Background: an optimization exercise with open tools, aiming at small area. Do not read the settings as production practice.
Only simulation tests tie the RTL to the original design; equivalence was not proved.
Some runs may be left out. An edit can pass the tests and still lose a function that they never use.
Power figures rest on the tool's default switching activity, not on a simulated workload.

<file path="flow/config.mk">
export PLATFORM = sky130hd
export DESIGN_NAME = mips_core
export DESIGN_NICKNAME = mips_core
export VERILOG_FILES = /design/flow/design.v
export SDC_FILE = /design/flow/constraint.sdc
export NUM_CORES = 4
export LEC_CHECK = 0
export CAP_MARGIN = 20
export CORE_MARGIN = 2
export CORE_UTILIZATION = 40
export PLACE_DENSITY = 0.6
export SLEW_MARGIN = 20
</file>
<file path="flow/constraint.sdc">
create_clock -name core_clock -period 15.0 [get_ports {clk}]
set_input_delay 3.0000 -clock core_clock [delete_from_list [all_inputs] [get_ports {clk}]]
set_output_delay 3.0000 -clock core_clock [all_outputs]
set_load 0.01 [all_outputs]
</file>
<file path="flow/design.v">
module regfile_forward(rs_data, rt_data, rs_num, rt_num, rd_num, rd_data, rd_we, clk, rst_b);
	input       [4:0]  rs_num, rt_num, rd_num;
	input       [31:0] rd_data;
	input              rd_we, clk, rst_b;
	output wire [31:0] rs_data, rt_data;
	reg         [31:0] mem[1:31];
	reg         [31:1] valid;
	wire wr = rd_we && (rd_num != 0);
	always @(posedge clk or negedge rst_b)
		if (!rst_b)
			valid <= 31'b0;
		else if (wr)
			valid[rd_num] <= 1'b1;
	always @(posedge clk)
		if (wr)
			mem[rd_num] <= rd_data;
	wire rs_byp = rd_we && (rd_num == rs_num) && (rs_num != 0);
	wire rt_byp = rd_we && (rd_num == rt_num) && (rt_num != 0);
	reg  [31:0] rs_or, rt_or;
	integer k;
	always @(*) begin
		rs_or = rs_byp ? rd_data : 32'h0;
		rt_or = rt_byp ? rd_data : 32'h0;
		for (k = 1; k < 32; k = k + 1) begin
			rs_or = rs_or | ({32{!rs_byp && valid[k] && (rs_num == k)}} & mem[k]);
			rt_or = rt_or | ({32{!rt_byp && valid[k] && (rt_num == k)}} & mem[k]);
		end
	end
	assign rs_data = rs_or;
	assign rt_data = rt_or;
endmodule
module btb16(rd_idx, pc_hi, tag_hit, hist, target, wr_idx, wr_tag, wr_hist, wr_target, wr_we, clk, rst_b);
	input       [3:0]  rd_idx, wr_idx;
	input       [29:0] pc_hi;       
	output wire        tag_hit;     
	output wire [1:0]  hist;
	output wire [29:0] target;
	input       [25:0] wr_tag;
	input       [1:0]  wr_hist;
	input       [29:0] wr_target;
	input              wr_we, clk, rst_b;
	reg         [25:0] tag_mem[0:15];
	reg         [1:0]  hist_mem[0:15];
	reg         [29:0] tgt_mem[0:15];
	reg         [15:0] valid;
	always @(posedge clk or negedge rst_b)
		if (!rst_b)
			valid <= 16'b0;
		else if (wr_we)
			valid[wr_idx] <= 1'b1;
	always @(posedge clk)
		if (wr_we) begin
			tag_mem[wr_idx]  <= wr_tag;
			hist_mem[wr_idx] <= wr_hist;
			tgt_mem[wr_idx]  <= wr_target;
		end
	reg  [25:0] tag_or;
	reg  [1:0]  hist_or;
	reg  [29:0] tgt_or;
	reg         v;
	integer k;
	always @(*) begin
		tag_or = 26'h0;
		hist_or = 2'b00;
		tgt_or = 30'h0;
		v = 1'b0;
		for (k = 0; k < 16; k = k + 1)
			if (rd_idx == k) v = valid[k];
		for (k = 0; k < 16; k = k + 1) begin
			tag_or  = tag_or  | ({26{valid[k] && (rd_idx == k)}} & tag_mem[k]);
			hist_or = hist_or | ({2{valid[k] && (rd_idx == k)}} & hist_mem[k]);
			tgt_or  = tgt_or  | ({30{valid[k] && (rd_idx == k)}} & tgt_mem[k]);
		end
	end
	assign tag_hit = v ? (tag_or == pc_hi[29:4]) : (pc_hi == 30'h0);
	assign hist    = hist_or;
	assign target  = tgt_or;
endmodule
module exception_unit(exception_halt, pc, IBE);
	output wire      exception_halt;
	input     [31:0] pc;
	input            IBE;
	assign exception_halt = (pc[1:0] != 2'b00) || IBE;
endmodule
module syscall_unit(syscall_halt, r_v0, Sys);
	output wire        syscall_halt;
	input       [31:0] r_v0;
	input              Sys;
	assign syscall_halt = Sys && (r_v0 == 32'h0a);
endmodule
module mips_decode( 
   ctrl_we, ctrl_Sys, ctrl_RI, alu__sel, regdst, pcMuxSel, jLink_en,
   memtoreg, alusrc1, alusrc2, se, mem_write_en, hi_en,lo_en,
   load_sel, brcond, store_sel,
   load_stall,
   dcd_op, dcd_funct2, dcd_rt
   );
   input       [5:0] dcd_op, dcd_funct2;
   input       [4:0] dcd_rt;
   output reg        ctrl_we, ctrl_Sys, ctrl_RI, regdst, jLink_en, alusrc1, alusrc2, se, hi_en, lo_en;
   output reg  [1:0] memtoreg, pcMuxSel;
   output reg  [3:0] alu__sel, mem_write_en;
   output reg  [2:0] load_sel,brcond;
   output reg  [1:0] store_sel;
   output reg        load_stall;
   always_comb begin
     alu__sel = 4'h0;  
     ctrl_we = 1'b1;  
     ctrl_Sys = 1'b0;
     ctrl_RI = 1'b0;
     regdst = 1'b0;  
     pcMuxSel = 2'b00;  
     jLink_en = 1'b0;  
     memtoreg = 2'b00;  
     alusrc1 = 1'b0;  
     alusrc2 = 1'b0;  
     se = 1'b0;  
     mem_write_en = 4'b0;  
     load_sel = 3'b0;
     store_sel = 2'b0;
     load_stall = 1'b0;  
     hi_en = 1'b0;  
     lo_en = 1'b0;  
     brcond = 3'b111; 
     case(dcd_op)  
       6'h00:  
         begin
           regdst = 1'b1;  
         case(dcd_funct2)
           6'h00:
             begin
               alu__sel = 4'b0010;
               alusrc1 = 1'b1;
               alusrc2 = 1'b1;
             end
          6'h02:
             begin
               alu__sel = 4'b0011;
               alusrc1 = 1'b1;
               alusrc2 = 1'b1;
             end
           6'h03:
             begin
               alu__sel = 4'b0100;
               alusrc1 = 1'b1;
               alusrc2 = 1'b1;
             end
           6'h04:
             alu__sel = 4'b0101;
           6'h06:
             alu__sel = 4'b0110;
           6'h07:
             alu__sel = 4'b0111;
           6'h08:  
             begin
               ctrl_we = 1'b0;
               pcMuxSel = 2'b10;
             end
           6'h09:
             begin
               pcMuxSel = 2'b10;
               jLink_en = 1'b1;
               ctrl_we = 1'b1;
             end
           6'h0c:
             ctrl_Sys = 1'b1;
           6'h10:  
             begin
               memtoreg=2'b10;
               load_stall=1'b1;
             end
           6'h11:  
             hi_en = 1'b1;
           6'h12:  
             begin
               memtoreg=2'b11;
               load_stall=1'b1;
             end
           6'h13:  
             lo_en = 1'b1;
           6'h20: 
               alu__sel = 4'b0000;
           6'h21:
             alu__sel = 4'b0000;  
           6'h22:
             alu__sel = 4'b0001;
           6'h23:
             alu__sel = 4'b0001;  
           6'h24:
             alu__sel = 4'b1000;
           6'h25:
             alu__sel = 4'b1001;
           6'h26:
             alu__sel = 4'b1010;
           6'h27:
             alu__sel = 4'b1011;
           6'h2a:
             alu__sel = 4'b1100;
           6'h2b:
             alu__sel = 4'b1101;
           default:
             ctrl_RI = 1'b1;
         endcase  
         end  
       6'h01:  
         case(dcd_rt)
           5'h00:
             begin
               alu__sel = 4'b0001;
               ctrl_we = 1'b0;
               pcMuxSel = 2'b01;
               brcond = 3'b000;
             end
           5'h01:
             begin
               alu__sel = 4'b0001;
               ctrl_we = 1'b0;
               pcMuxSel = 2'b01;
               brcond = 3'b001;
             end
           5'h10:
             begin
               alu__sel = 4'b0001;
               pcMuxSel = 2'b01;
               jLink_en = 1'b1;
               brcond = 3'b000;
             end
           5'h11:
             begin
               alu__sel = 4'b0001;  
               pcMuxSel = 2'b01;
               jLink_en = 1'b1;
               brcond = 3'b001;
             end
           default:
             ctrl_RI = 1'b1;
         endcase  
       6'h02:
         begin
           ctrl_we = 1'b0;
           pcMuxSel = 2'b11;
         end
       6'h03:
         begin
           ctrl_we = 1'b1;  
           pcMuxSel = 2'b11;
           jLink_en = 1'b1;
         end
       6'h04:
         begin
           alu__sel = 4'b0001;  
           ctrl_we = 1'b0;
           pcMuxSel = 2'b01;
           brcond = 3'b010;
           se = 1'b1;
         end
       6'h05:
         begin
           alu__sel = 4'b0001;  
           ctrl_we = 1'b0;
           pcMuxSel = 2'b01;
           brcond = 3'b011;
           se = 1'b1;
         end
       6'h06:
         begin
           alu__sel = 4'b0001;  
           ctrl_we = 1'b0;
           pcMuxSel = 2'b01;
           brcond = 3'b100;
           se = 1'b1;
         end
       6'h07:
         begin
           alu__sel = 4'b0001;  
           ctrl_we = 1'b0;
           pcMuxSel = 2'b01;
           brcond = 3'b101;
           se = 1'b1;
         end
       6'h08:
         begin
           alu__sel = 4'b0000;
           alusrc2 = 1'b1;
           se = 1'b1;
         end
       6'h09:
         begin
           alu__sel = 4'b0000;
           alusrc2 = 1'b1;
           se = 1'b1;  
         end
       6'h0a:
         begin
           alu__sel = 4'b1100;
           alusrc2 = 1'b1;
           se = 1'b1;
         end
       6'h0b:
         begin
           alu__sel = 4'b1101;
           alusrc2 = 1'b1;
         end
       6'h0c:
         begin
           alu__sel = 4'b1000;
           alusrc2 = 1'b1;
         end
       6'h0d:
         begin
           alu__sel = 4'b1001;
           alusrc2 = 1'b1;
         end
       6'h0e:
         begin
           alu__sel = 4'b1010;
           alusrc2 = 1'b1;
         end
       6'h0f:
         begin
           memtoreg = 2'b01;
           load_stall = 1'b1;
           load_sel = 3'b000;
         end
       6'h20:
         begin
           load_stall = 1'b1;
           alu__sel = 4'b0000;
           se = 1'b1;
           alusrc2 = 1'b1;
           memtoreg = 1'b1;
           load_sel = 3'b001;
         end
       6'h21:
         begin
           load_stall = 1'b1;
           alu__sel = 4'b0000;
           se = 1'b1;
           alusrc2 = 1'b1;
           memtoreg = 1'b1;
           load_sel = 3'b010;
         end
       6'h23:
         begin
           load_stall = 1'b1;
           alu__sel = 4'b0000;
           se = 1'b1;
           alusrc2 = 1'b1;
           memtoreg = 1'b1;
           load_sel = 3'b011;
         end
       6'h24:
         begin
           load_stall = 1'b1;
           alu__sel = 4'b0000;
           se = 1'b1;
           alusrc2 = 1'b1;
           memtoreg = 1'b1;
           load_sel = 3'b100;
         end
       6'h25:
         begin
           load_stall = 1'b1;
           alu__sel = 4'b0000;
           se = 1'b1;
           alusrc2 = 1'b1;
           memtoreg = 1'b1;
           load_sel = 3'b101;
         end
       6'h28:
         begin
           ctrl_we = 1'b0;
           alu__sel = 4'b0000;
           alusrc2 = 1'b1;
           se = 1'b1;
           regdst = 1'b1;
           mem_write_en = 4'b1000;
           store_sel = 2'b00;
         end
       6'h29:
         begin
           ctrl_we = 1'b0;
           alu__sel = 4'b0000;
           alusrc2 = 1'b1;
           se = 1'b1;
           regdst = 1'b1;
           mem_write_en = 4'b1100;
           store_sel = 2'b01;
         end
       6'h2b:
         begin
           ctrl_we = 1'b0;
           alu__sel = 4'b0000;
           alusrc2 = 1'b1;
           se = 1'b1;
           regdst = 1'b1;
           mem_write_en = 4'b1111;
           store_sel = 2'b10;
         end
       default:
         begin
            ctrl_RI = 1'b1;
         end
     endcase  
   end
endmodule
module mips_core( 
   inst_addr, mem_addr, mem_data_in, mem_write_en, halted,
   clk, inst_excpt, mem_excpt, inst, mem_data_out, rst_b
   );
   parameter text_start  = 32'h00400000;  
   input         clk, inst_excpt, mem_excpt;
   output [29:0] inst_addr;
   output [29:0] mem_addr;
   input  [31:0] inst, mem_data_out;
   output [31:0] mem_data_in;
   output [3:0]  mem_write_en;
   output        halted;
   input         rst_b;
   reg  [31:0] pc;
   reg  [31:0] pc_ID, inst_ID;
   reg         btbHit_ID;
   reg  [1:0]  history_ID;
   reg  [31:0] pc_EX, rs_data_EX, rt_data_EX;
   reg  [15:0] imm_EX;           
   reg         immhi_EX;         
   reg  [9:0]  target_EX;        
   reg  [4:0]  wr_reg_EX;
   reg  [1:0]  fwd_rs_sel_EX, fwd_rt_sel_EX;
   reg         btbHit_EX, pcLinkSel_EX;
   reg  [1:0]  history_EX;
   reg         ctrl_we_EX, hi_en_EX, lo_en_EX, st_EX;
   reg  [1:0]  pcMuxSel_EX;
   reg         ctrl_Sys_EX, jLink_en_EX, alusrc1_EX, alusrc2_EX, load_stall_EX;
   reg  [1:0]  memtoreg_EX, store_sel_EX;
   reg  [3:0]  alu__sel_EX;
   reg  [2:0]  load_sel_EX, brcond_EX;
   reg  [31:0] alu__out_MEM, rt_data_MEM, pcLink_MEM;
   reg  [15:0] imm_MEM;
   reg  [4:0]  wr_reg_MEM;
   reg         ctrl_we_MEM, ctrl_Sys_MEM, jLink_en_MEM, st_MEM;
   reg  [1:0]  memtoreg_MEM, store_sel_MEM;
   reg  [2:0]  load_sel_MEM;
   reg  [31:0] wr_dataMem, pcLink_WB;
   reg  [4:0]  wr_reg_WB;
   reg         ctrl_we_WB, jLink_en_WB, sys_halt_WB;
   reg  [31:0] hi_out, lo_out;
   reg         flush;
   reg         halted;
   wire        internal_halt, exception_halt, syscall_halt;
   wire        IFen, EXen, mispredict;
   wire [31:0] pc_plus4 = pc + 32'd4;
   wire [31:0] stallpc = IFen ? pc_plus4 : pc;
   wire        btbHit;
   wire [1:0]  history;
   wire [29:0] btb_target;
   wire [31:0] pcPred, pcCorr, newpc;
   wire        btbPred = btbHit && history[1];
   assign pcPred = (btbPred && IFen) ? {btb_target, 2'b00} : stallpc;
   assign pcCorr = mispredict ? newpc : pcPred;
   assign inst_addr = pc[31:2];
   always @(posedge clk or negedge rst_b)
     if (!rst_b)
       pc <= text_start;
     else if (!internal_halt)
       pc <= pcCorr;
   always @(posedge clk or negedge rst_b)
     if (!rst_b) begin
        pc_ID <= 32'h0;
        inst_ID <= 32'h0;
        btbHit_ID <= 1'b0;
        history_ID <= 2'b00;
     end else if (IFen) begin
        pc_ID <= pc;
        inst_ID <= inst;
        btbHit_ID <= btbHit;
        history_ID <= history;
     end
   wire [4:0]  dcd_rs = inst_ID[25:21];
   wire [4:0]  dcd_rt = inst_ID[20:16];
   wire [4:0]  dcd_rd = inst_ID[15:11];
   wire [15:0] dcd_imm = inst_ID[15:0];
   wire [3:0]  alu__sel;
   wire        ctrl_we, ctrl_Sys, ctrl_RI, regdst, jLink_en, alusrc1, alusrc2, se;
   wire        hi_en, lo_en, load_stall;
   wire [1:0]  memtoreg, pcMuxSel, store_sel;
   wire [3:0]  mem_en;
   wire [2:0]  load_sel, brcond;
   mips_decode Decoder(.ctrl_we(ctrl_we), .ctrl_Sys(ctrl_Sys), .ctrl_RI(ctrl_RI),
                       .alu__sel(alu__sel), .regdst(regdst), .pcMuxSel(pcMuxSel),
                       .jLink_en(jLink_en), .memtoreg(memtoreg), .alusrc1(alusrc1),
                       .alusrc2(alusrc2), .se(se), .mem_write_en(mem_en),
                       .hi_en(hi_en), .lo_en(lo_en), .load_sel(load_sel),
                       .brcond(brcond), .store_sel(store_sel), .load_stall(load_stall),
                       .dcd_op(inst_ID[31:26]), .dcd_funct2(inst_ID[5:0]), .dcd_rt(dcd_rt));
   wire [4:0]  rt_regNum = ctrl_Sys ? 5'd2 : dcd_rt;    
   wire [4:0]  wr_regNum = regdst ? dcd_rd : dcd_rt;
   wire [31:0] rs_data, rt_data, wr_data;
   wire [4:0]  wr_reg;
   regfile_forward RegFile(.rs_data(rs_data), .rt_data(rt_data), .rs_num(dcd_rs),
                           .rt_num(rt_regNum), .rd_num(wr_reg), .rd_data(wr_data),
                           .rd_we(ctrl_we_WB), .clk(clk), .rst_b(rst_b));
   wire [1:0]  fwd_rs_sel, fwd_rt_sel;
   wire        pcLinkSel;
   forwardData fwd(.wr_reg_EX(wr_reg_EX), .wr_reg_MEM(wr_reg_MEM), .dcd_rt(rt_regNum),
                   .dcd_rs(dcd_rs), .ctrl_we_EX(ctrl_we_EX), .ctrl_we_MEM(ctrl_we_MEM),
                   .jLink_en_EX(jLink_en_EX), .jLink_en_MEM(jLink_en_MEM),
                   .pcLinkSel(pcLinkSel), .rsfwd(fwd_rs_sel), .rtfwd(fwd_rt_sel));
   wire load_use = load_stall_EX && (ctrl_we_EX || st_EX) &&
                   ((regdst && (rt_regNum != 5'd0) && (rt_regNum == wr_reg_EX)) ||
                    ((dcd_rs != 5'd0) && (dcd_rs == wr_reg_EX)));
   assign IFen = !load_use;
   always @(posedge clk or negedge rst_b)
     if (!rst_b)
       flush <= 1'b0;
     else
       flush <= mispredict;
   assign EXen = !flush && !mispredict && IFen;
   always @(posedge clk or negedge rst_b)
     if (!rst_b) begin
        pc_EX <= 32'h0;
        rs_data_EX <= 32'h0;
        rt_data_EX <= 32'h0;
        imm_EX <= 16'h0;
        immhi_EX <= 1'b0;
        target_EX <= 10'h0;
        wr_reg_EX <= 5'h0;
        fwd_rs_sel_EX <= 2'b00;
        fwd_rt_sel_EX <= 2'b00;
        btbHit_EX <= 1'b0;
        pcLinkSel_EX <= 1'b0;
        history_EX <= 2'b00;
     end else if (EXen) begin
        pc_EX <= pc_ID;
        rs_data_EX <= rs_data;
        rt_data_EX <= rt_data;
        imm_EX <= dcd_imm;
        immhi_EX <= se & dcd_imm[15];
        target_EX <= inst_ID[25:16];
        wr_reg_EX <= wr_regNum;
        fwd_rs_sel_EX <= fwd_rs_sel;
        fwd_rt_sel_EX <= fwd_rt_sel;
        btbHit_EX <= btbHit_ID;
        pcLinkSel_EX <= pcLinkSel;
        history_EX <= history_ID;
     end
   always @(posedge clk or negedge rst_b)
     if (!rst_b) begin
        ctrl_we_EX <= 1'b0;
        hi_en_EX <= 1'b0;
        lo_en_EX <= 1'b0;
        st_EX <= 1'b0;
        pcMuxSel_EX <= 2'b00;
        ctrl_Sys_EX <= 1'b0;
        jLink_en_EX <= 1'b0;
        alusrc1_EX <= 1'b0;
        alusrc2_EX <= 1'b0;
        load_stall_EX <= 1'b0;
        memtoreg_EX <= 2'b00;
        store_sel_EX <= 2'b00;
        alu__sel_EX <= 4'h0;
        load_sel_EX <= 3'b000;
        brcond_EX <= 3'b000;
     end else begin
        ctrl_we_EX <= EXen & ctrl_we;
        hi_en_EX <= EXen & hi_en;
        lo_en_EX <= EXen & lo_en;
        st_EX <= EXen & (mem_en != 4'b0);
        pcMuxSel_EX <= EXen ? pcMuxSel : 2'b00;
        ctrl_Sys_EX <= ctrl_Sys;
        jLink_en_EX <= jLink_en;
        alusrc1_EX <= alusrc1;
        alusrc2_EX <= alusrc2;
        load_stall_EX <= load_stall;
        memtoreg_EX <= memtoreg;
        store_sel_EX <= store_sel;
        alu__sel_EX <= alu__sel;
        load_sel_EX <= load_sel;
        brcond_EX <= brcond;
     end
   wire [31:0] imm_full = {{16{immhi_EX}}, imm_EX};
   wire [31:0] pcfwd = pcLinkSel_EX ? pcLink_WB : pcLink_MEM;
   wire [31:0] rs_fwd, rt_fwd;
   mux4to1 fwdrs(rs_fwd, rs_data_EX, alu__out_MEM, wr_dataMem, pcfwd, fwd_rs_sel_EX);
   mux4to1 fwdrt(rt_fwd, rt_data_EX, alu__out_MEM, wr_dataMem, pcfwd, fwd_rt_sel_EX);
   wire [31:0] alu_in1 = alusrc1_EX ? rt_fwd : rs_fwd;
   wire [31:0] alu_in2 = alusrc2_EX ? imm_full : rt_fwd;
   wire [31:0] alu__out;
   wire        branchTrue;
   mips_ALU ALU(.alu__out(alu__out), .branchTrue(branchTrue), .alu__op1(alu_in1),
                .alu__op2(alu_in2), .alu__sel(alu__sel_EX), .brcond(brcond_EX));
   wire [1:0]  pcMuxSelFinal = (pcMuxSel_EX == 2'b01 && !branchTrue) ? 2'b00 : pcMuxSel_EX;
   wire [31:0] pc_EX4 = pc_EX + 32'd4;
   wire [31:0] br_target = pc_EX4 + {imm_full[29:0], 2'b00};
   wire [31:0] j_target = {pc_EX[31:28], target_EX, imm_EX, 2'b00};
   wire [31:0] ctl_target;
   mux4to1 pcMux(ctl_target, pc_EX4, br_target, rs_fwd, j_target, pcMuxSelFinal);
   assign newpc = (pcMuxSelFinal == 2'b00 && !IFen) ? pc_EX : ctl_target;
   assign mispredict = !flush && (pcMuxSel_EX != 2'b00) && (pc_ID != ctl_target);
   wire        btb_wr_we = (pcMuxSelFinal != 2'b00);
   wire [1:0]  sat_inc = (history_EX == 2'b11) ? 2'b11 : history_EX + 2'b01;
   wire [1:0]  state_new = btbHit_EX ? sat_inc : (mispredict ? 2'b10 : 2'b01);
   btb16 btb(.rd_idx(pc[5:2]), .pc_hi(pc[31:2]), .tag_hit(btbHit), .hist(history),
             .target(btb_target), .wr_idx(pc_EX[5:2]), .wr_tag(pc_EX[31:6]),
             .wr_hist(state_new), .wr_target(ctl_target[31:2]), .wr_we(btb_wr_we),
             .clk(clk), .rst_b(rst_b));
   always @(posedge clk or negedge rst_b)
     if (!rst_b)
       hi_out <= 32'h0;
     else if (hi_en_EX)
       hi_out <= rs_fwd;
   always @(posedge clk or negedge rst_b)
     if (!rst_b)
       lo_out <= 32'h0;
     else if (lo_en_EX)
       lo_out <= rs_fwd;
   always @(posedge clk or negedge rst_b)
     if (!rst_b) begin
        alu__out_MEM <= 32'h0;
        rt_data_MEM <= 32'h0;
        pcLink_MEM <= 32'h0;
        imm_MEM <= 16'h0;
        wr_reg_MEM <= 5'h0;
        ctrl_we_MEM <= 1'b0;
        ctrl_Sys_MEM <= 1'b0;
        jLink_en_MEM <= 1'b0;
        st_MEM <= 1'b0;
        memtoreg_MEM <= 2'b00;
        store_sel_MEM <= 2'b00;
        load_sel_MEM <= 3'b000;
     end else begin
        alu__out_MEM <= alu__out;
        rt_data_MEM <= rt_fwd;
        pcLink_MEM <= pc_EX4;
        imm_MEM <= imm_EX;
        wr_reg_MEM <= wr_reg_EX;
        ctrl_we_MEM <= ctrl_we_EX;
        ctrl_Sys_MEM <= ctrl_Sys_EX;
        jLink_en_MEM <= jLink_en_EX;
        st_MEM <= st_EX;
        memtoreg_MEM <= memtoreg_EX;
        store_sel_MEM <= store_sel_EX;
        load_sel_MEM <= load_sel_EX;
     end
   wire [1:0]  offset = alu__out_MEM[1:0];
   assign mem_addr = alu__out_MEM[31:2];
   wire [31:0] load_data;
   loader loader(.load_data(load_data), .dcd_imm(imm_MEM), .mem_data(mem_data_out),
                 .load_sel(load_sel_MEM), .offset(offset));
   storer storer(.store_data(mem_data_in), .mem_write_en(mem_write_en), .rt_data(rt_data_MEM),
                 .store_sel(store_sel_MEM), .offset(offset), .st(st_MEM));
   reg [31:0] wb_data;
   always_comb
     case (memtoreg_MEM)
       2'b00: wb_data = alu__out_MEM;
       2'b01: wb_data = load_data;
       2'b10: wb_data = hi_out;
       default: wb_data = lo_out;
     endcase
   wire sys_halt;
   syscall_unit SU(.syscall_halt(sys_halt), .r_v0(rt_data_MEM), .Sys(ctrl_Sys_MEM));
   always @(posedge clk or negedge rst_b)
     if (!rst_b) begin
        wr_dataMem <= 32'h0;
        pcLink_WB <= 32'h0;
        wr_reg_WB <= 5'h0;
        ctrl_we_WB <= 1'b0;
        jLink_en_WB <= 1'b0;
        sys_halt_WB <= 1'b0;
     end else begin
        wr_dataMem <= wb_data;
        pcLink_WB <= pcLink_MEM;
        wr_reg_WB <= wr_reg_MEM;
        ctrl_we_WB <= ctrl_we_MEM;
        jLink_en_WB <= jLink_en_MEM;
        sys_halt_WB <= sys_halt;
     end
   assign wr_data = jLink_en_WB ? pcLink_WB : wr_dataMem;
   assign wr_reg = jLink_en_WB ? 5'd31 : wr_reg_WB;
   exception_unit EU(.exception_halt(exception_halt), .pc(pc), .IBE(inst_excpt));
   assign syscall_halt = sys_halt_WB;
   assign internal_halt = exception_halt | syscall_halt;
   always @(posedge clk or negedge rst_b)
     if (!rst_b)
       halted <= 1'b0;
     else
       halted <= internal_halt;
endmodule  
module mips_ALU(alu__out, branchTrue, alu__op1, alu__op2, alu__sel, brcond);
   output logic [31:0] alu__out;
   output logic        branchTrue;
   input  logic [31:0] alu__op1, alu__op2;
   input  logic [3:0]  alu__sel;
   input  logic [2:0]  brcond;
   wire        sub = (alu__sel == 4'b0001) || (alu__sel == 4'b1100) || (alu__sel == 4'b1101);
   wire [32:0] sum = {1'b0, alu__op1} + {1'b0, alu__op2 ^ {32{sub}}} + {32'b0, sub};
   wire        sltu = !sum[32];
   wire        slt = (alu__op1[31] ^ alu__op2[31]) ? alu__op1[31] : sum[31];
   wire        sh_var = (alu__sel == 4'b0101) || (alu__sel == 4'b0110) || (alu__sel == 4'b0111);
   wire        sh_left = (alu__sel == 4'b0010) || (alu__sel == 4'b0101);
   wire        sh_arith = (alu__sel == 4'b0100) || (alu__sel == 4'b0111);
   wire [31:0] sh_data = sh_var ? alu__op2 : alu__op1;
   wire [4:0]  sh_amt = sh_var ? alu__op1[4:0] : alu__op2[10:6];
   logic [31:0] sh_in, sh_rev, sh_out;
   always_comb begin
      for (int i = 0; i < 32; i++) sh_rev[i] = sh_data[31 - i];
      sh_in = sh_left ? sh_rev : sh_data;
   end
   wire [31:0] sh_r = $signed({sh_arith & sh_data[31], sh_in}) >>> sh_amt;
   always_comb
      for (int i = 0; i < 32; i++) sh_out[i] = sh_left ? sh_r[31 - i] : sh_r[i];
   wire        op1_zero = (alu__op1 == 32'h0);
   always_comb begin
      case (alu__sel)
        4'b0000, 4'b0001: alu__out = sum[31:0];
        4'b0010, 4'b0011, 4'b0100,
        4'b0101, 4'b0110, 4'b0111: alu__out = sh_out;
        4'b1000:  alu__out = alu__op1 & alu__op2;
        4'b1001:   alu__out = alu__op1 | alu__op2;
        4'b1010:  alu__out = alu__op1 ^ alu__op2;
        4'b1011:  alu__out = ~(alu__op1 | alu__op2);
        4'b1100:  alu__out = {31'b0, slt};
        4'b1101: alu__out = {31'b0, sltu};
        default:   alu__out = 32'h0;
      endcase
      branchTrue = 1'b0;
      if (alu__sel == 4'b0001)
        case (brcond)
          3'b000: branchTrue = alu__op1[31];
          3'b001: branchTrue = !alu__op1[31];
          3'b010:  branchTrue = (sum[31:0] == 32'h0);
          3'b011:  branchTrue = (sum[31:0] != 32'h0);
          3'b100: branchTrue = alu__op1[31] || op1_zero;
          3'b101: branchTrue = !alu__op1[31] && !op1_zero;
          default:  branchTrue = 1'b0;
        endcase
   end
endmodule
module forwardData(
  input logic [4:0] wr_reg_EX, wr_reg_MEM, dcd_rt, dcd_rs,
  input logic ctrl_we_EX, ctrl_we_MEM, jLink_en_EX, jLink_en_MEM,
  output logic pcLinkSel,
  output logic [1:0] rsfwd, rtfwd);
  always_comb begin
    rsfwd = 2'b0;
    rtfwd = 2'b0;
    pcLinkSel = 1'b0;
    if (ctrl_we_MEM != 0) begin
      if (dcd_rs != 0) begin
        if (dcd_rs == wr_reg_MEM) begin
          rsfwd = 2'b10;
        end
        if (jLink_en_MEM && dcd_rs == 5'd31) begin
          rsfwd = 2'b11;
          pcLinkSel = 1'b1;
        end
      end
      if (dcd_rt != 0) begin
        if (dcd_rt == wr_reg_MEM) begin
          rtfwd = 2'b10;
        end
        if (jLink_en_MEM && dcd_rt == 5'd31) begin
          rtfwd = 2'b11;
          pcLinkSel = 1'b1;
        end
      end
    end
    if (ctrl_we_EX != 0) begin
      if (dcd_rs != 0) begin
        if (dcd_rs == wr_reg_EX) begin
          rsfwd = 2'b01;
        end
        if (jLink_en_EX && dcd_rs == 5'd31) begin
          rsfwd = 2'b11;
        end
      end
      if (dcd_rt != 0) begin
        if (dcd_rt == wr_reg_EX) begin
          rtfwd = 2'b01;
        end
        if (jLink_en_EX && dcd_rt == 5'd31) begin
          rtfwd = 2'b11;
        end
      end
    end
  end
endmodule
module mux4to1 #(parameter width = 32) (
      output logic [width - 1:0] out,
      input logic [width - 1:0] in0, in1, in2, in3,
      input logic [1:0] sel);
    assign out = sel[1] ? (sel[0] ? in3 : in2) : (sel[0] ? in1 : in0);
endmodule
module loader (
      output logic [31:0] load_data,
      input logic [15:0] dcd_imm,
      input logic [31:0] mem_data,
      input logic [2:0] load_sel,
      input logic [1:0] offset);
    logic [31:0] data;
    assign data = mem_data >> {offset, 3'b000};
    always_comb begin
      case(load_sel)
        3'b000:
          load_data = {dcd_imm, 16'b0};
        3'b001:
          load_data = {{24{data[7]}}, data[7:0]};
        3'b010:
          load_data = {{16{data[15]}}, data[15:0]};
        3'b011:
          load_data = mem_data;
        3'b100:
          load_data = {24'b0, data[7:0]};
        3'b101:
          load_data = {16'b0, data[15:0]};
        default:
          load_data = 32'h0;
      endcase
    end
endmodule
module storer (
      output logic [31:0] store_data,
      output logic [3:0] mem_write_en,
      input logic [31:0] rt_data,
      input logic [1:0] store_sel,
      input logic [1:0] offset,
      input logic st);
    wire sw = (store_sel == 2'b10);
    always_comb begin
      case (store_sel)
        2'b00: mem_write_en = 4'b0001 << offset;
        2'b01: mem_write_en = 4'b0011 << offset;
        2'b10: mem_write_en = 4'b1111;
        default: mem_write_en = 4'b0000;
      endcase
      if (!st)
        mem_write_en = 4'b0000;
      store_data[7:0]   = rt_data[7:0];
      store_data[15:8]  = (sw || !offset[0]) ? rt_data[15:8] : rt_data[7:0];
      store_data[23:16] = sw ? rt_data[23:16] : (offset[0] ? rt_data[15:8] : rt_data[7:0]);
      store_data[31:24] = sw ? rt_data[31:24] : (offset[0] ? rt_data[7:0] : rt_data[15:8]);
    end
endmodule
</file>
<file path="flow/run.sh">
#!/bin/bash
# synth_recipe.tcl (not shown) runs the flow's synth.tcl, then flattens the netlist and writes it again
# the make line also repeats each setting of config.mk as NAME=value (left out here)
make -C /OpenROAD-flow-scripts/flow DESIGN_CONFIG=/design/flow/config.mk WORK_HOME=/design/flow/orfs CLKGATE_MAP_FILE= SYNTH_SCRIPT=/design/flow/synth_recipe.tcl finish
</file>
run_1/port_nets.png
Scale: 1 px per um.
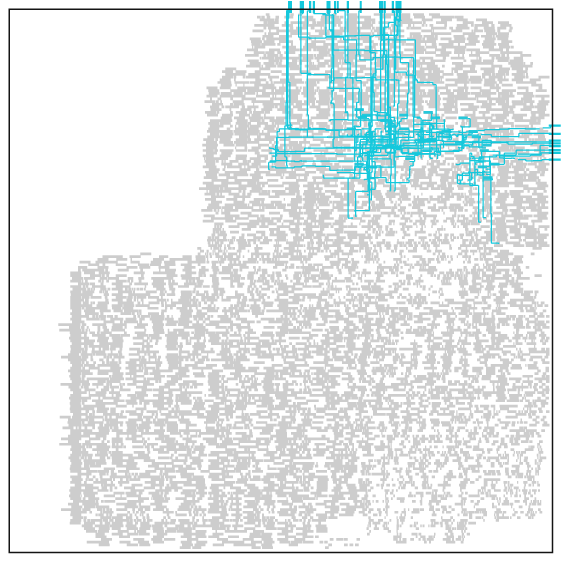
| color | port | bits | direction | edge | end cells | buffers | wire |
|---|---|---|---|---|---|---|---|
| cyan | inst_addr | 30 | output | 22 top, 8 right | 30 | 30 | 8,590 um |

run_1/cell_classes.png
Scale: 1 px per um. Fill, decap, tap and diode cells in gray.
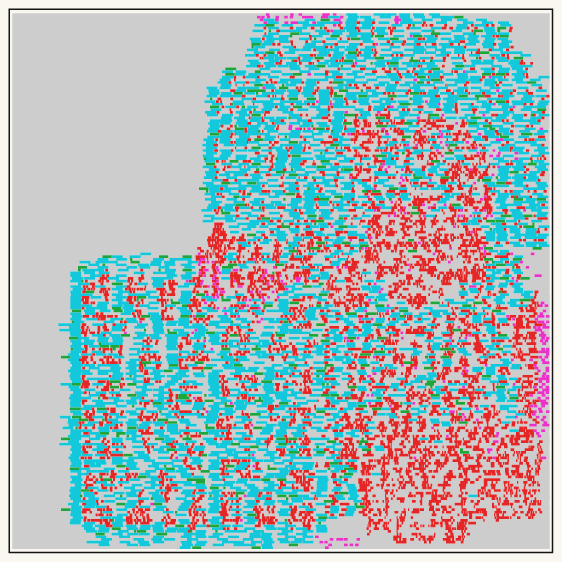
| color | class | cells | share of their area |
|---|---|---|---|
| cyan | flops | 2,493 | 57% |
| red | all other logic | 5,673 | 33% |
| magenta | other buffers and delay cells | 407 | 2.8% |
| green | clock drivers and dummy loads | 470 | 6.8% |
area of the core: 288,000 um2
Design Area, Final: 130,000 um2
Layout Utilization: 0.452

==> metrics.md, run 1 <==
| Metric | Value |
|---|---|
| Min Hold Slack | `around 340 ps` |
| Area leader, netlist | `edfxtp_1` |
| Max reg flops | `approximately 1,000` |
| CP endpoint kind | `flop` |
| Hpwl dp | `288,000 um` |
| Ranking of synthesized cells by area | `edfxtp_1, dfrtp_1, a22oi_1, mux2i_1, mux2_2` |
| GPL Wtd Cong | `0.986` |
| Max clock buf depth | `4` |
| Met2 GRT Util | `0.470` |
| Clock share of power | `0.312` |
| Mapped Nets | `about 9,100` |
| Die ar. | `approximately 290,000 um2` |
| Most frequent cells in the layout | `edfxtp_1, a22oi_1, dfrtp_1` |
| Status | `finished clean` |
| Maxcap violations | `0` |
| Busiest grt layer | `met2` |
| Worst Path Max Fanout | `61` |
| Global-route wire length before repair | `~660,000 um` |
| Setup skew after layout | `~92 ps` |
| Max-slew violation count | `0` |
| Mapped Area | `116,000 um2` |
| Synth cell types | `96` |
| M3 GR Usage | `0.116` |
| Synth Instances | `8,920` |
| Largest net degree at the start of global routing | `between 100 and 150` |
| Hold-fix buffers, CTS | `0` |
| Vias | `between 80,000 and 90,000` |
| Post-route minimum period | `approximately 12,000 ps` |
| CP max-delay cell | `a2111oi_0` |
| Setup bufs post-CTS | `0` |
| Number of antenna violations at the first check in global routing | `29` |
| Slew of the pin with the lowest slew margin | `1270 ps` |
| Synth Area per Inst | `between 10 and 15 um2` |
| # H-tree levels | `5` |
| WL final | `488,000 um` |
| Post-CTS sizing | `0` |
| Comb pwr share | `0.251` |
| Fin Setup TNS | `0 ps` |
| WP data required | `around 16,000 ps` |
| Drt pass-1 iters | `10` |
| Vias in the first global route | `about 84,000` |
| Gr ovfl total | `0` |
| Biggest register | `RegFile.mem` |
| Initial Utilization | `0.402` |
| Area growth syn-to-layout | `12.5%` |
| Hold Vio Cnt, Final | `0` |
| Cell Pwr Density | `roughly 160 nW/um2` |
| Top FF cell, synth | `edfxtp_1` |
| Register area share after synthesis | `0.623` |
| CTS sink count | `about 2,500` |
| Switching Share | `0.341` |
| Initial DRC Count | `~16,000` |
| F_max | `80.8 MHz` |
run_1/final_routing.png
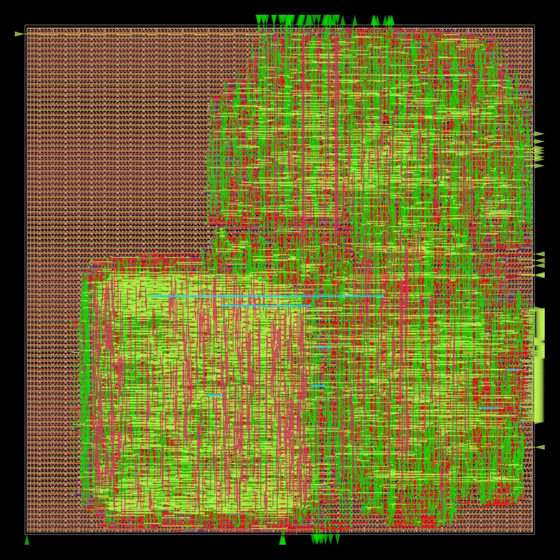
DR top layer: met5
metal3 WL: 71,500 um
M1 WL: 177,000 um

==> run 1: layout make-up <==
type / instances / area, um2
antenna: 15 / 37.5
clock inverter: 131 / 1310
clock buffer: 339 / 7220
multi-input combinational: 5474 / 40600
timing repair buffer: 407 / 3500
fill: 25500 / 158000
sequential: 2493 / 72000
tap: 3781 / 4730
inverter: 199 / 747
==> run 1: per-stage QoR <==
stage / util / power [mW] / area (um2) / std cells / setup WS [ps]
after floorplan: - / 12.0 / 116000 / 8920 / 4530
after global placement: 0.422 / 14.3 / 121000 / 12400 / 3010
after detailed placement: 0.422 / 14.4 / 122000 / 12400 / 2850
after CTS: 0.452 / 20.9 / 130000 / 12800 / 2790
after global routing: 0.452 / 21.7 / 130000 / 12800 / 2390
final: 0.452 / 21.1 / 130000 / 12800 / 2630
==> run 1: cells in the mapped netlist (all sizes together), types with 75 or more instances <==
cell type,instances
a21oi,340
a221oi,177
a222oi,180
a22o,137
a22oi,959
and3,113
buf,185
clkbuf,569
dfrtp,572
edfxtp,1920
ha,151
inv,197
mux2,284
mux2i,370
nand2,442
nand3,242
nand4,235
nor2,465
nor3,100
o21ai,269
xnor2,134
xor2,75
==> run 1: critical path, delay by kind of cell (launching register included) <==
kind | cells | cell delay, ps
AO/OA/AOI/OAI | 9 | 5170
adder cells (fa/ha/maj) | 1 | 420
buffers and inverters | 4 | 1650
flip-flops | 1 | 340
multiplexers | 1 | 420
AND/OR/NAND/NOR | 10 | 4000
==> run 1: cells by family after synthesis <==
| kind of cell | count (synthesis) | share of synthesized area |
|---|---|---|
| buffers and inverters | 953 | 0.0341 |
| and+or+nand+nor | 1889 | 0.0807 |
| adders and majority gates | 153 | 0.0167 |
| muxes | 688 | 0.0687 |
| AOI/OAI and AO/OA | 2535 | 0.161 |
| DFF | 2493 | 0.623 |
| xor gates and xnor gates | 209 | 0.0158 |
==> run 1: power groups by stage <==
| stage | clock network [mW] | logic [mW] | registers, mW |
|---|---|---|---|
| detailed placement | 0 | 5.09 | 9.30 |
| global placement | 0 | 5.02 | 9.29 |
| finish | 6.58 | 5.30 | 9.22 |
| CTS | 6.58 | 5.11 | 9.17 |
| floorplan | 0 | 3.17 | 8.81 |
| global route | 6.87 | 5.57 | 9.23 |
==> run 1: per-layer routing <==
layer | part of all wire | wire [um]
met1 | 0.36 | 177000
met3 | 0.15 | 71500
met2 | 0.42 | 205000
met4 | 0.070 | 34100
met5 | 0.00084 | 410
==> run 1: path summary, 6_finish.rpt <==
path / startpoint / depth (start not counted) / to
worst max-delay path: fwd_rt_sel_EX[0] / 25 / rt_data_EX[14]
worst min-delay path: memtoreg_EX[0] / 0 / memtoreg_MEM[0]
worst max register to register: fwd_rt_sel_EX[0] / 25 / rt_data_EX[14]
worst min register to register: memtoreg_EX[0] / 0 / memtoreg_MEM[0]
max in group asynchronous: rst_b / 3 / halted
min in group asynchronous: rst_b / 1 / alu__out_MEM[2]
==> run 2: changes to the inputs <==
--- a/flow/design.v
+++ b/flow/design.v
@@ -436,7 +436,6 @@
    reg  [3:0]  alu__sel_EX;
    reg  [2:0]  load_sel_EX, brcond_EX;
    reg  [31:0] alu__out_MEM, rt_data_MEM, pcLink_MEM;
-   reg  [15:0] imm_MEM;
    reg  [4:0]  wr_reg_MEM;
    reg         ctrl_we_MEM, ctrl_Sys_MEM, jLink_en_MEM, st_MEM;
    reg  [1:0]  memtoreg_MEM, store_sel_MEM;
@@ -445,34 +444,33 @@
    reg  [4:0]  wr_reg_WB;
    reg         ctrl_we_WB, jLink_en_WB, sys_halt_WB;
    reg  [31:0] hi_out, lo_out;
+   reg         hi_v, lo_v;       
    reg         flush;
    reg         halted;
    wire        internal_halt, exception_halt, syscall_halt;
    wire        IFen, EXen, mispredict;
    wire [31:0] pc_plus4 = pc + 32'd4;
-   wire [31:0] stallpc = IFen ? pc_plus4 : pc;
    wire        btbHit;
    wire [1:0]  history;
    wire [29:0] btb_target;
    wire [31:0] pcPred, pcCorr, newpc;
    wire        btbPred = btbHit && history[1];
-   assign pcPred = (btbPred && IFen) ? {btb_target, 2'b00} : stallpc;
+   assign pcPred = btbPred ? {btb_target, 2'b00} : pc_plus4;
    assign pcCorr = mispredict ? newpc : pcPred;
    assign inst_addr = pc[31:2];
    always @(posedge clk or negedge rst_b)
      if (!rst_b)
        pc <= text_start;
-     else if (!internal_halt)
+     else if (!internal_halt && (IFen || mispredict))
        pc <= pcCorr;
    always @(posedge clk or negedge rst_b)
-     if (!rst_b) begin
-        pc_ID <= 32'h0;
+     if (!rst_b)
         inst_ID <= 32'h0;
-        btbHit_ID <= 1'b0;
-        history_ID <= 2'b00;
-     end else if (IFen) begin
-        pc_ID <= pc;
+     else if (IFen)
         inst_ID <= inst;
+   always @(posedge clk)
+     if (IFen) begin
+        pc_ID <= pc;
         btbHit_ID <= btbHit;
         history_ID <= history;
      end
@@ -516,21 +514,8 @@
      else
        flush <= mispredict;
    assign EXen = !flush && !mispredict && IFen;
-   always @(posedge clk or negedge rst_b)
-     if (!rst_b) begin
-        pc_EX <= 32'h0;
-        rs_data_EX <= 32'h0;
-        rt_data_EX <= 32'h0;
-        imm_EX <= 16'h0;
-        immhi_EX <= 1'b0;
-        target_EX <= 10'h0;
-        wr_reg_EX <= 5'h0;
-        fwd_rs_sel_EX <= 2'b00;
-        fwd_rt_sel_EX <= 2'b00;
-        btbHit_EX <= 1'b0;
-        pcLinkSel_EX <= 1'b0;
-        history_EX <= 2'b00;
-     end else if (EXen) begin
+   always @(posedge clk)
+     if (EXen) begin
         pc_EX <= pc_ID;
         rs_data_EX <= rs_data;
         rt_data_EX <= rt_data;
@@ -552,15 +537,6 @@
         st_EX <= 1'b0;
         pcMuxSel_EX <= 2'b00;
         ctrl_Sys_EX <= 1'b0;
-        jLink_en_EX <= 1'b0;
-        alusrc1_EX <= 1'b0;
-        alusrc2_EX <= 1'b0;
-        load_stall_EX <= 1'b0;
-        memtoreg_EX <= 2'b00;
-        store_sel_EX <= 2'b00;
-        alu__sel_EX <= 4'h0;
-        load_sel_EX <= 3'b000;
-        brcond_EX <= 3'b000;
      end else begin
         ctrl_we_EX <= EXen & ctrl_we;
         hi_en_EX <= EXen & hi_en;
@@ -568,6 +544,8 @@
         st_EX <= EXen & (mem_en != 4'b0);
         pcMuxSel_EX <= EXen ? pcMuxSel : 2'b00;
         ctrl_Sys_EX <= ctrl_Sys;
+     end
+   always @(posedge clk) begin
         jLink_en_EX <= jLink_en;
         alusrc1_EX <= alusrc1;
         alusrc2_EX <= alusrc2;
@@ -577,7 +555,7 @@
         alu__sel_EX <= alu__sel;
         load_sel_EX <= load_sel;
         brcond_EX <= brcond;
-     end
+   end
    wire [31:0] imm_full = {{16{immhi_EX}}, imm_EX};
    wire [31:0] pcfwd = pcLinkSel_EX ? pcLink_WB : pcLink_MEM;
    wire [31:0] rs_fwd, rt_fwd;
@@ -605,47 +583,42 @@
              .wr_hist(state_new), .wr_target(ctl_target[31:2]), .wr_we(btb_wr_we),
              .clk(clk), .rst_b(rst_b));
    always @(posedge clk or negedge rst_b)
-     if (!rst_b)
-       hi_out <= 32'h0;
-     else if (hi_en_EX)
-       hi_out <= rs_fwd;
-   always @(posedge clk or negedge rst_b)
-     if (!rst_b)
-       lo_out <= 32'h0;
-     else if (lo_en_EX)
-       lo_out <= rs_fwd;
+     if (!rst_b) begin
+       hi_v <= 1'b0;
+       lo_v <= 1'b0;
+     end else begin
+       if (hi_en_EX) hi_v <= 1'b1;
+       if (lo_en_EX) lo_v <= 1'b1;
+     end
+   always @(posedge clk) begin
+     if (hi_en_EX) hi_out <= rs_fwd;
+     if (lo_en_EX) lo_out <= rs_fwd;
+   end
    always @(posedge clk or negedge rst_b)
      if (!rst_b) begin
-        alu__out_MEM <= 32'h0;
-        rt_data_MEM <= 32'h0;
-        pcLink_MEM <= 32'h0;
-        imm_MEM <= 16'h0;
-        wr_reg_MEM <= 5'h0;
         ctrl_we_MEM <= 1'b0;
         ctrl_Sys_MEM <= 1'b0;
-        jLink_en_MEM <= 1'b0;
         st_MEM <= 1'b0;
-        memtoreg_MEM <= 2'b00;
-        store_sel_MEM <= 2'b00;
-        load_sel_MEM <= 3'b000;
      end else begin
+        ctrl_we_MEM <= ctrl_we_EX;
+        ctrl_Sys_MEM <= ctrl_Sys_EX;
+        st_MEM <= st_EX;
+     end
+   always @(posedge clk) begin
         alu__out_MEM <= alu__out;
-        rt_data_MEM <= rt_fwd;
+        rt_data_MEM[15:0] <= rt_fwd[15:0];
+        rt_data_MEM[31:16] <= (memtoreg_EX == 2'b01) ? imm_EX : rt_fwd[31:16];
         pcLink_MEM <= pc_EX4;
-        imm_MEM <= imm_EX;
         wr_reg_MEM <= wr_reg_EX;
-        ctrl_we_MEM <= ctrl_we_EX;
-        ctrl_Sys_MEM <= ctrl_Sys_EX;
         jLink_en_MEM <= jLink_en_EX;
-        st_MEM <= st_EX;
         memtoreg_MEM <= memtoreg_EX;
         store_sel_MEM <= store_sel_EX;
         load_sel_MEM <= load_sel_EX;
-     end
+   end
    wire [1:0]  offset = alu__out_MEM[1:0];
    assign mem_addr = alu__out_MEM[31:2];
    wire [31:0] load_data;
-   loader loader(.load_data(load_data), .dcd_imm(imm_MEM), .mem_data(mem_data_out),
+   loader loader(.load_data(load_data), .dcd_imm(rt_data_MEM[31:16]), .mem_data(mem_data_out),
                  .load_sel(load_sel_MEM), .offset(offset));
    storer storer(.store_data(mem_data_in), .mem_write_en(mem_write_en), .rt_data(rt_data_MEM),
                  .store_sel(store_sel_MEM), .offset(offset), .st(st_MEM));
@@ -654,27 +627,25 @@
      case (memtoreg_MEM)
        2'b00: wb_data = alu__out_MEM;
        2'b01: wb_data = load_data;
-       2'b10: wb_data = hi_out;
-       default: wb_data = lo_out;
+       2'b10: wb_data = hi_v ? hi_out : 32'h0;
+       default: wb_data = lo_v ? lo_out : 32'h0;
      endcase
    wire sys_halt;
    syscall_unit SU(.syscall_halt(sys_halt), .r_v0(rt_data_MEM), .Sys(ctrl_Sys_MEM));
    always @(posedge clk or negedge rst_b)
      if (!rst_b) begin
-        wr_dataMem <= 32'h0;
-        pcLink_WB <= 32'h0;
-        wr_reg_WB <= 5'h0;
         ctrl_we_WB <= 1'b0;
-        jLink_en_WB <= 1'b0;
         sys_halt_WB <= 1'b0;
      end else begin
+        ctrl_we_WB <= ctrl_we_MEM;
+        sys_halt_WB <= sys_halt;
+     end
+   always @(posedge clk) begin
         wr_dataMem <= wb_data;
         pcLink_WB <= pcLink_MEM;
         wr_reg_WB <= wr_reg_MEM;
-        ctrl_we_WB <= ctrl_we_MEM;
         jLink_en_WB <= jLink_en_MEM;
-        sys_halt_WB <= sys_halt;
-     end
+   end
    assign wr_data = jLink_en_WB ? pcLink_WB : wr_dataMem;
    assign wr_reg = jLink_en_WB ? 5'd31 : wr_reg_WB;
    exception_unit EU(.exception_halt(exception_halt), .pc(pc), .IBE(inst_excpt));
@@ -728,8 +699,8 @@
         case (brcond)
           3'b000: branchTrue = alu__op1[31];
           3'b001: branchTrue = !alu__op1[31];
-          3'b010:  branchTrue = (sum[31:0] == 32'h0);
-          3'b011:  branchTrue = (sum[31:0] != 32'h0);
+          3'b010:  branchTrue = (alu__op1 == alu__op2);
+          3'b011:  branchTrue = (alu__op1 != alu__op2);
           3'b100: branchTrue = alu__op1[31] || op1_zero;
           3'b101: branchTrue = !alu__op1[31] && !op1_zero;
           default:  branchTrue = 1'b0;
--- a/flow/config.mk
+++ b/flow/config.mk
@@ -7,6 +7,8 @@
 export LEC_CHECK = 0
 export CAP_MARGIN = 20
 export CORE_MARGIN = 2
-export CORE_UTILIZATION = 40
-export PLACE_DENSITY = 0.6
+export CORE_UTILIZATION = 55
+export CTS_CLUSTER_DIAMETER = 200
+export CTS_CLUSTER_SIZE = 20
+export PLACE_DENSITY = 0.65
 export SLEW_MARGIN = 20
==> metrics.md, run 2 <==
| Metric | Value |
|---|---|
| Max-slew violation count | `0 (unchanged)` |
| Fin Setup TNS | `0 ps (unchanged)` |
| Status | `finished clean` |
| Setup skew after layout | `50.4 ps (-41.3 ps)` |
| Register area share after synthesis | `0.648 (+0.0250)` |
| Fillers | `15,700 (-38%)` |
| Area of the core | `200,000 um2 (-31%)` |
| Top FF cell, synth | `edfxtp_1` |
| Final worst slack | `3950 ps (+1320 ps)` |
| Vias | `84,600 (-5.6%)` |
| RSZ-0062 raised after global routing | `false` |
| Slew of the pin with the lowest slew margin | `1230 ps (-45.1 ps)` |
| R2r startpoint | `fwd_rs_sel_EX[0]` |
| Synth cell types | `104 (+8.3%)` |
| Gr ovfl total | `0 (unchanged)` |
| Most common cell in the netlist | `edfxtp_1` |
| Largest net degree at the start of global routing | `98 (-34%)` |
| Hold Vio Cnt, Final | `0 (unchanged)` |
| Global-route wire length before repair | `627,000 um (-5.7%)` |
| Area leader, netlist | `edfxtp_1` |
| Drt pass-1 iters | `10 (unchanged)` |
| Post-CTS sizing | `0 (unchanged)` |
| Initial DRC Count | `17,400 (+8.5%)` |
| Mapped Nets | `8,417 (-7.9%)` |
| Hold-fix buffers, CTS | `0 (unchanged)` |
| Mapped Area | `111,000 um2 (-4.1%)` |
| GPL Wtd Cong | `0.985 (-0.16%)` |
| Hpwl dp | `266,000 um (-7.6%)` |
| F_max | `90.5 MHz (+12%)` |
| Initial Utilization | `0.555 (+0.153)` |
| Die ar. | `205,000 um2 (-30%)` |
| CP endpoint kind | `flop` |
| Biggest register | `RegFile.mem` |
| Worst R2R End | `rt_data_EX[11]` |
| WHS Endpoint | `load_sel_MEM[1]` |
| Total GRT Usage | `0.439` |
| Power Total | `20.0 mW (-5.1%)` |
| WP data required | `15,480 ps (-210 ps)` |
| Worst Hold Path Cells | `0 (unchanged)` |
| # H-tree levels | `4 (-1)` |
| Synth Instances | `8,196 (-8.1%)` |
| CTS sink count | `2,479 (-0.56%)` |
| Setup bufs post-CTS | `0 (unchanged)` |
| Maxcap violations | `0 (unchanged)` |
| WL final | `460,000 um (-5.6%)` |
| Placement Cell Area | `116,000 um2 (-4.9%)` |
| Number of antenna violations at the first check in global routing | `22 (-24%)` |
| Ranking of synthesized cells by area | `edfxtp_1, a22oi_1, dfxtp_1, mux2i_1, dfrtp_1` |
| Max clock buf depth | `3 (-1)` |
| Hold Startpoint | `load_sel_EX[1]` |
| Worst Path Max Fanout | `70 (+15%)` |
| Reg2reg path depth | `24 (-4.0%)` |
| Max reg flops | `992 (unchanged)` |
| Most frequent cells in the layout | `edfxtp_1, a22oi_1, nor2_1` |
| Area growth syn-to-layout | `7.86%` |
| Post-synth top cells | `edfxtp_1, a22oi_1, clkbuf_1` |
| Cell Pwr Density | `167 nW/um2 (+3.2%)` |
| Setup slack at placement | `4360 ps (+1520 ps)` |
| Vias in the first global route | `78,400 (-6.2%)` |
| Synth Area per Inst | `13.5 um2 (+4.4%)` |
run 2: cell types whose count changed after synthesis, sizes merged, moves of 52 or more:
cell / previous run / this run
a222oi: 180 / 273
edfxtp: 1920 / 2155
o21ai: 269 / 217
nand2: 442 / 344
a22o: 137 / 278
a221oi: 177 / 331
mux2: 284 / 127
dfrtp: 572 / 126
nand3: 242 / 168
a22oi: 959 / 560
dfxtp: 0 / 197
run 2: worst max-delay path by stage:
stage / endpoint / cells past startpoint / from / slack [ps]
after floorplan: hi_en_EX / 25 / pc_EX[7] / 5040
after global placement: rs_data_EX[11] / 25 / fwd_rs_sel_EX[0] / 4510
after detailed placement: rt_data_EX[12] / 25 / fwd_rs_sel_EX[0] / 4360
after CTS: rt_data_EX[11] / 25 / fwd_rs_sel_EX[0] / 4300
after global routing: rt_data_EX[13] / 25 / fwd_rs_sel_EX[0] / 3590
final: rt_data_EX[11] / 24 / fwd_rs_sel_EX[0] / 3950
run 2: critical path, delay by kind of cell, from the launching register on:
family                     cells  cell delay (ps)
muxes                          1              420
adders and majority gates      1              430
AOI/OAI and AO/OA             11             4660
buffers and inverters          5             2820
and+or+nand+nor                5             1630
xor gates and xnor gates       1              140
DFF                            1              340
run 2: power breakdown:
| part | switching, mW | total, mW | internal (mW) | leakage (nW) |
|---|---|---|---|---|
| clock | 2.30 | 4.11 | 1.81 | 1.94 |
| combinational | 4.02 | 6.01 | 1.99 | 15.1 |
| sequential | 1.01 | 9.90 | 8.89 | 23.0 |
run 2: cell type report:
cell class / instances / area, um2 / area share
repair buffers: 407 / 3470 / 0.0290
diodes: 13 / 32.5 / 0.000272
flip-flops and latches: 2479 / 71800 / 0.600
multi-input cells: 4851 / 36300 / 0.303
well taps: 2656 / 3320 / 0.0278
inverters: 182 / 686 / 0.00573
clock inverters: 11 / 163 / 0.00136
clock buffers: 220 / 3890 / 0.0325
run 2: routing by layer:
layer	wire length [um]	global-route usage	part of all wire
met1	158000	0.573	0.34
met2	190000	0.627	0.41
met3	73700	0.160	0.16
met4	37700	0.266	0.082
met5	345	0.00606	0.00075
run 2: cells by family (layout without fill, tap and decap cells):
| kind of cell | count (synthesis) | after routing | synth area share |
|---|---|---|---|
| AOI/OAI and AO/OA | 2420 | 2420 | 0.168 |
| xor gates and xnor gates | 207 | 207 | 0.0163 |
| adders and majority gates | 153 | 153 | 0.0174 |
| buffers and inverters | 866 | 820 | 0.0329 |
| DFF | 2479 | 2479 | 0.648 |
| muxes | 476 | 476 | 0.0455 |
| other | 0 | 13 | 0 |
| and+or+nand+nor | 1595 | 1595 | 0.0722 |
run 2: metrics by stage:
step,hold WS (ps),utilization,cells
finish,343,0.598,10800
global route,345,0.598,10800
CTS,342,0.598,10800
detailed placement,314,0.578,10600
global placement,317,0.577,10600
floorplan,310,-,8196
run_2/final_routing.png
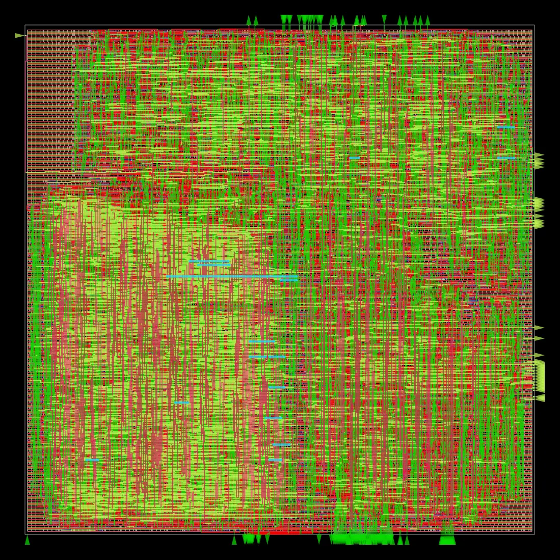
M1 WL: 158,000 um
wire per inst: 42.6 um

run_2/port_nets.png
Scale: 1 px per um.
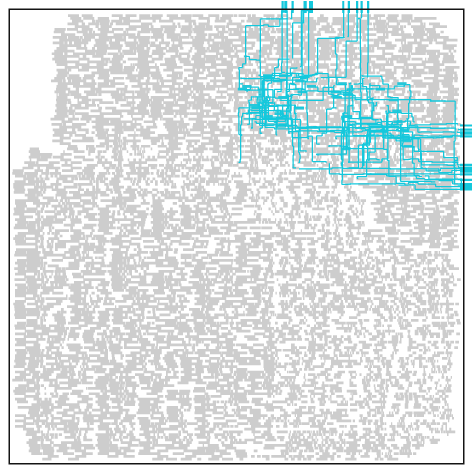
| color | port | bits | direction | edge | end cells | buffers | wire |
|---|---|---|---|---|---|---|---|
| cyan | inst_addr | 30 | output | 17 right, 13 top | 30 | 30 | 7,710 um |

run_2/cell_classes.png
Scale: 1 px per um. Fill, decap, tap and diode cells in gray.
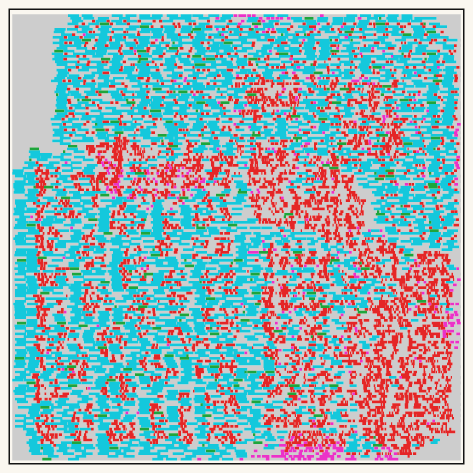
| color | class | cells | share of their area |
|---|---|---|---|
| magenta | other buffers and delay cells | 407 | 3.0% |
| green | clock drivers and dummy loads | 231 | 3.5% |
| red | all other logic | 5,033 | 32% |
| cyan | flops | 2,479 | 62% |
Seq/total area: 0.600
Design Area, Final: 120,000 um2

run_2/registers.png
Scale: 1 px per um. Other sequential cells in the stronger gray, the rest of the logic in the fainter gray.
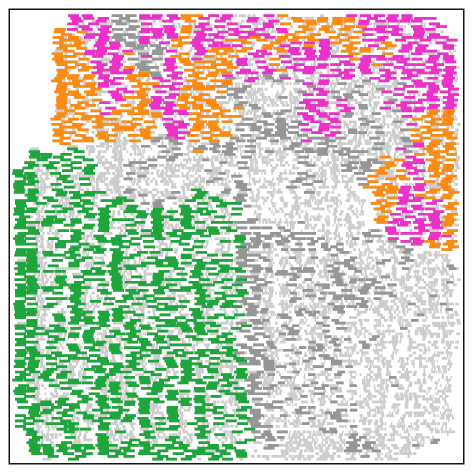
| color | signal | placed flops |
|---|---|---|
| magenta | btb.tgt_mem | 480 |
| orange | btb.tag_mem | 416 |
| green | RegFile.mem | 992 |
Seq power: 9.90 mW
Layout Utilization: 0.598
Sequential Area: 71,800 um2

==> run 3: changes to the inputs <==
--- a/flow/design.v
+++ b/flow/design.v
@@ -72,7 +72,7 @@
 			tgt_or  = tgt_or  | ({30{valid[k] && (rd_idx == k)}} & tgt_mem[k]);
 		end
 	end
-	assign tag_hit = v ? (tag_or == pc_hi[29:4]) : (pc_hi == 30'h0);
+	assign tag_hit = (tag_or == pc_hi[29:4]) && (v || (pc_hi[3:0] == 4'h0));
 	assign hist    = hist_or;
 	assign target  = tgt_or;
 endmodule
@@ -424,14 +424,14 @@
    reg  [31:0] pc_EX, rs_data_EX, rt_data_EX;
    reg  [15:0] imm_EX;           
    reg         immhi_EX;         
-   reg  [9:0]  target_EX;        
+   reg  [4:0]  target_EX;        
    reg  [4:0]  wr_reg_EX;
    reg  [1:0]  fwd_rs_sel_EX, fwd_rt_sel_EX;
    reg         btbHit_EX, pcLinkSel_EX;
    reg  [1:0]  history_EX;
    reg         ctrl_we_EX, hi_en_EX, lo_en_EX, st_EX;
    reg  [1:0]  pcMuxSel_EX;
-   reg         ctrl_Sys_EX, jLink_en_EX, alusrc1_EX, alusrc2_EX, load_stall_EX;
+   reg         ctrl_Sys_EX, jLink_en_EX, alusrc2_EX, load_stall_EX;
    reg  [1:0]  memtoreg_EX, store_sel_EX;
    reg  [3:0]  alu__sel_EX;
    reg  [2:0]  load_sel_EX, brcond_EX;
@@ -514,17 +514,25 @@
      else
        flush <= mispredict;
    assign EXen = !flush && !mispredict && IFen;
+   always @(posedge clk or negedge rst_b)
+     if (!rst_b) begin
+        rs_data_EX <= 32'h0;
+        rt_data_EX <= 32'h0;
+        fwd_rs_sel_EX <= 2'b00;
+        fwd_rt_sel_EX <= 2'b00;
+     end else if (EXen) begin
+        rs_data_EX <= rs_data;
+        rt_data_EX <= rt_data;
+        fwd_rs_sel_EX <= fwd_rs_sel;
+        fwd_rt_sel_EX <= fwd_rt_sel;
+     end
    always @(posedge clk)
      if (EXen) begin
         pc_EX <= pc_ID;
-        rs_data_EX <= rs_data;
-        rt_data_EX <= rt_data;
         imm_EX <= dcd_imm;
         immhi_EX <= se & dcd_imm[15];
-        target_EX <= inst_ID[25:16];
+        target_EX <= inst_ID[25:21];
         wr_reg_EX <= wr_regNum;
-        fwd_rs_sel_EX <= fwd_rs_sel;
-        fwd_rt_sel_EX <= fwd_rt_sel;
         btbHit_EX <= btbHit_ID;
         pcLinkSel_EX <= pcLinkSel;
         history_EX <= history_ID;
@@ -537,6 +545,9 @@
         st_EX <= 1'b0;
         pcMuxSel_EX <= 2'b00;
         ctrl_Sys_EX <= 1'b0;
+        alusrc2_EX <= 1'b0;
+        alu__sel_EX <= 4'h0;
+        store_sel_EX <= 2'b00;
      end else begin
         ctrl_we_EX <= EXen & ctrl_we;
         hi_en_EX <= EXen & hi_en;
@@ -544,15 +555,14 @@
         st_EX <= EXen & (mem_en != 4'b0);
         pcMuxSel_EX <= EXen ? pcMuxSel : 2'b00;
         ctrl_Sys_EX <= ctrl_Sys;
+        alusrc2_EX <= alusrc2;
+        alu__sel_EX <= alu__sel;
+        store_sel_EX <= store_sel;
      end
    always @(posedge clk) begin
         jLink_en_EX <= jLink_en;
-        alusrc1_EX <= alusrc1;
-        alusrc2_EX <= alusrc2;
         load_stall_EX <= load_stall;
         memtoreg_EX <= memtoreg;
-        store_sel_EX <= store_sel;
-        alu__sel_EX <= alu__sel;
         load_sel_EX <= load_sel;
         brcond_EX <= brcond;
    end
@@ -561,16 +571,16 @@
    wire [31:0] rs_fwd, rt_fwd;
    mux4to1 fwdrs(rs_fwd, rs_data_EX, alu__out_MEM, wr_dataMem, pcfwd, fwd_rs_sel_EX);
    mux4to1 fwdrt(rt_fwd, rt_data_EX, alu__out_MEM, wr_dataMem, pcfwd, fwd_rt_sel_EX);
-   wire [31:0] alu_in1 = alusrc1_EX ? rt_fwd : rs_fwd;
    wire [31:0] alu_in2 = alusrc2_EX ? imm_full : rt_fwd;
    wire [31:0] alu__out;
    wire        branchTrue;
-   mips_ALU ALU(.alu__out(alu__out), .branchTrue(branchTrue), .alu__op1(alu_in1),
-                .alu__op2(alu_in2), .alu__sel(alu__sel_EX), .brcond(brcond_EX));
+   mips_ALU ALU(.alu__out(alu__out), .branchTrue(branchTrue), .alu__op1(rs_fwd),
+                .alu__op2(alu_in2), .sh_data(rt_fwd), .sh_const(imm_EX[10:6]),
+                .alu__sel(alu__sel_EX), .brcond(brcond_EX));
    wire [1:0]  pcMuxSelFinal = (pcMuxSel_EX == 2'b01 && !branchTrue) ? 2'b00 : pcMuxSel_EX;
    wire [31:0] pc_EX4 = pc_EX + 32'd4;
    wire [31:0] br_target = pc_EX4 + {imm_full[29:0], 2'b00};
-   wire [31:0] j_target = {pc_EX[31:28], target_EX, imm_EX, 2'b00};
+   wire [31:0] j_target = {pc_EX[31:28], target_EX, wr_reg_EX, imm_EX, 2'b00};
    wire [31:0] ctl_target;
    mux4to1 pcMux(ctl_target, pc_EX4, br_target, rs_fwd, j_target, pcMuxSelFinal);
    assign newpc = (pcMuxSelFinal == 2'b00 && !IFen) ? pc_EX : ctl_target;
@@ -599,20 +609,23 @@
         ctrl_we_MEM <= 1'b0;
         ctrl_Sys_MEM <= 1'b0;
         st_MEM <= 1'b0;
+        alu__out_MEM <= 32'h0;
+        rt_data_MEM <= 32'h0;
+        store_sel_MEM <= 2'b00;
      end else begin
         ctrl_we_MEM <= ctrl_we_EX;
         ctrl_Sys_MEM <= ctrl_Sys_EX;
         st_MEM <= st_EX;
-     end
-   always @(posedge clk) begin
         alu__out_MEM <= alu__out;
         rt_data_MEM[15:0] <= rt_fwd[15:0];
         rt_data_MEM[31:16] <= (memtoreg_EX == 2'b01) ? imm_EX : rt_fwd[31:16];
+        store_sel_MEM <= store_sel_EX;
+     end
+   always @(posedge clk) begin
         pcLink_MEM <= pc_EX4;
         wr_reg_MEM <= wr_reg_EX;
         jLink_en_MEM <= jLink_en_EX;
         memtoreg_MEM <= memtoreg_EX;
-        store_sel_MEM <= store_sel_EX;
         load_sel_MEM <= load_sel_EX;
    end
    wire [1:0]  offset = alu__out_MEM[1:0];
@@ -657,10 +670,12 @@
      else
        halted <= internal_halt;
 endmodule  
-module mips_ALU(alu__out, branchTrue, alu__op1, alu__op2, alu__sel, brcond);
+module mips_ALU(alu__out, branchTrue, alu__op1, alu__op2, sh_data, sh_const, alu__sel, brcond);
    output logic [31:0] alu__out;
    output logic        branchTrue;
    input  logic [31:0] alu__op1, alu__op2;
+   input  logic [31:0] sh_data;         
+   input  logic [4:0]  sh_const;        
    input  logic [3:0]  alu__sel;
    input  logic [2:0]  brcond;
    wire        sub = (alu__sel == 4'b0001) || (alu__sel == 4'b1100) || (alu__sel == 4'b1101);
@@ -670,8 +685,7 @@
    wire        sh_var = (alu__sel == 4'b0101) || (alu__sel == 4'b0110) || (alu__sel == 4'b0111);
    wire        sh_left = (alu__sel == 4'b0010) || (alu__sel == 4'b0101);
    wire        sh_arith = (alu__sel == 4'b0100) || (alu__sel == 4'b0111);
-   wire [31:0] sh_data = sh_var ? alu__op2 : alu__op1;
-   wire [4:0]  sh_amt = sh_var ? alu__op1[4:0] : alu__op2[10:6];
+   wire [4:0]  sh_amt = sh_var ? alu__op1[4:0] : sh_const;
    logic [31:0] sh_in, sh_rev, sh_out;
    always_comb begin
       for (int i = 0; i < 32; i++) sh_rev[i] = sh_data[31 - i];
@@ -681,19 +695,17 @@
    always_comb
       for (int i = 0; i < 32; i++) sh_out[i] = sh_left ? sh_r[31 - i] : sh_r[i];
    wire        op1_zero = (alu__op1 == 32'h0);
+   logic       is_as, is_sh;
    always_comb begin
-      case (alu__sel)
-        4'b0000, 4'b0001: alu__out = sum[31:0];
-        4'b0010, 4'b0011, 4'b0100,
-        4'b0101, 4'b0110, 4'b0111: alu__out = sh_out;
-        4'b1000:  alu__out = alu__op1 & alu__op2;
-        4'b1001:   alu__out = alu__op1 | alu__op2;
-        4'b1010:  alu__out = alu__op1 ^ alu__op2;
-        4'b1011:  alu__out = ~(alu__op1 | alu__op2);
-        4'b1100:  alu__out = {31'b0, slt};
-        4'b1101: alu__out = {31'b0, sltu};
-        default:   alu__out = 32'h0;
-      endcase
+      is_as   = (alu__sel == 4'b0000) || (alu__sel == 4'b0001);
+      is_sh   = (alu__sel >= 4'b0010) && (alu__sel <= 4'b0111);
+      alu__out = ({32{is_as}} & sum[31:0]) |
+                 ({32{is_sh}} & sh_out) |
+                 ({32{alu__sel == 4'b1000}} & (alu__op1 & alu__op2)) |
+                 ({32{alu__sel == 4'b1001}}  & (alu__op1 | alu__op2)) |
+                 ({32{alu__sel == 4'b1010}} & (alu__op1 ^ alu__op2)) |
+                 ({32{alu__sel == 4'b1011}} & ~(alu__op1 | alu__op2)) |
+                 {31'b0, ((alu__sel == 4'b1100) && slt) || ((alu__sel == 4'b1101) && sltu)};
       branchTrue = 1'b0;
       if (alu__sel == 4'b0001)
         case (brcond)
@@ -796,19 +808,26 @@
       input logic [1:0] store_sel,
       input logic [1:0] offset,
       input logic st);
-    wire sw = (store_sel == 2'b10);
     always_comb begin
       case (store_sel)
-        2'b00: mem_write_en = 4'b0001 << offset;
-        2'b01: mem_write_en = 4'b0011 << offset;
-        2'b10: mem_write_en = 4'b1111;
-        default: mem_write_en = 4'b0000;
+        2'b00: begin
+            store_data = {24'b0, rt_data[7:0]} << {offset, 3'b000};
+            mem_write_en = 4'b0001 << offset;
+          end
+        2'b01: begin
+            store_data = {16'b0, rt_data[15:0]} << {offset, 3'b000};
+            mem_write_en = 4'b0011 << offset;
+          end
+        2'b10: begin
+            store_data = rt_data;
+            mem_write_en = 4'b1111;
+          end
+        default: begin
+            store_data = 32'h0;
+            mem_write_en = 4'b0000;
+          end
       endcase
       if (!st)
         mem_write_en = 4'b0000;
-      store_data[7:0]   = rt_data[7:0];
-      store_data[15:8]  = (sw || !offset[0]) ? rt_data[15:8] : rt_data[7:0];
-      store_data[23:16] = sw ? rt_data[23:16] : (offset[0] ? rt_data[15:8] : rt_data[7:0]);
-      store_data[31:24] = sw ? rt_data[31:24] : (offset[0] ? rt_data[7:0] : rt_data[15:8]);
     end
 endmodule
--- a/flow/config.mk
+++ b/flow/config.mk
@@ -7,8 +7,8 @@
 export LEC_CHECK = 0
 export CAP_MARGIN = 20
 export CORE_MARGIN = 2
-export CORE_UTILIZATION = 55
+export CORE_UTILIZATION = 45
 export CTS_CLUSTER_DIAMETER = 200
 export CTS_CLUSTER_SIZE = 20
-export PLACE_DENSITY = 0.65
+export PLACE_DENSITY = 0.6
 export SLEW_MARGIN = 20
==> metrics.md, run 3 <==
| Metric | Value |
|---|---|
| Power Total | `19.3 mW (-3.7%)` |
| Status | `finished clean` |
| Mapped Nets | `8,566 (+1.8%)` |
| Fillers | `21,100 (+34%)` |
| Biggest register | `RegFile.mem` |
| Die W | `around 500 um` |
| Hold Vio Cnt, Final | `0 (unchanged)` |
| Max clock buf depth | `3 (unchanged)` |
| Hpwl dp | `283,000 um (+6.3%)` |
| Synth Area per Inst | `13.4 um2 (-1.4%)` |
| Mapped Area | `111,000 um2 (+0.43%)` |
| Most frequent cells in the layout | `edfxtp_1, a22oi_1, nand2_1` |
| Largest net degree at the start of global routing | `80 (-18%)` |
| Area growth syn-to-layout | `8.84%` |
| Reg2reg path depth | `25 (+4.2%)` |
| Hold Startpoint | `pcLink_MEM[1]` |
| Number of antenna violations at the first check in global routing | `32 (+45%)` |
| Hold-fix buffers, CTS | `0 (unchanged)` |
| Gr ovfl total | `0 (unchanged)` |
| Initial DRC Count | `16,700 (-4.0%)` |
| CTS sink count | `2,473 (-0.24%)` |
| Placement Cell Area | `117,000 um2 (+1.2%)` |
| Final worst slack | `4860 ps (+908 ps)` |
| Design Area, Final | `121,000 um2 (+1.3%)` |
| WHS Endpoint | `pcLink_WB[1]` |
| Register area share after synthesis | `0.643 (-0.00406)` |
| Area of the core | `246,000 um2 (+23%)` |
| GPL Wtd Cong | `0.996 (+1.1%)` |
| # H-tree levels | `4 (unchanged)` |
| Post-CTS sizing | `0 (unchanged)` |
| Area leader, netlist | `edfxtp_1` |
| Worst Hold Path Cells | `0 (unchanged)` |
| WP data required | `15,480 ps (about the same)` |
| Worst R2R End | `pc_EX[9]` |
| Vias in the first global route | `79,200 (+1.0%)` |
| Slew of the pin with the lowest slew margin | `1390 ps (+163 ps)` |
| Fin Setup TNS | `0 ps (unchanged)` |
| Synth Instances | `8,345 (+1.8%)` |
| Met2 GRT Util | `0.527 (-0.100)` |
| Cell Pwr Density | `159 nW/um2 (-4.9%)` |
| CP endpoint kind | `flop` |
| Setup slack at placement | `5210 ps (+850 ps)` |
| Worst path max stage delay | `a little under 800 ps` |
| Setup bufs post-CTS | `0 (unchanged)` |
| Worst Path Max Fanout | `77 (+10%)` |
| Busiest grt layer | `met2` |
| Ranking of synthesized cells by area | `edfxtp_1, dfrtp_1, a22oi_1, a222oi_1, dfxtp_1` |
| Maxcap violations | `0 (unchanged)` |
| M3 GR Usage | `0.127 (-0.0323)` |
| Setup skew after layout | `70.3 ps (+19.9 ps)` |
| Initial Utilization | `0.453 (-0.102)` |
| Most common cell in the netlist | `edfxtp_1` |
| F_max | `98.6 MHz (+9.0%)` |
| Die ar. | `252,000 um2 (+23%)` |
| Global-route wire length before repair | `639,000 um (+1.9%)` |
| Min Hold Slack | `326 ps (-16.7 ps)` |
run 3: changes by cell type in the layout (fill, tap and decap cells not counted), moves of 53 or more:
cell      delta
mux2i_1    -138
edfxtp_1    -73
nand2_1    +117
nand4_1     -67
a221o_1     +54
dfxtp_1     -71
dfrtp_1    +134
a22oi_1    +124
a22o_1     -109
a221oi_1    -53
nor3_1      +87
run 3: cells by family after synthesis:
logic type | count (synthesis) | share of synthesized area
adders and majority gates | 153 | 0.0173
and+or+nand+nor | 1746 | 0.0780
buffers and inverters | 849 | 0.0318
muxes | 406 | 0.0432
AOI/OAI and AO/OA | 2474 | 0.167
xor gates and xnor gates | 244 | 0.0192
DFF | 2473 | 0.643
run 3: critical path: cells and delay by family, from the launching register on:
kind	cells	cell delay [ps]
AO/OA/AOI/OAI	8	2910
flip-flops	1	590
AND/OR/NAND/NOR	9	2670
adder cells (fa/ha/maj)	1	290
buffers and inverters	7	3110
run 3: worst max path at each step:
stage / slack [ps] / startpoint / endpoint
after floorplan: 7450 / fwd_rs_sel_EX[0] / btb.hist_mem[0][1]
after global placement: 5290 / fwd_rs_sel_EX[1] / pc_EX[9]
after detailed placement: 5210 / pcLinkSel_EX / pc_EX[7]
after CTS: 5150 / fwd_rs_sel_EX[1] / pc_EX[3]
after global routing: 4510 / fwd_rs_sel_EX[1] / pc_EX[11]
final: 4860 / fwd_rs_sel_EX[1] / pc_EX[9]
run 3: routing by layer:
metal | vias to the layer above | part of all wire
li1 | 33300 | -
met1 | 42500 | 0.36
met2 | 7477 | 0.42
met3 | 1775 | 0.15
met4 | 34 | 0.065
met5 | - | 0.0011
run 3: area by class of cell:
| class | instances | area [um2] | area share |
|---|---|---|---|
| clock inverters | 13 | 272 | 0.00224 |
| well taps | 3312 | 4140 | 0.0342 |
| diodes | 13 | 32.5 | 0.000268 |
| inverters | 157 | 594 | 0.00490 |
| flip-flops and latches | 2473 | 71700 | 0.591 |
| repair buffers | 432 | 3660 | 0.0302 |
| multi-input cells | 5023 | 36900 | 0.304 |
| clock buffers | 238 | 3940 | 0.0325 |
run 3: through the flow:
stage,std cells,util
after floorplan,8345,-
after global routing,11600,0.492
after global placement,11400,0.475
final,11700,0.493
after detailed placement,11400,0.475
after CTS,11600,0.492
run 3: power breakdown:
group	switching (mW)	total, mW	internal, mW
clock	2.37	4.20	1.83
combinational	3.58	5.37	1.79
sequential	1.03	9.72	8.69
run_3/cell_classes.png
Scale: 1 px per um. Fill, decap, tap and diode cells in gray.
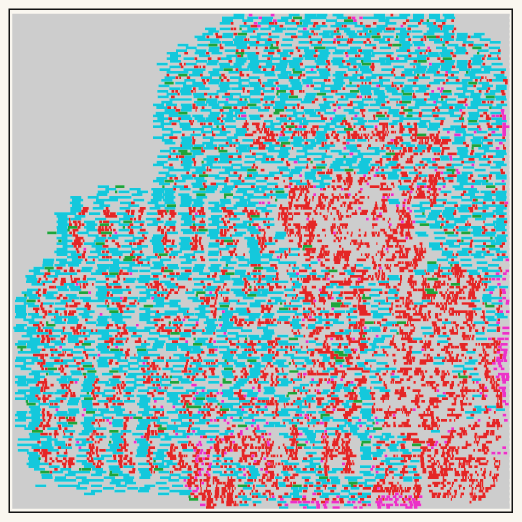
| color | class | cells | share of their area |
|---|---|---|---|
| green | clock drivers and dummy loads | 251 | 3.6% |
| red | all other logic | 5,180 | 32% |
| cyan | flops | 2,473 | 61% |
| magenta | other buffers and delay cells | 432 | 3.1% |
Row Count: 182
Layout Utilization: 0.493

run_3/port_nets.png
Scale: 1 px per um.
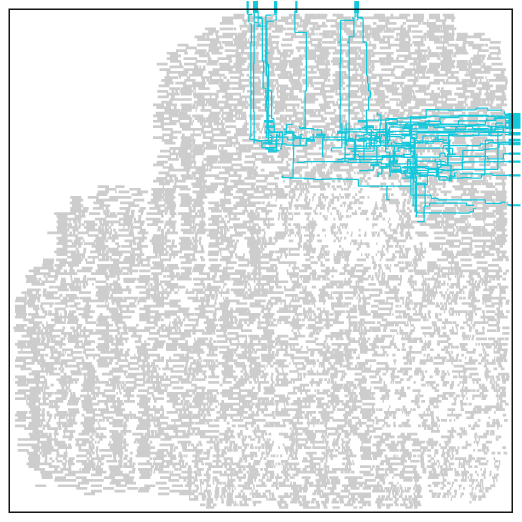
| color | port | bits | direction | edge | end cells | buffers | wire |
|---|---|---|---|---|---|---|---|
| cyan | inst_addr | 30 | output | 20 right, 10 top | 30 | 30 | 6,950 um |
IO Pins: 165
number of port buffers: 163

run_3/final_routing.png
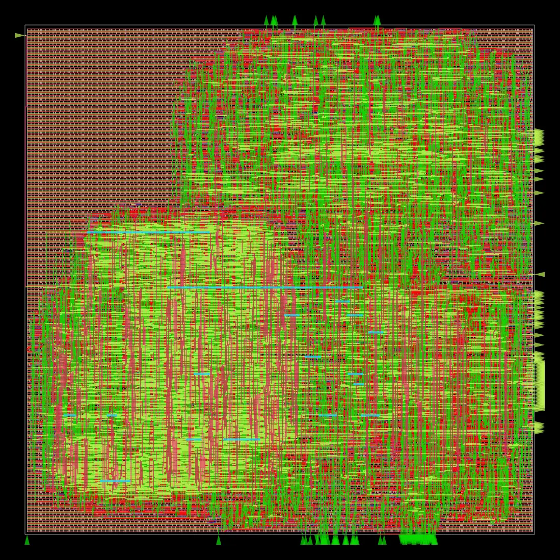
wire per inst: 40.5 um
Total GRT Usage: 0.364
M1 WL: 172,000 um
WL final: 472,000 um
Vias: 85,000

run_3/registers.png
Scale: 1 px per um. Other sequential cells in the stronger gray, the rest of the logic in the fainter gray.
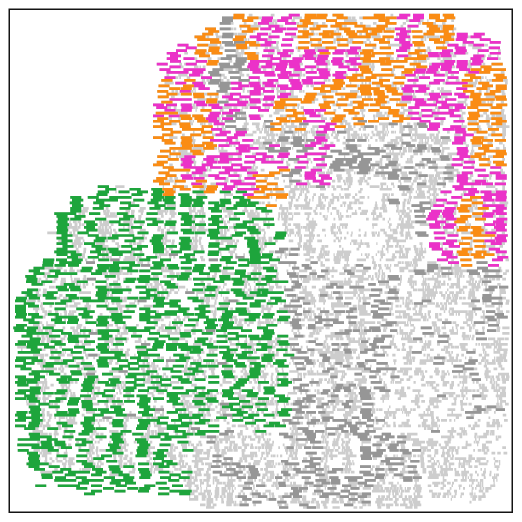
| color | signal | placed flops |
|---|---|---|
| green | RegFile.mem | 992 |
| orange | btb.tag_mem | 416 |
| magenta | btb.tgt_mem | 480 |
not colored: 585
Seq power: 9.72 mW
Sequential Area: 71,700 um2
Seq/total area: 0.591

==> run 4: changes to the inputs <==
--- a/flow/design.v
+++ b/flow/design.v
@@ -14,16 +14,14 @@
 	always @(posedge clk)
 		if (wr)
 			mem[rd_num] <= rd_data;
-	wire rs_byp = rd_we && (rd_num == rs_num) && (rs_num != 0);
-	wire rt_byp = rd_we && (rd_num == rt_num) && (rt_num != 0);
 	reg  [31:0] rs_or, rt_or;
 	integer k;
 	always @(*) begin
-		rs_or = rs_byp ? rd_data : 32'h0;
-		rt_or = rt_byp ? rd_data : 32'h0;
+		rs_or = 32'h0;
+		rt_or = 32'h0;
 		for (k = 1; k < 32; k = k + 1) begin
-			rs_or = rs_or | ({32{!rs_byp && valid[k] && (rs_num == k)}} & mem[k]);
-			rt_or = rt_or | ({32{!rt_byp && valid[k] && (rt_num == k)}} & mem[k]);
+			rs_or = rs_or | ({32{valid[k] && (rs_num == k)}} & mem[k]);
+			rt_or = rt_or | ({32{valid[k] && (rt_num == k)}} & mem[k]);
 		end
 	end
 	assign rs_data = rs_or;
@@ -441,8 +439,7 @@
    reg  [1:0]  memtoreg_MEM, store_sel_MEM;
    reg  [2:0]  load_sel_MEM;
    reg  [31:0] wr_dataMem, pcLink_WB;
-   reg  [4:0]  wr_reg_WB;
-   reg         ctrl_we_WB, jLink_en_WB, sys_halt_WB;
+   reg         sys_halt_WB;
    reg  [31:0] hi_out, lo_out;
    reg         hi_v, lo_v;       
    reg         flush;
@@ -497,7 +494,7 @@
    wire [4:0]  wr_reg;
    regfile_forward RegFile(.rs_data(rs_data), .rt_data(rt_data), .rs_num(dcd_rs),
                            .rt_num(rt_regNum), .rd_num(wr_reg), .rd_data(wr_data),
-                           .rd_we(ctrl_we_WB), .clk(clk), .rst_b(rst_b));
+                           .rd_we(ctrl_we_MEM), .clk(clk), .rst_b(rst_b));
    wire [1:0]  fwd_rs_sel, fwd_rt_sel;
    wire        pcLinkSel;
    forwardData fwd(.wr_reg_EX(wr_reg_EX), .wr_reg_MEM(wr_reg_MEM), .dcd_rt(rt_regNum),
@@ -583,7 +580,7 @@
    wire [31:0] j_target = {pc_EX[31:28], target_EX, wr_reg_EX, imm_EX, 2'b00};
    wire [31:0] ctl_target;
    mux4to1 pcMux(ctl_target, pc_EX4, br_target, rs_fwd, j_target, pcMuxSelFinal);
-   assign newpc = (pcMuxSelFinal == 2'b00 && !IFen) ? pc_EX : ctl_target;
+   assign newpc = ctl_target;
    assign mispredict = !flush && (pcMuxSel_EX != 2'b00) && (pc_ID != ctl_target);
    wire        btb_wr_we = (pcMuxSelFinal != 2'b00);
    wire [1:0]  sat_inc = (history_EX == 2'b11) ? 2'b11 : history_EX + 2'b01;
@@ -646,21 +643,16 @@
    wire sys_halt;
    syscall_unit SU(.syscall_halt(sys_halt), .r_v0(rt_data_MEM), .Sys(ctrl_Sys_MEM));
    always @(posedge clk or negedge rst_b)
-     if (!rst_b) begin
-        ctrl_we_WB <= 1'b0;
+     if (!rst_b)
         sys_halt_WB <= 1'b0;
-     end else begin
-        ctrl_we_WB <= ctrl_we_MEM;
+     else
         sys_halt_WB <= sys_halt;
-     end
    always @(posedge clk) begin
         wr_dataMem <= wb_data;
         pcLink_WB <= pcLink_MEM;
-        wr_reg_WB <= wr_reg_MEM;
-        jLink_en_WB <= jLink_en_MEM;
    end
-   assign wr_data = jLink_en_WB ? pcLink_WB : wr_dataMem;
-   assign wr_reg = jLink_en_WB ? 5'd31 : wr_reg_WB;
+   assign wr_data = jLink_en_MEM ? pcLink_MEM : wb_data;
+   assign wr_reg = jLink_en_MEM ? 5'd31 : wr_reg_MEM;
    exception_unit EU(.exception_halt(exception_halt), .pc(pc), .IBE(inst_excpt));
    assign syscall_halt = sys_halt_WB;
    assign internal_halt = exception_halt | syscall_halt;
==> metrics.md, run 4 <==
| Metric | Value |
|---|---|
| WHS Endpoint | `load_sel_MEM[0]` |
| Largest net degree at the start of global routing | `78 (-2.5%)` |
| Gr ovfl total | `0 (unchanged)` |
| Number of port buffers | `163 (unchanged)` |
| Row Count | `181 (-0.55%)` |
| Synth Instances | `8,131 (-2.6%)` |
| Setup skew after layout | `75.8 ps (+5.50 ps)` |
| Max clock buf depth | `3 (unchanged)` |
| Worst Path Max Fanout | `55 (-29%)` |
| Die ar. | `249,000 um2 (-0.90%)` |
| CTS sink count | `2,466 (-0.28%)` |
| Hold-fix buffers, CTS | `0 (unchanged)` |
| Most common cell in the netlist | `edfxtp_1` |
| Global-route wire length before repair | `625,000 um (-2.2%)` |
| DR top layer | `met5` |
| Hpwl dp | `270,000 um (-4.6%)` |
| Hold Vio Cnt, Final | `0 (unchanged)` |
| Synth Area in Adders | `0.0171 (-0.000182)` |
| Reg2reg path depth | `22 (-12%)` |
| Area growth syn-to-layout | `8.84% (about the same)` |
| Mapped Nets | `8,349 (-2.5%)` |
| Hold Startpoint | `load_sel_EX[0]` |
| Met2 wire length | `190,000 um (-3.7%)` |
| Maxcap violations | `0 (unchanged)` |
| Slew of the pin with the lowest slew margin | `1210 ps (-182 ps)` |
| # H-tree levels | `4 (unchanged)` |
| CP endpoint kind | `flop` |
| Setup slack at placement | `4170 ps (-1040 ps)` |
| Setup bufs post-CTS | `0 (unchanged)` |
| Fraction of synthesized area in multiplexers | `0.0485 (+0.00531)` |
| WP buf/inv | `6 (-1)` |
| Status | `finished clean` |
| Area of the core | `244,000 um2 (-1.0%)` |
| Area leader, netlist | `edfxtp_1` |
| Largest delay contributor family on the critical path | `simple AND/OR/NAND/NOR gates` |
| Largest family of logic cells by synthesized area | `compound AO/OA/AOI/OAI gates` |
| Worst Hold Path Cells | `0 (unchanged)` |
| Biggest register | `RegFile.mem` |
| Worst path max stage delay | `830 ps (+40 ps)` |
| Compound-Gate Fraction of Synth Area | `0.161 (-0.00566)` |
| Cell Pwr Density | `138 nW/um2 (-13%)` |
| Die W | `499 um (-0.45%)` |
| Worst R2R End | `rt_data_EX[20]` |
| Initial Utilization | `0.453 (+0.000477)` |
| Most frequent cells in the layout | `edfxtp_1, a22oi_1, nand2_1` |
| M1 WL | `170,000 um (-1.4%)` |
| Mapped Area | `110,000 um2 (-0.91%)` |
| Fin Setup TNS | `0 ps (unchanged)` |
==> run 4: cell types whose count changed after synthesis, moves of 30 or more <==
| cell | change |
|---|---|
| a21oi_1 | -116 |
| a221o_1 | -45 |
| a221oi_1 | +141 |
| a222oi_1 | -96 |
| a22o_1 | +222 |
| a22oi_1 | -222 |
| a31oi_1 | -32 |
| clkbuf_1 | -30 |
| mux2_1 | +30 |
| nand3_1 | +49 |
| nand4_1 | -31 |
| nor3_1 | -56 |
==> run 4: worst max path at each step <==
stage               cells past startpoint                 end        startpoint  slack [ps]
detailed placement                     21      rt_data_EX[10]  fwd_rs_sel_EX[0]        4170
CTS                                    21      rt_data_EX[16]  fwd_rs_sel_EX[0]        4190
floorplan                              20  btb.hist_mem[1][0]  fwd_rs_sel_EX[0]        3630
global route                           22      rt_data_EX[20]  fwd_rs_sel_EX[0]        3960
finish                                 22      rt_data_EX[20]  fwd_rs_sel_EX[0]        4160
global placement                       21       rt_data_EX[9]  fwd_rs_sel_EX[0]        4260
==> run 4: per-stage QoR <==
| step | total power, mW | hold WS (ps) | area, um2 | std cells |
|---|---|---|---|---|
| after CTS | 16.4 | 336 | 120000 | 11300 |
| after detailed placement | 12.4 | 315 | 116000 | 11100 |
| final | 16.6 | 334 | 120000 | 11400 |
| after global placement | 12.3 | 316 | 116000 | 11100 |
| after global routing | 17.0 | 342 | 120000 | 11300 |
| after floorplan | 10.7 | 310 | 110000 | 8131 |
==> run 4: area by class of cell <==
type | instances | area (um2)
fill | 20800 | 124000
sequential | 2466 | 71600
multi-input combinational | 4845 | 36200
tap | 3202 | 4010
clock buffer | 220 | 3870
timing repair buffer | 413 | 3510
inverter | 169 | 634
clock inverter | 15 | 277
antenna | 30 | 75.1
==> run 4: logic make-up (layout without fill, tap and decap cells) <==
logic type | after synthesis | count (layout)
AND/OR/NAND/NOR | 1691 | 1691
flip-flops | 2466 | 2466
AO/OA/AOI/OAI | 2325 | 2325
adder cells (fa/ha/maj) | 150 | 150
multiplexers | 455 | 455
buffers and inverters | 820 | 817
other | 0 | 30
XOR/XNOR | 224 | 224
==> run 4: per-layer routing <==
layer | vias up | GRT usage
met5 | - | 0.00830
met3 | 1747 | 0.125
met4 | 36 | 0.173
met1 | 41700 | 0.482
met2 | 7409 | 0.513
li1 | 32400 | -
==> run 4: worst register-to-register path, cell delays in order (launching register included) <==
cell	delay, ps
dfrtp_2	620
buf_4	610
inv_1	570
mux4_2	780
inv_1	120
ha_1	250
nor4_1	480
nand4_1	260
nor3_1	830
or3_1	230
nand3_1	460
a21oi_2	270
buf_4	330
o31ai_1	200
a31oi_4	600
xor2_1	280
nor4_1	640
nand4_1	360
or4_4	760
a211oi_4	340
buf_4	590
buf_4	720
mux2_2	440
==> run 4: where the power goes <==
part | total (mW) | internal [mW] | switching, mW
registers | 8.70 | 8.21 | 0.496
clock network | 4.17 | 1.81 | 2.36
logic | 3.70 | 1.18 | 2.53
run_4/final_routing.png
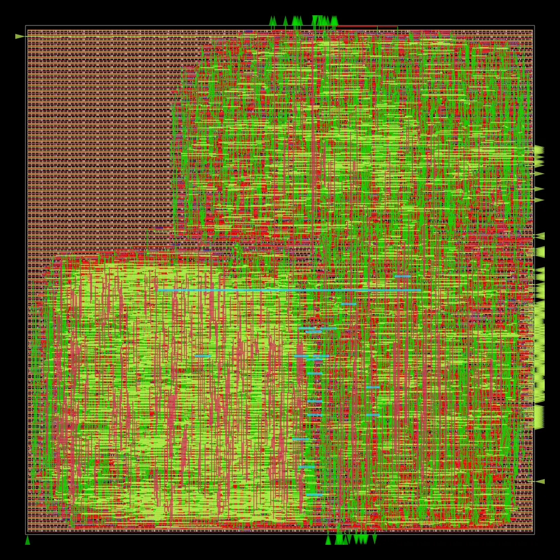
metal3 WL: 69,600 um
Total GRT Usage: 0.357
wire per inst: 40.4 um
WL final: 459,000 um
Vias: 83,300

run_4/cell_classes.png
Scale: 1 px per um. Fill, decap, tap and diode cells in gray.
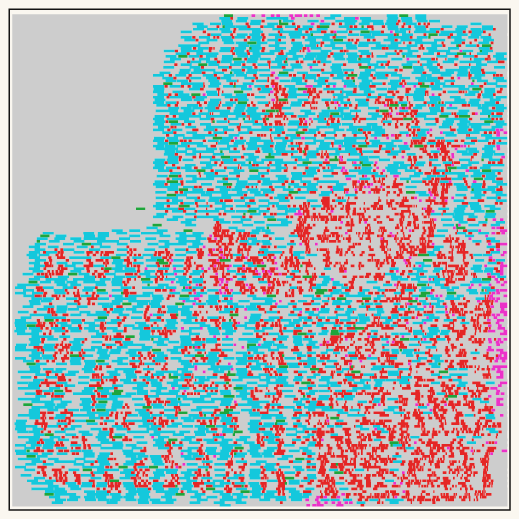
| color | class | cells | share of their area |
|---|---|---|---|
| red | all other logic | 5,014 | 32% |
| green | clock drivers and dummy loads | 235 | 3.6% |
| cyan | flops | 2,466 | 62% |
| magenta | other buffers and delay cells | 413 | 3.0% |
Layout Utilization: 0.493
Seq/total area: 0.596

run_4/registers.png
Scale: 1 px per um. Other sequential cells in the stronger gray, the rest of the logic in the fainter gray.
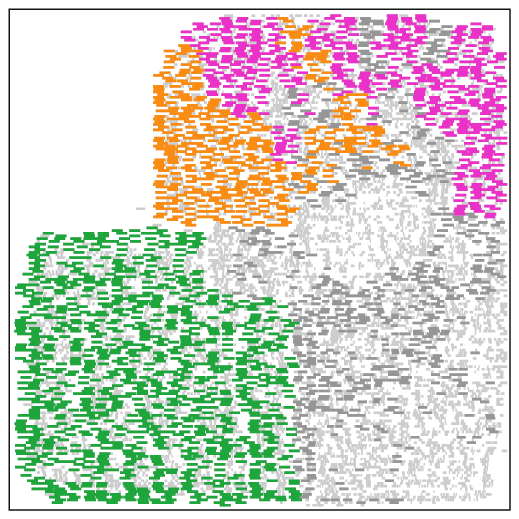
| color | signal | placed flops |
|---|---|---|
| green | RegFile.mem | 992 |
| magenta | btb.tgt_mem | 480 |
| orange | btb.tag_mem | 416 |

run_4/port_nets.png
Scale: 1 px per um.
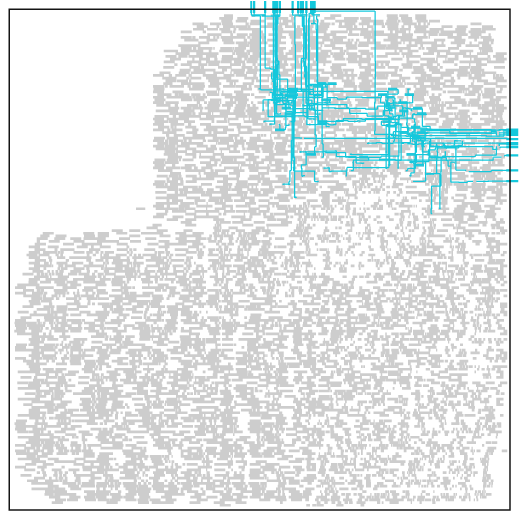
| color | port | bits | direction | edge | end cells | buffers | wire |
|---|---|---|---|---|---|---|---|
| cyan | inst_addr | 30 | output | 18 top, 12 right | 30 | 31 | 7,030 um |

==> run 5: changes to the inputs <==
--- a/flow/config.mk
+++ b/flow/config.mk
@@ -5,10 +5,10 @@
 export SDC_FILE = /design/flow/constraint.sdc
 export NUM_CORES = 4
 export LEC_CHECK = 0
-export CAP_MARGIN = 20
+export CAP_MARGIN = 40
 export CORE_MARGIN = 2
 export CORE_UTILIZATION = 45
 export CTS_CLUSTER_DIAMETER = 200
 export CTS_CLUSTER_SIZE = 20
 export PLACE_DENSITY = 0.6
-export SLEW_MARGIN = 20
+export SLEW_MARGIN = 40
==> metrics.md, run 5 <==
| Metric | Value |
|---|---|
| Num CTS Buffers | `141` |
| Slew of the pin with the lowest slew margin | `1050 ps (-159 ps)` |
| Most frequent cells in the layout | `edfxtp_1, a22oi_1, nand2_1` |
| Setup skew after layout | `61.6 ps (-14.2 ps)` |
| Hold Startpoint | `load_sel_EX[0]` |
| CTS sink count | `2,466 (unchanged)` |
| Hpwl dp | `273,000 um (+1.0%)` |
| Setup slack at placement | `4540 ps (+371 ps)` |
| Largest delay contributor family on the critical path | `simple AND/OR/NAND/NOR gates` |
| Die W | `499 um (unchanged)` |
| Wire per inst | `40.4 um (-0.15%)` |
| Post-CTS sizing | `0` |
| WP depth | `21 (-4.5%)` |
| Mapped Area | `110,000 um2 (unchanged)` |
| Number of port buffers | `163 (unchanged)` |
| Biggest regs | `RegFile.mem: 992 flops, btb.tgt_mem: 480 flops, btb.tag_mem: 416 flops` |
| Fin Setup TNS | `0 ps (unchanged)` |
| Die ar. | `249,000 um2 (unchanged)` |
| Initial DRC Count | `around 16,000` |
| Initial Utilization | `0.453 (unchanged)` |
| DR top layer | `met5` |
| Synth Instances | `8,131 (unchanged)` |
| Cell Pwr Density | `137 nW/um2 (-0.58%)` |
| Hold-fix buffers, CTS | `0 (unchanged)` |
| Vias | `82,600 (-0.82%)` |
| Synth Register Bits | `2,466` |
| CP endpoint kind | `flop` |
| Top FF cell, synth | `edfxtp_1` |
| Critical Path End | `rt_data_EX[20]` |
| Status | `finished clean` |
| GPL Wtd Cong | `0.970` |
| R2r startpoint | `fwd_rs_sel_EX[0]` |
| Mapped Nets | `8,349 (unchanged)` |
| Worst Path Max Fanout | `55 (unchanged)` |
| Worst setup path start | `fwd_rs_sel_EX[0]` |
| Hold Vio Cnt, Final | `0 (unchanged)` |
| Multi-input gate area | `36,300 um2 (+0.31%)` |
| Global-route wire length before repair | `625,000 um (about the same)` |
| Power Total | `16.6 mW (about the same)` |
| Maxcap violations | `0 (unchanged)` |
| Area leader, netlist | `edfxtp_1` |
| WP buf/inv | `5 (-1)` |
| CTS tree | `done` |
| Root Buffer | `clkbuf_16` |
| Area growth syn-to-layout | `9.45%` |
| Setup bufs post-CTS | `0 (unchanged)` |
| Peak VDD IR | `about 0.11 mV` |
| Reg2reg path depth | `21 (-4.5%)` |
| Most common cell in the netlist | `edfxtp_1` |
| Worst path max stage delay | `850 ps (+20 ps)` |
| Fillers | `20,800 (-0.15%)` |
| Placement Cell Area | `116,000 um2 (+0.39%)` |
| Max-slew violation count | `0` |
| Worst R2R End | `rt_data_EX[20]` |
| Fin crit share | `0.719` |
| # H-tree levels | `4 (unchanged)` |
| Largest net degree at the start of global routing | `78 (unchanged)` |
| Max clock buf depth | `3 (unchanged)` |
| Gr ovfl total | `0 (unchanged)` |
| Biggest register | `RegFile.mem` |
[run 5: cell families (layout without fill, tap and decap cells)]
logic type | count (synthesis) | in the layout | synth area share
other cells | 0 | 29 | 0
xor+xnor | 224 | 224 | 0.0178
buf+inv | 820 | 825 | 0.0310
flops | 2466 | 2466 | 0.648
simple gates | 1691 | 1691 | 0.0762
compound gates | 2325 | 2325 | 0.161
fa+ha+maj | 150 | 150 | 0.0171
mux | 455 | 455 | 0.0485
[run 5: per-stage QoR]
stage               std cells  hold slack [ps]
global route            11400              341
CTS                     11300              335
detailed placement      11100              315
finish                  11400              333
global placement        11100              316
floorplan                8131              310
[run 5: how the worst min path moves through the flow]
stage,to,slack (ps),cells past startpoint
final,load_sel_MEM[0],330,0
after global routing,load_sel_MEM[0],340,0
after CTS,load_sel_MEM[0],340,0
after detailed placement,load_sel_MEM[0],310,0
after global placement,load_sel_MEM[1],320,0
after floorplan,load_sel_MEM[0],310,0
[run 5: final cells by class]
| class | count | share of cell area |
|---|---|---|
| Timing Repair Buffer | 437 | 0.0333 |
| Sequential cell | 2466 | 0.592 |
| Multi-Input combinational cell | 4845 | 0.301 |
| Tap cell | 3202 | 0.0332 |
| Clock buffer | 202 | 0.0311 |
| Antenna cell | 29 | 0.000601 |
| Inverter | 169 | 0.00527 |
| Clock inverter | 17 | 0.00353 |
[run 5: power by group]
| part | switching (mW) | internal [mW] | leakage [nW] |
|---|---|---|---|
| clock network | 2.37 | 1.79 | 1.98 |
| registers | 0.484 | 8.20 | 23.8 |
| logic | 2.54 | 1.19 | 15.7 |
[run 5: worst reg2reg max path, stage by stage, from the launching register on]
cell      delay (ps)
dfrtp_2          600
buf_4            620
mux4_2           840
inv_1            560
ha_1             430
nor4_1           310
nand4_1          270
nor3_1           850
or3_1            230
nand3_1          460
a21oi_2          270
buf_4            330
o31ai_1          190
a31oi_4          580
xor2_1           280
nor4_1           620
nand4_1          350
or4_4            760
a211oi_4         330
buf_4            590
buf_4            710
mux2_2           460
[run 5: metal layers]
layer / global-route usage / vias up
met3: 0.126 / 1606
met5: 0.0172 / -
met1: 0.479 / 41300
li1: - / 32400
met4: 0.168 / 38
met2: 0.518 / 7225
run_5/final_routing.png
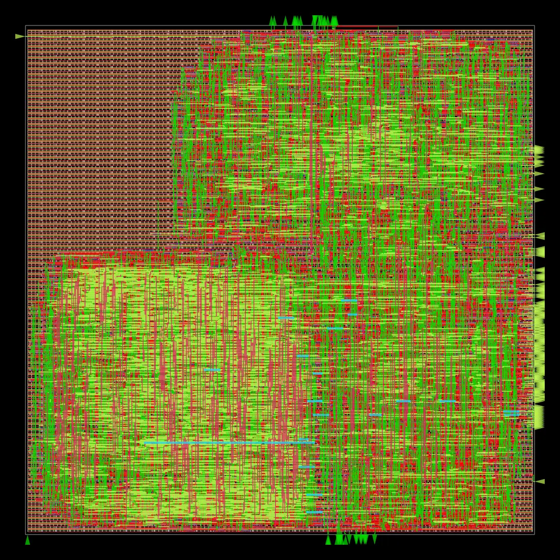
WL final: 459,000 um
Total GRT Usage: 0.358
M1 WL: 169,000 um
metal3 WL: 69,400 um
met2 wire length: 192,000 um

run_5/registers.png
Scale: 1 px per um. Other sequential cells in the stronger gray, the rest of the logic in the fainter gray.
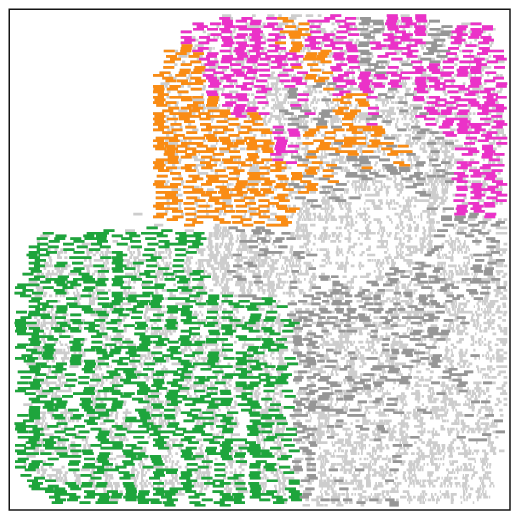
| color | signal | placed flops |
|---|---|---|
| orange | btb.tag_mem | 416 |
| green | RegFile.mem | 992 |
| magenta | btb.tgt_mem | 480 |
not colored: 578
Layout Utilization: 0.496
Seq power: 8.69 mW
Seq/total area: 0.592
Sequential Area: 71,600 um2

run_5/port_nets.png
Scale: 1 px per um.
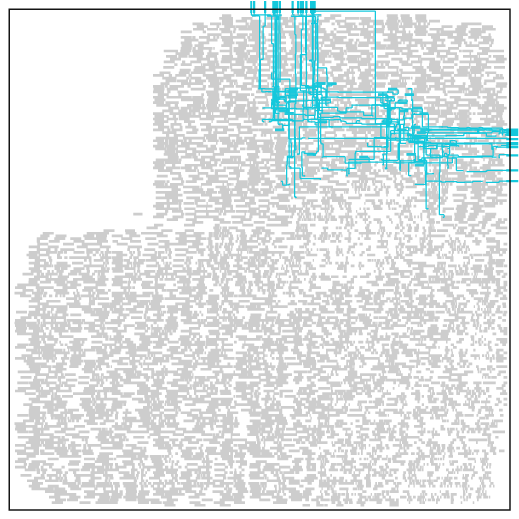

run_5/cell_classes.png
Scale: 1 px per um. Fill, decap, tap and diode cells in gray.
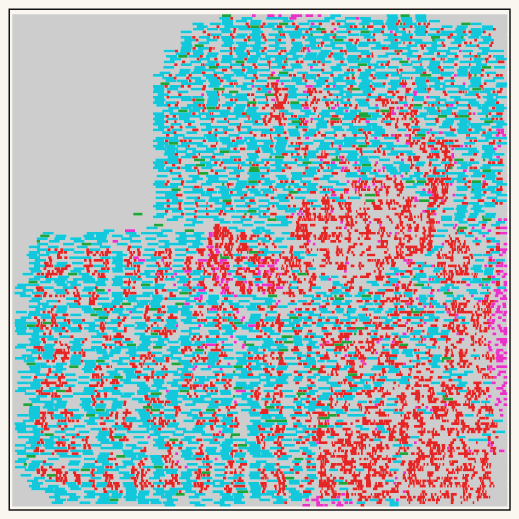
Row Count: 181
Design Area, Final: 121,000 um2
area of the core: 244,000 um2

==> run 6: changes to the inputs <==
==> flow/config.mk (replaced) <==
export PLATFORM = sky130hd
export DESIGN_NAME = mips_core
export DESIGN_NICKNAME = mips_core
export VERILOG_FILES = /design/flow/design.v
export SDC_FILE = /design/flow/constraint.sdc
export NUM_CORES = 4
export LEC_CHECK = 0
export CAP_MARGIN = 20
export CORE_MARGIN = 2
export CORE_UTILIZATION = 45
export CTS_CLUSTER_DIAMETER = 100
export CTS_CLUSTER_SIZE = 25
export PLACE_DENSITY = 0.6
export SLEW_MARGIN = 20
==> metrics.md, run 6 <==
| Metric | Value |
|---|---|
| Status | `finished clean` |
| Fin crit share | `0.722 (+0.00383)` |
| Max-slew violation count | `0 (unchanged)` |
| Comb pwr share | `0.228 (+0.003)` |
| Most common cell in the netlist | `edfxtp_1` |
| Peak VDD IR | `0.108 mV (-1.4%)` |
| Number of port buffers | `163 (unchanged)` |
| Die W | `499 um (unchanged)` |
| Synth Area in XOR/XNOR | `0.0178 (unchanged)` |
| Num CTS Buffers | `115 (-18%)` |
| CTS sink count | `2,466 (unchanged)` |
| Global-route wire length before repair | `623,000 um (-0.28%)` |
| Vias | `82,700 (+0.16%)` |
| Mapped Area | `110,000 um2 (unchanged)` |
| Mapped Nets | `8,349 (unchanged)` |
| # H-tree levels | `3 (-1)` |
| CTS tree | `done` |
| Cell Pwr Density | `136 nW/um2 (-1.1%)` |
| Worst Path Max Fanout | `55 (unchanged)` |
| Top FF cell, synth | `edfxtp_1` |
| Initial Utilization | `0.453 (unchanged)` |
| Clock share of power | `0.236 (-0.015)` |
| Switching Share | `0.327 (+0.00142)` |
| Fin Setup TNS | `0 ps (unchanged)` |
| Worst path max stage delay | `880 ps (+30 ps)` |
| Compound-Gate Fraction of Synth Area | `0.161 (unchanged)` |
| Largest family of logic cells by synthesized area | `compound AO/OA/AOI/OAI gates` |
| Setup slack at placement | `4170 ps (-371 ps)` |
| Root Buffer | `clkbuf_16` |
[run 6: cell counts after synthesis]
Identical to the previous run, type by type.
[run 6: cell type report]
class / count / area (um2) / share of cell area
Sequential cell: 2466 / 71600 / 0.598
Timing Repair Buffer: 413 / 3510 / 0.0293
Multi-Input combinational cell: 4845 / 36200 / 0.303
Inverter: 169 / 634 / 0.00531
Tap cell: 3202 / 4010 / 0.0335
Antenna cell: 21 / 52.6 / 0.000440
Clock inverter: 22 / 382 / 0.00319
Clock buffer: 184 / 3190 / 0.0267
[run 6: metrics by stage]
stage | cells | area, um2 | power (mW) | hold WS (ps)
after floorplan | 8131 | 110000 | 10.7 | 310
after global placement | 11100 | 116000 | 12.3 | 316
after detailed placement | 11100 | 116000 | 12.4 | 315
after CTS | 11300 | 119000 | 16.0 | 337
after global routing | 11300 | 120000 | 16.6 | 344
final | 11300 | 120000 | 16.2 | 335
[run 6: power groups by stage]
stage          Clock [mW]  Sequential (mW)  Combinational [mW]
2_1_floorplan           0             8.53                2.13
3_3_place_gp            0             8.82                3.49
3_5_place_dp            0             8.83                3.54
4_1_cts              3.81             8.67                3.55
5_1_grt              4.04             8.72                3.87
6_report             3.82             8.70                3.70
[run 6: worst paths after layout]
| check | start | end | slack (ps) | cells past startpoint |
|---|---|---|---|---|
| worst max register to register | fwd_rs_sel_EX[0] | rt_data_EX[16] | 4160 | 21 |
| worst max-delay path | fwd_rs_sel_EX[0] | rt_data_EX[16] | 4160 | 21 |
| worst min-delay path | load_sel_EX[0] | load_sel_MEM[0] | 340 | 0 |
| max in group asynchronous | rst_b | pc[27] | 11250 | 2 |
| min in group asynchronous | rst_b | alu__out_MEM[6] | 2120 | 1 |
| worst min register to register | load_sel_EX[0] | load_sel_MEM[0] | 340 | 0 |
[run 6: kinds of logic (layout without fill, tap and decap cells)]
kind of cell    Yosys count  after routing
flops                  2466           2466
fa+ha+maj               150            150
mux                     455            455
compound gates         2325           2325
xor+xnor                224            224
buf+inv                 820            788
other cells               0             21
simple gates           1691           1691
[run 6: per-layer routing]
metal	vias up	track usage
met4	50	0.170
met2	7071	0.512
met3	1680	0.125
li1	32300	-
met1	41600	0.478
met5	-	0.0100
run_6/cell_classes.png
Scale: 1 px per um. Fill, decap, tap and diode cells in gray.
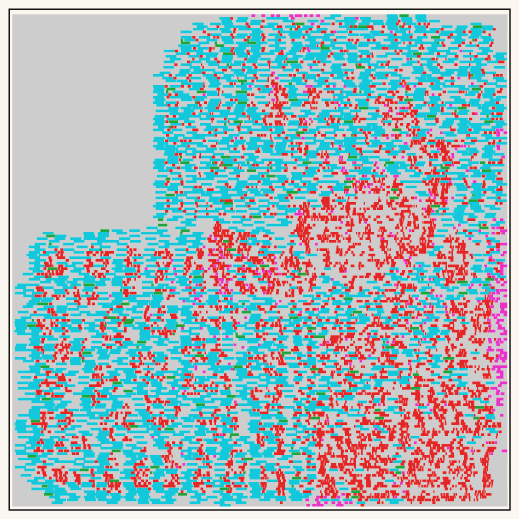
Design Area, Final: 120,000 um2
Seq/total area: 0.598

run_6/registers.png
Scale: 1 px per um. Other sequential cells in the stronger gray, the rest of the logic in the fainter gray.
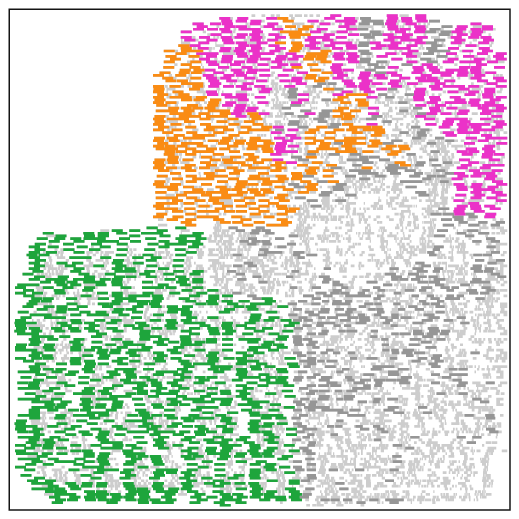
Layout Utilization: 0.491
Seq power: 8.70 mW

run_6/port_nets.png
Scale: 1 px per um.
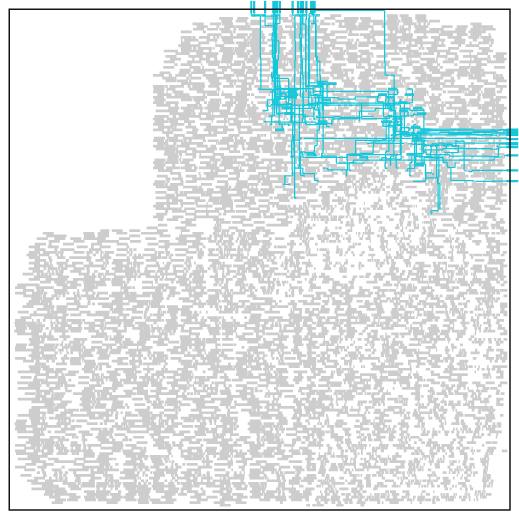
| color | port | bits | direction | edge | end cells | buffers | wire |
|---|---|---|---|---|---|---|---|
| cyan | inst_addr | 30 | output | 18 top, 12 right | 30 | 31 | 7,040 um |

run_6/final_routing.png
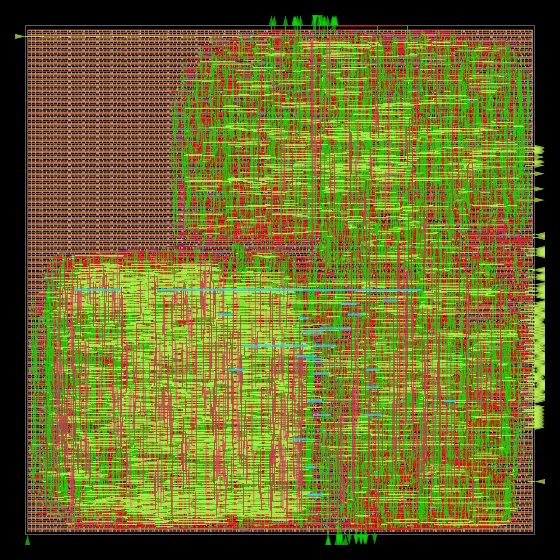
WL final: 458,000 um
Total GRT Usage: 0.356
metal3 WL: 68,800 um
M1 WL: 169,000 um
met2 wire length: 191,000 um

==> run 7: changes to the inputs <==
--- a/flow/config.mk
+++ b/flow/config.mk
@@ -9,6 +9,6 @@
 export CORE_MARGIN = 2
 export CORE_UTILIZATION = 45
 export CTS_CLUSTER_DIAMETER = 100
-export CTS_CLUSTER_SIZE = 25
+export CTS_CLUSTER_SIZE = 28
 export PLACE_DENSITY = 0.6
 export SLEW_MARGIN = 20
==> metrics.md, run 7 <==
| Metric | Value |
|---|---|
| Mapped Nets | `8,349 (unchanged)` |
| Root Buffer | `clkbuf_16` |
| Global-route wire length before repair | `623,000 um (about the same)` |
| Die W | `499 um (unchanged)` |
| Worst Path Max Fanout | `55 (unchanged)` |
| CTS sink count | `2,466 (unchanged)` |
| Worst setup path start | `fwd_rs_sel_EX[0]` |
| Min Hold Slack | `340 ps (+4.87 ps)` |
| Status | `finished clean` |
| Worst Hold Path Cells | `0 (unchanged)` |
| CTS tree | `done` |
| Worst path max stage delay | `870 ps (about the same)` |
| Hold Startpoint | `load_sel_EX[0]` |
| Initial Utilization | `0.453 (unchanged)` |
| Peak VDD IR | `0.108 mV (+0.80%)` |
| Cell Pwr Density | `135 nW/um2 (-0.65%)` |
| Mapped Area | `110,000 um2 (unchanged)` |
| Top FF cell, synth | `edfxtp_1` |
| Num CTS Buffers | `106 (-7.8%)` |
| # H-tree levels | `3 (unchanged)` |
| Vias | `82,600 (-0.20%)` |
| Number of port buffers | `163 (unchanged)` |
| Final std cells w/o fill | `11,300 (-0.31%)` |
| Fin Setup TNS | `0 ps (unchanged)` |
| Placed insts | `11,100 (unchanged)` |
| Reg2reg path depth | `21 (unchanged)` |
| Setup slack at placement | `4170 ps (unchanged)` |
| Most common cell in the netlist | `edfxtp_1` |
| Die Span Y | `~500 um` |
| Fin crit share | `0.722 (about the same)` |
| Max-slew violation count | `0 (unchanged)` |
| WP depth | `21 (unchanged)` |
==> run 7: power breakdown <==
part           total (mW)  switching, mW  internal, mW
sequential           8.70          0.497          8.21
combinational        3.71           2.53          1.18
clock                3.67           2.26          1.41
total                16.1           5.29          10.8
==> run 7: cell families (layout without fill, tap and decap cells) <==
| kind of cell | count (synthesis) | after routing | share of synthesized area |
|---|---|---|---|
| flip-flops | 2466 | 2466 | 0.648 |
| AO/OA/AOI/OAI | 2325 | 2325 | 0.161 |
| AND/OR/NAND/NOR | 1691 | 1691 | 0.0762 |
| buffers and inverters | 820 | 752 | 0.0310 |
| multiplexers | 455 | 455 | 0.0485 |
| XOR/XNOR | 224 | 224 | 0.0178 |
| adder cells (fa/ha/maj) | 150 | 150 | 0.0171 |
| other | 0 | 22 | 0 |
==> run 7: final timing paths <==
check                                  end
max                         rt_data_EX[10]
min                        load_sel_MEM[0]
max reg2reg                 rt_data_EX[10]
min reg2reg                load_sel_MEM[0]
max in group asynchronous           pc[21]
min in group asynchronous  alu__out_MEM[6]
==> run 7: worst register-to-register path, stage by stage, from the launching register on <==
cell and delay (ps):
dfrtp_2 630, buf_4 620, mux4_2 830, inv_1 540
ha_1 430, nor4_1 330, nand4_1 260, nor3_1 870
or3_1 230, nand3_1 460, a21oi_2 270, buf_4 320
o31ai_1 190, a31oi_4 610, xor2_1 280, nor4_1 620
nand4_1 360, or4_4 760, a211oi_4 350, buf_4 610
buf_4 710, mux2_2 460
==> run 7: routing by layer <==
metal / share of wire / GRT usage / vias to the layer above
li1: - / - / 32300
met1: 0.37 / 0.482 / 41400
met2: 0.42 / 0.514 / 7237
met3: 0.15 / 0.121 / 1617
met4: 0.059 / 0.165 / 39
met5: 0.0012 / 0.00926 / -
==> run 7: area by class of cell <==
class	instances	area, um2	share of cell area
sequential	2466	71600	0.600
multi-input combinational	4845	36200	0.304
tap	3202	4010	0.0336
timing repair buffer	414	3510	0.0295
clock buffer	141	2840	0.0238
inverter	169	634	0.00532
clock inverter	28	439	0.00368
antenna	22	55.1	0.000462
==> run 7: per-stage QoR <==
stage / power [mW] / area, um2
after floorplan: 10.7 / 110000
after global placement: 12.3 / 116000
after detailed placement: 12.4 / 116000
after CTS: 15.9 / 119000
after global routing: 16.5 / 119000
final: 16.1 / 119000
run_7/final_routing.png
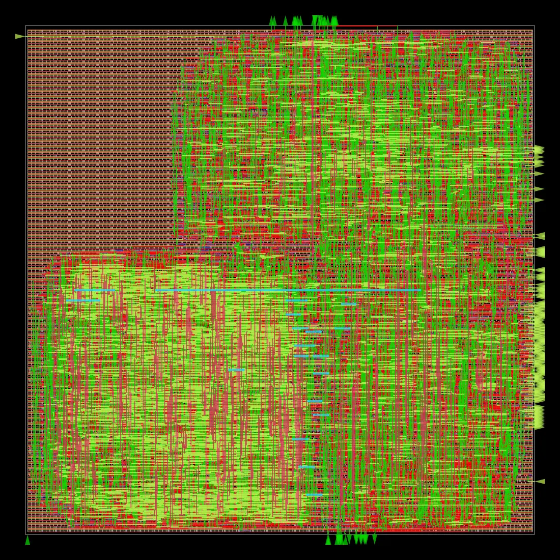
met2 wire length: 191,000 um
WL final: 458,000 um
metal3 WL: 69,400 um

run_7/port_nets.png
Scale: 1 px per um.
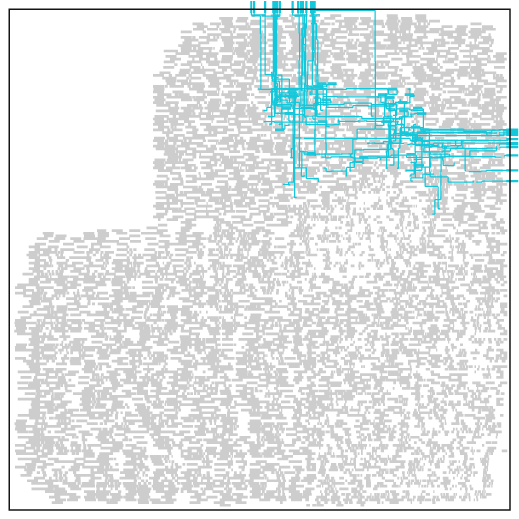
| color | port | bits | direction | edge | end cells | buffers | wire |
|---|---|---|---|---|---|---|---|
| cyan | inst_addr | 30 | output | 18 top, 12 right | 30 | 31 | 6,990 um |

run_7/cell_classes.png
Scale: 1 px per um. Fill, decap, tap and diode cells in gray.
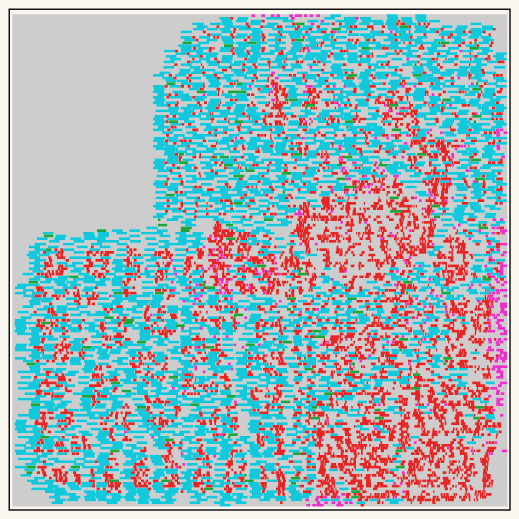
| color | class | cells | share of their area |
|---|---|---|---|
| green | clock drivers and dummy loads | 169 | 2.8% |
| red | all other logic | 5,014 | 32% |
| cyan | flops | 2,466 | 62% |
| magenta | other buffers and delay cells | 414 | 3.1% |

run_7/registers.png
Scale: 1 px per um. Other sequential cells in the stronger gray, the rest of the logic in the fainter gray.
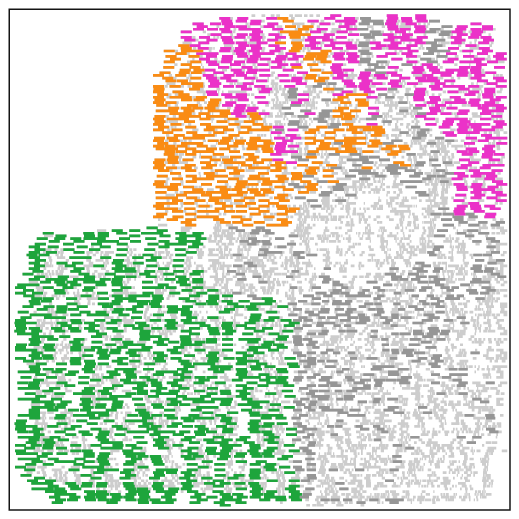
| color | signal | placed flops |
|---|---|---|
| magenta | btb.tgt_mem | 480 |
| green | RegFile.mem | 992 |
| orange | btb.tag_mem | 416 |
Seq/total area: 0.600
Layout Utilization: 0.489

-- port drivers added, routing unchanged --
How much do the figures lean on ideal ports? The routed layouts below were timed once more, with nothing changed but the port constraints. Step 1: set_driving_cell puts a clkbuf_16 on clk and a buf_2 on each other input, an assumption about the parent block. Step 2 adds t to the input delays and takes it off the output delays; t is the mean of the earliest and latest rising clock arrival at the registers after step 1. Input paths then give back, and output paths get back, about the clock's delay inside the block. a / b / c = ideal ports / drivers / drivers and shift; a / b = the first two.
run | shift t [ns] | setup slack, ns | hold WS [ns] | latest minus earliest clock arrival (ns)
run 1 | 0.956 | 2.631 / 2.631 / 2.631 | 0.345 / 0.345 / 0.345 | 0.092 / 0.092
run 2 | 0.940 | 3.950 / 3.950 / 3.950 | 0.343 / 0.343 / 0.343 | 0.052 / 0.051
run 3 | 0.941 | 4.859 / 4.859 / 4.859 | 0.326 / 0.326 / 0.326 | 0.080 / 0.080
run 4 | 0.940 | 4.160 / 4.160 / 4.160 | 0.334 / 0.334 / 0.334 | 0.083 / 0.083
run 5 | 0.964 | 4.222 / 4.222 / 4.222 | 0.333 / 0.333 / 0.333 | 0.085 / 0.084
run 6 | 0.940 | 4.164 / 4.164 / 4.164 | 0.335 / 0.335 / 0.335 | 0.100 / 0.101
run 7 | 0.920 | 4.165 / 4.165 / 4.165 | 0.340 / 0.340 / 0.340 | 0.109 / 0.109
After both steps every run listed still meets setup and hold.
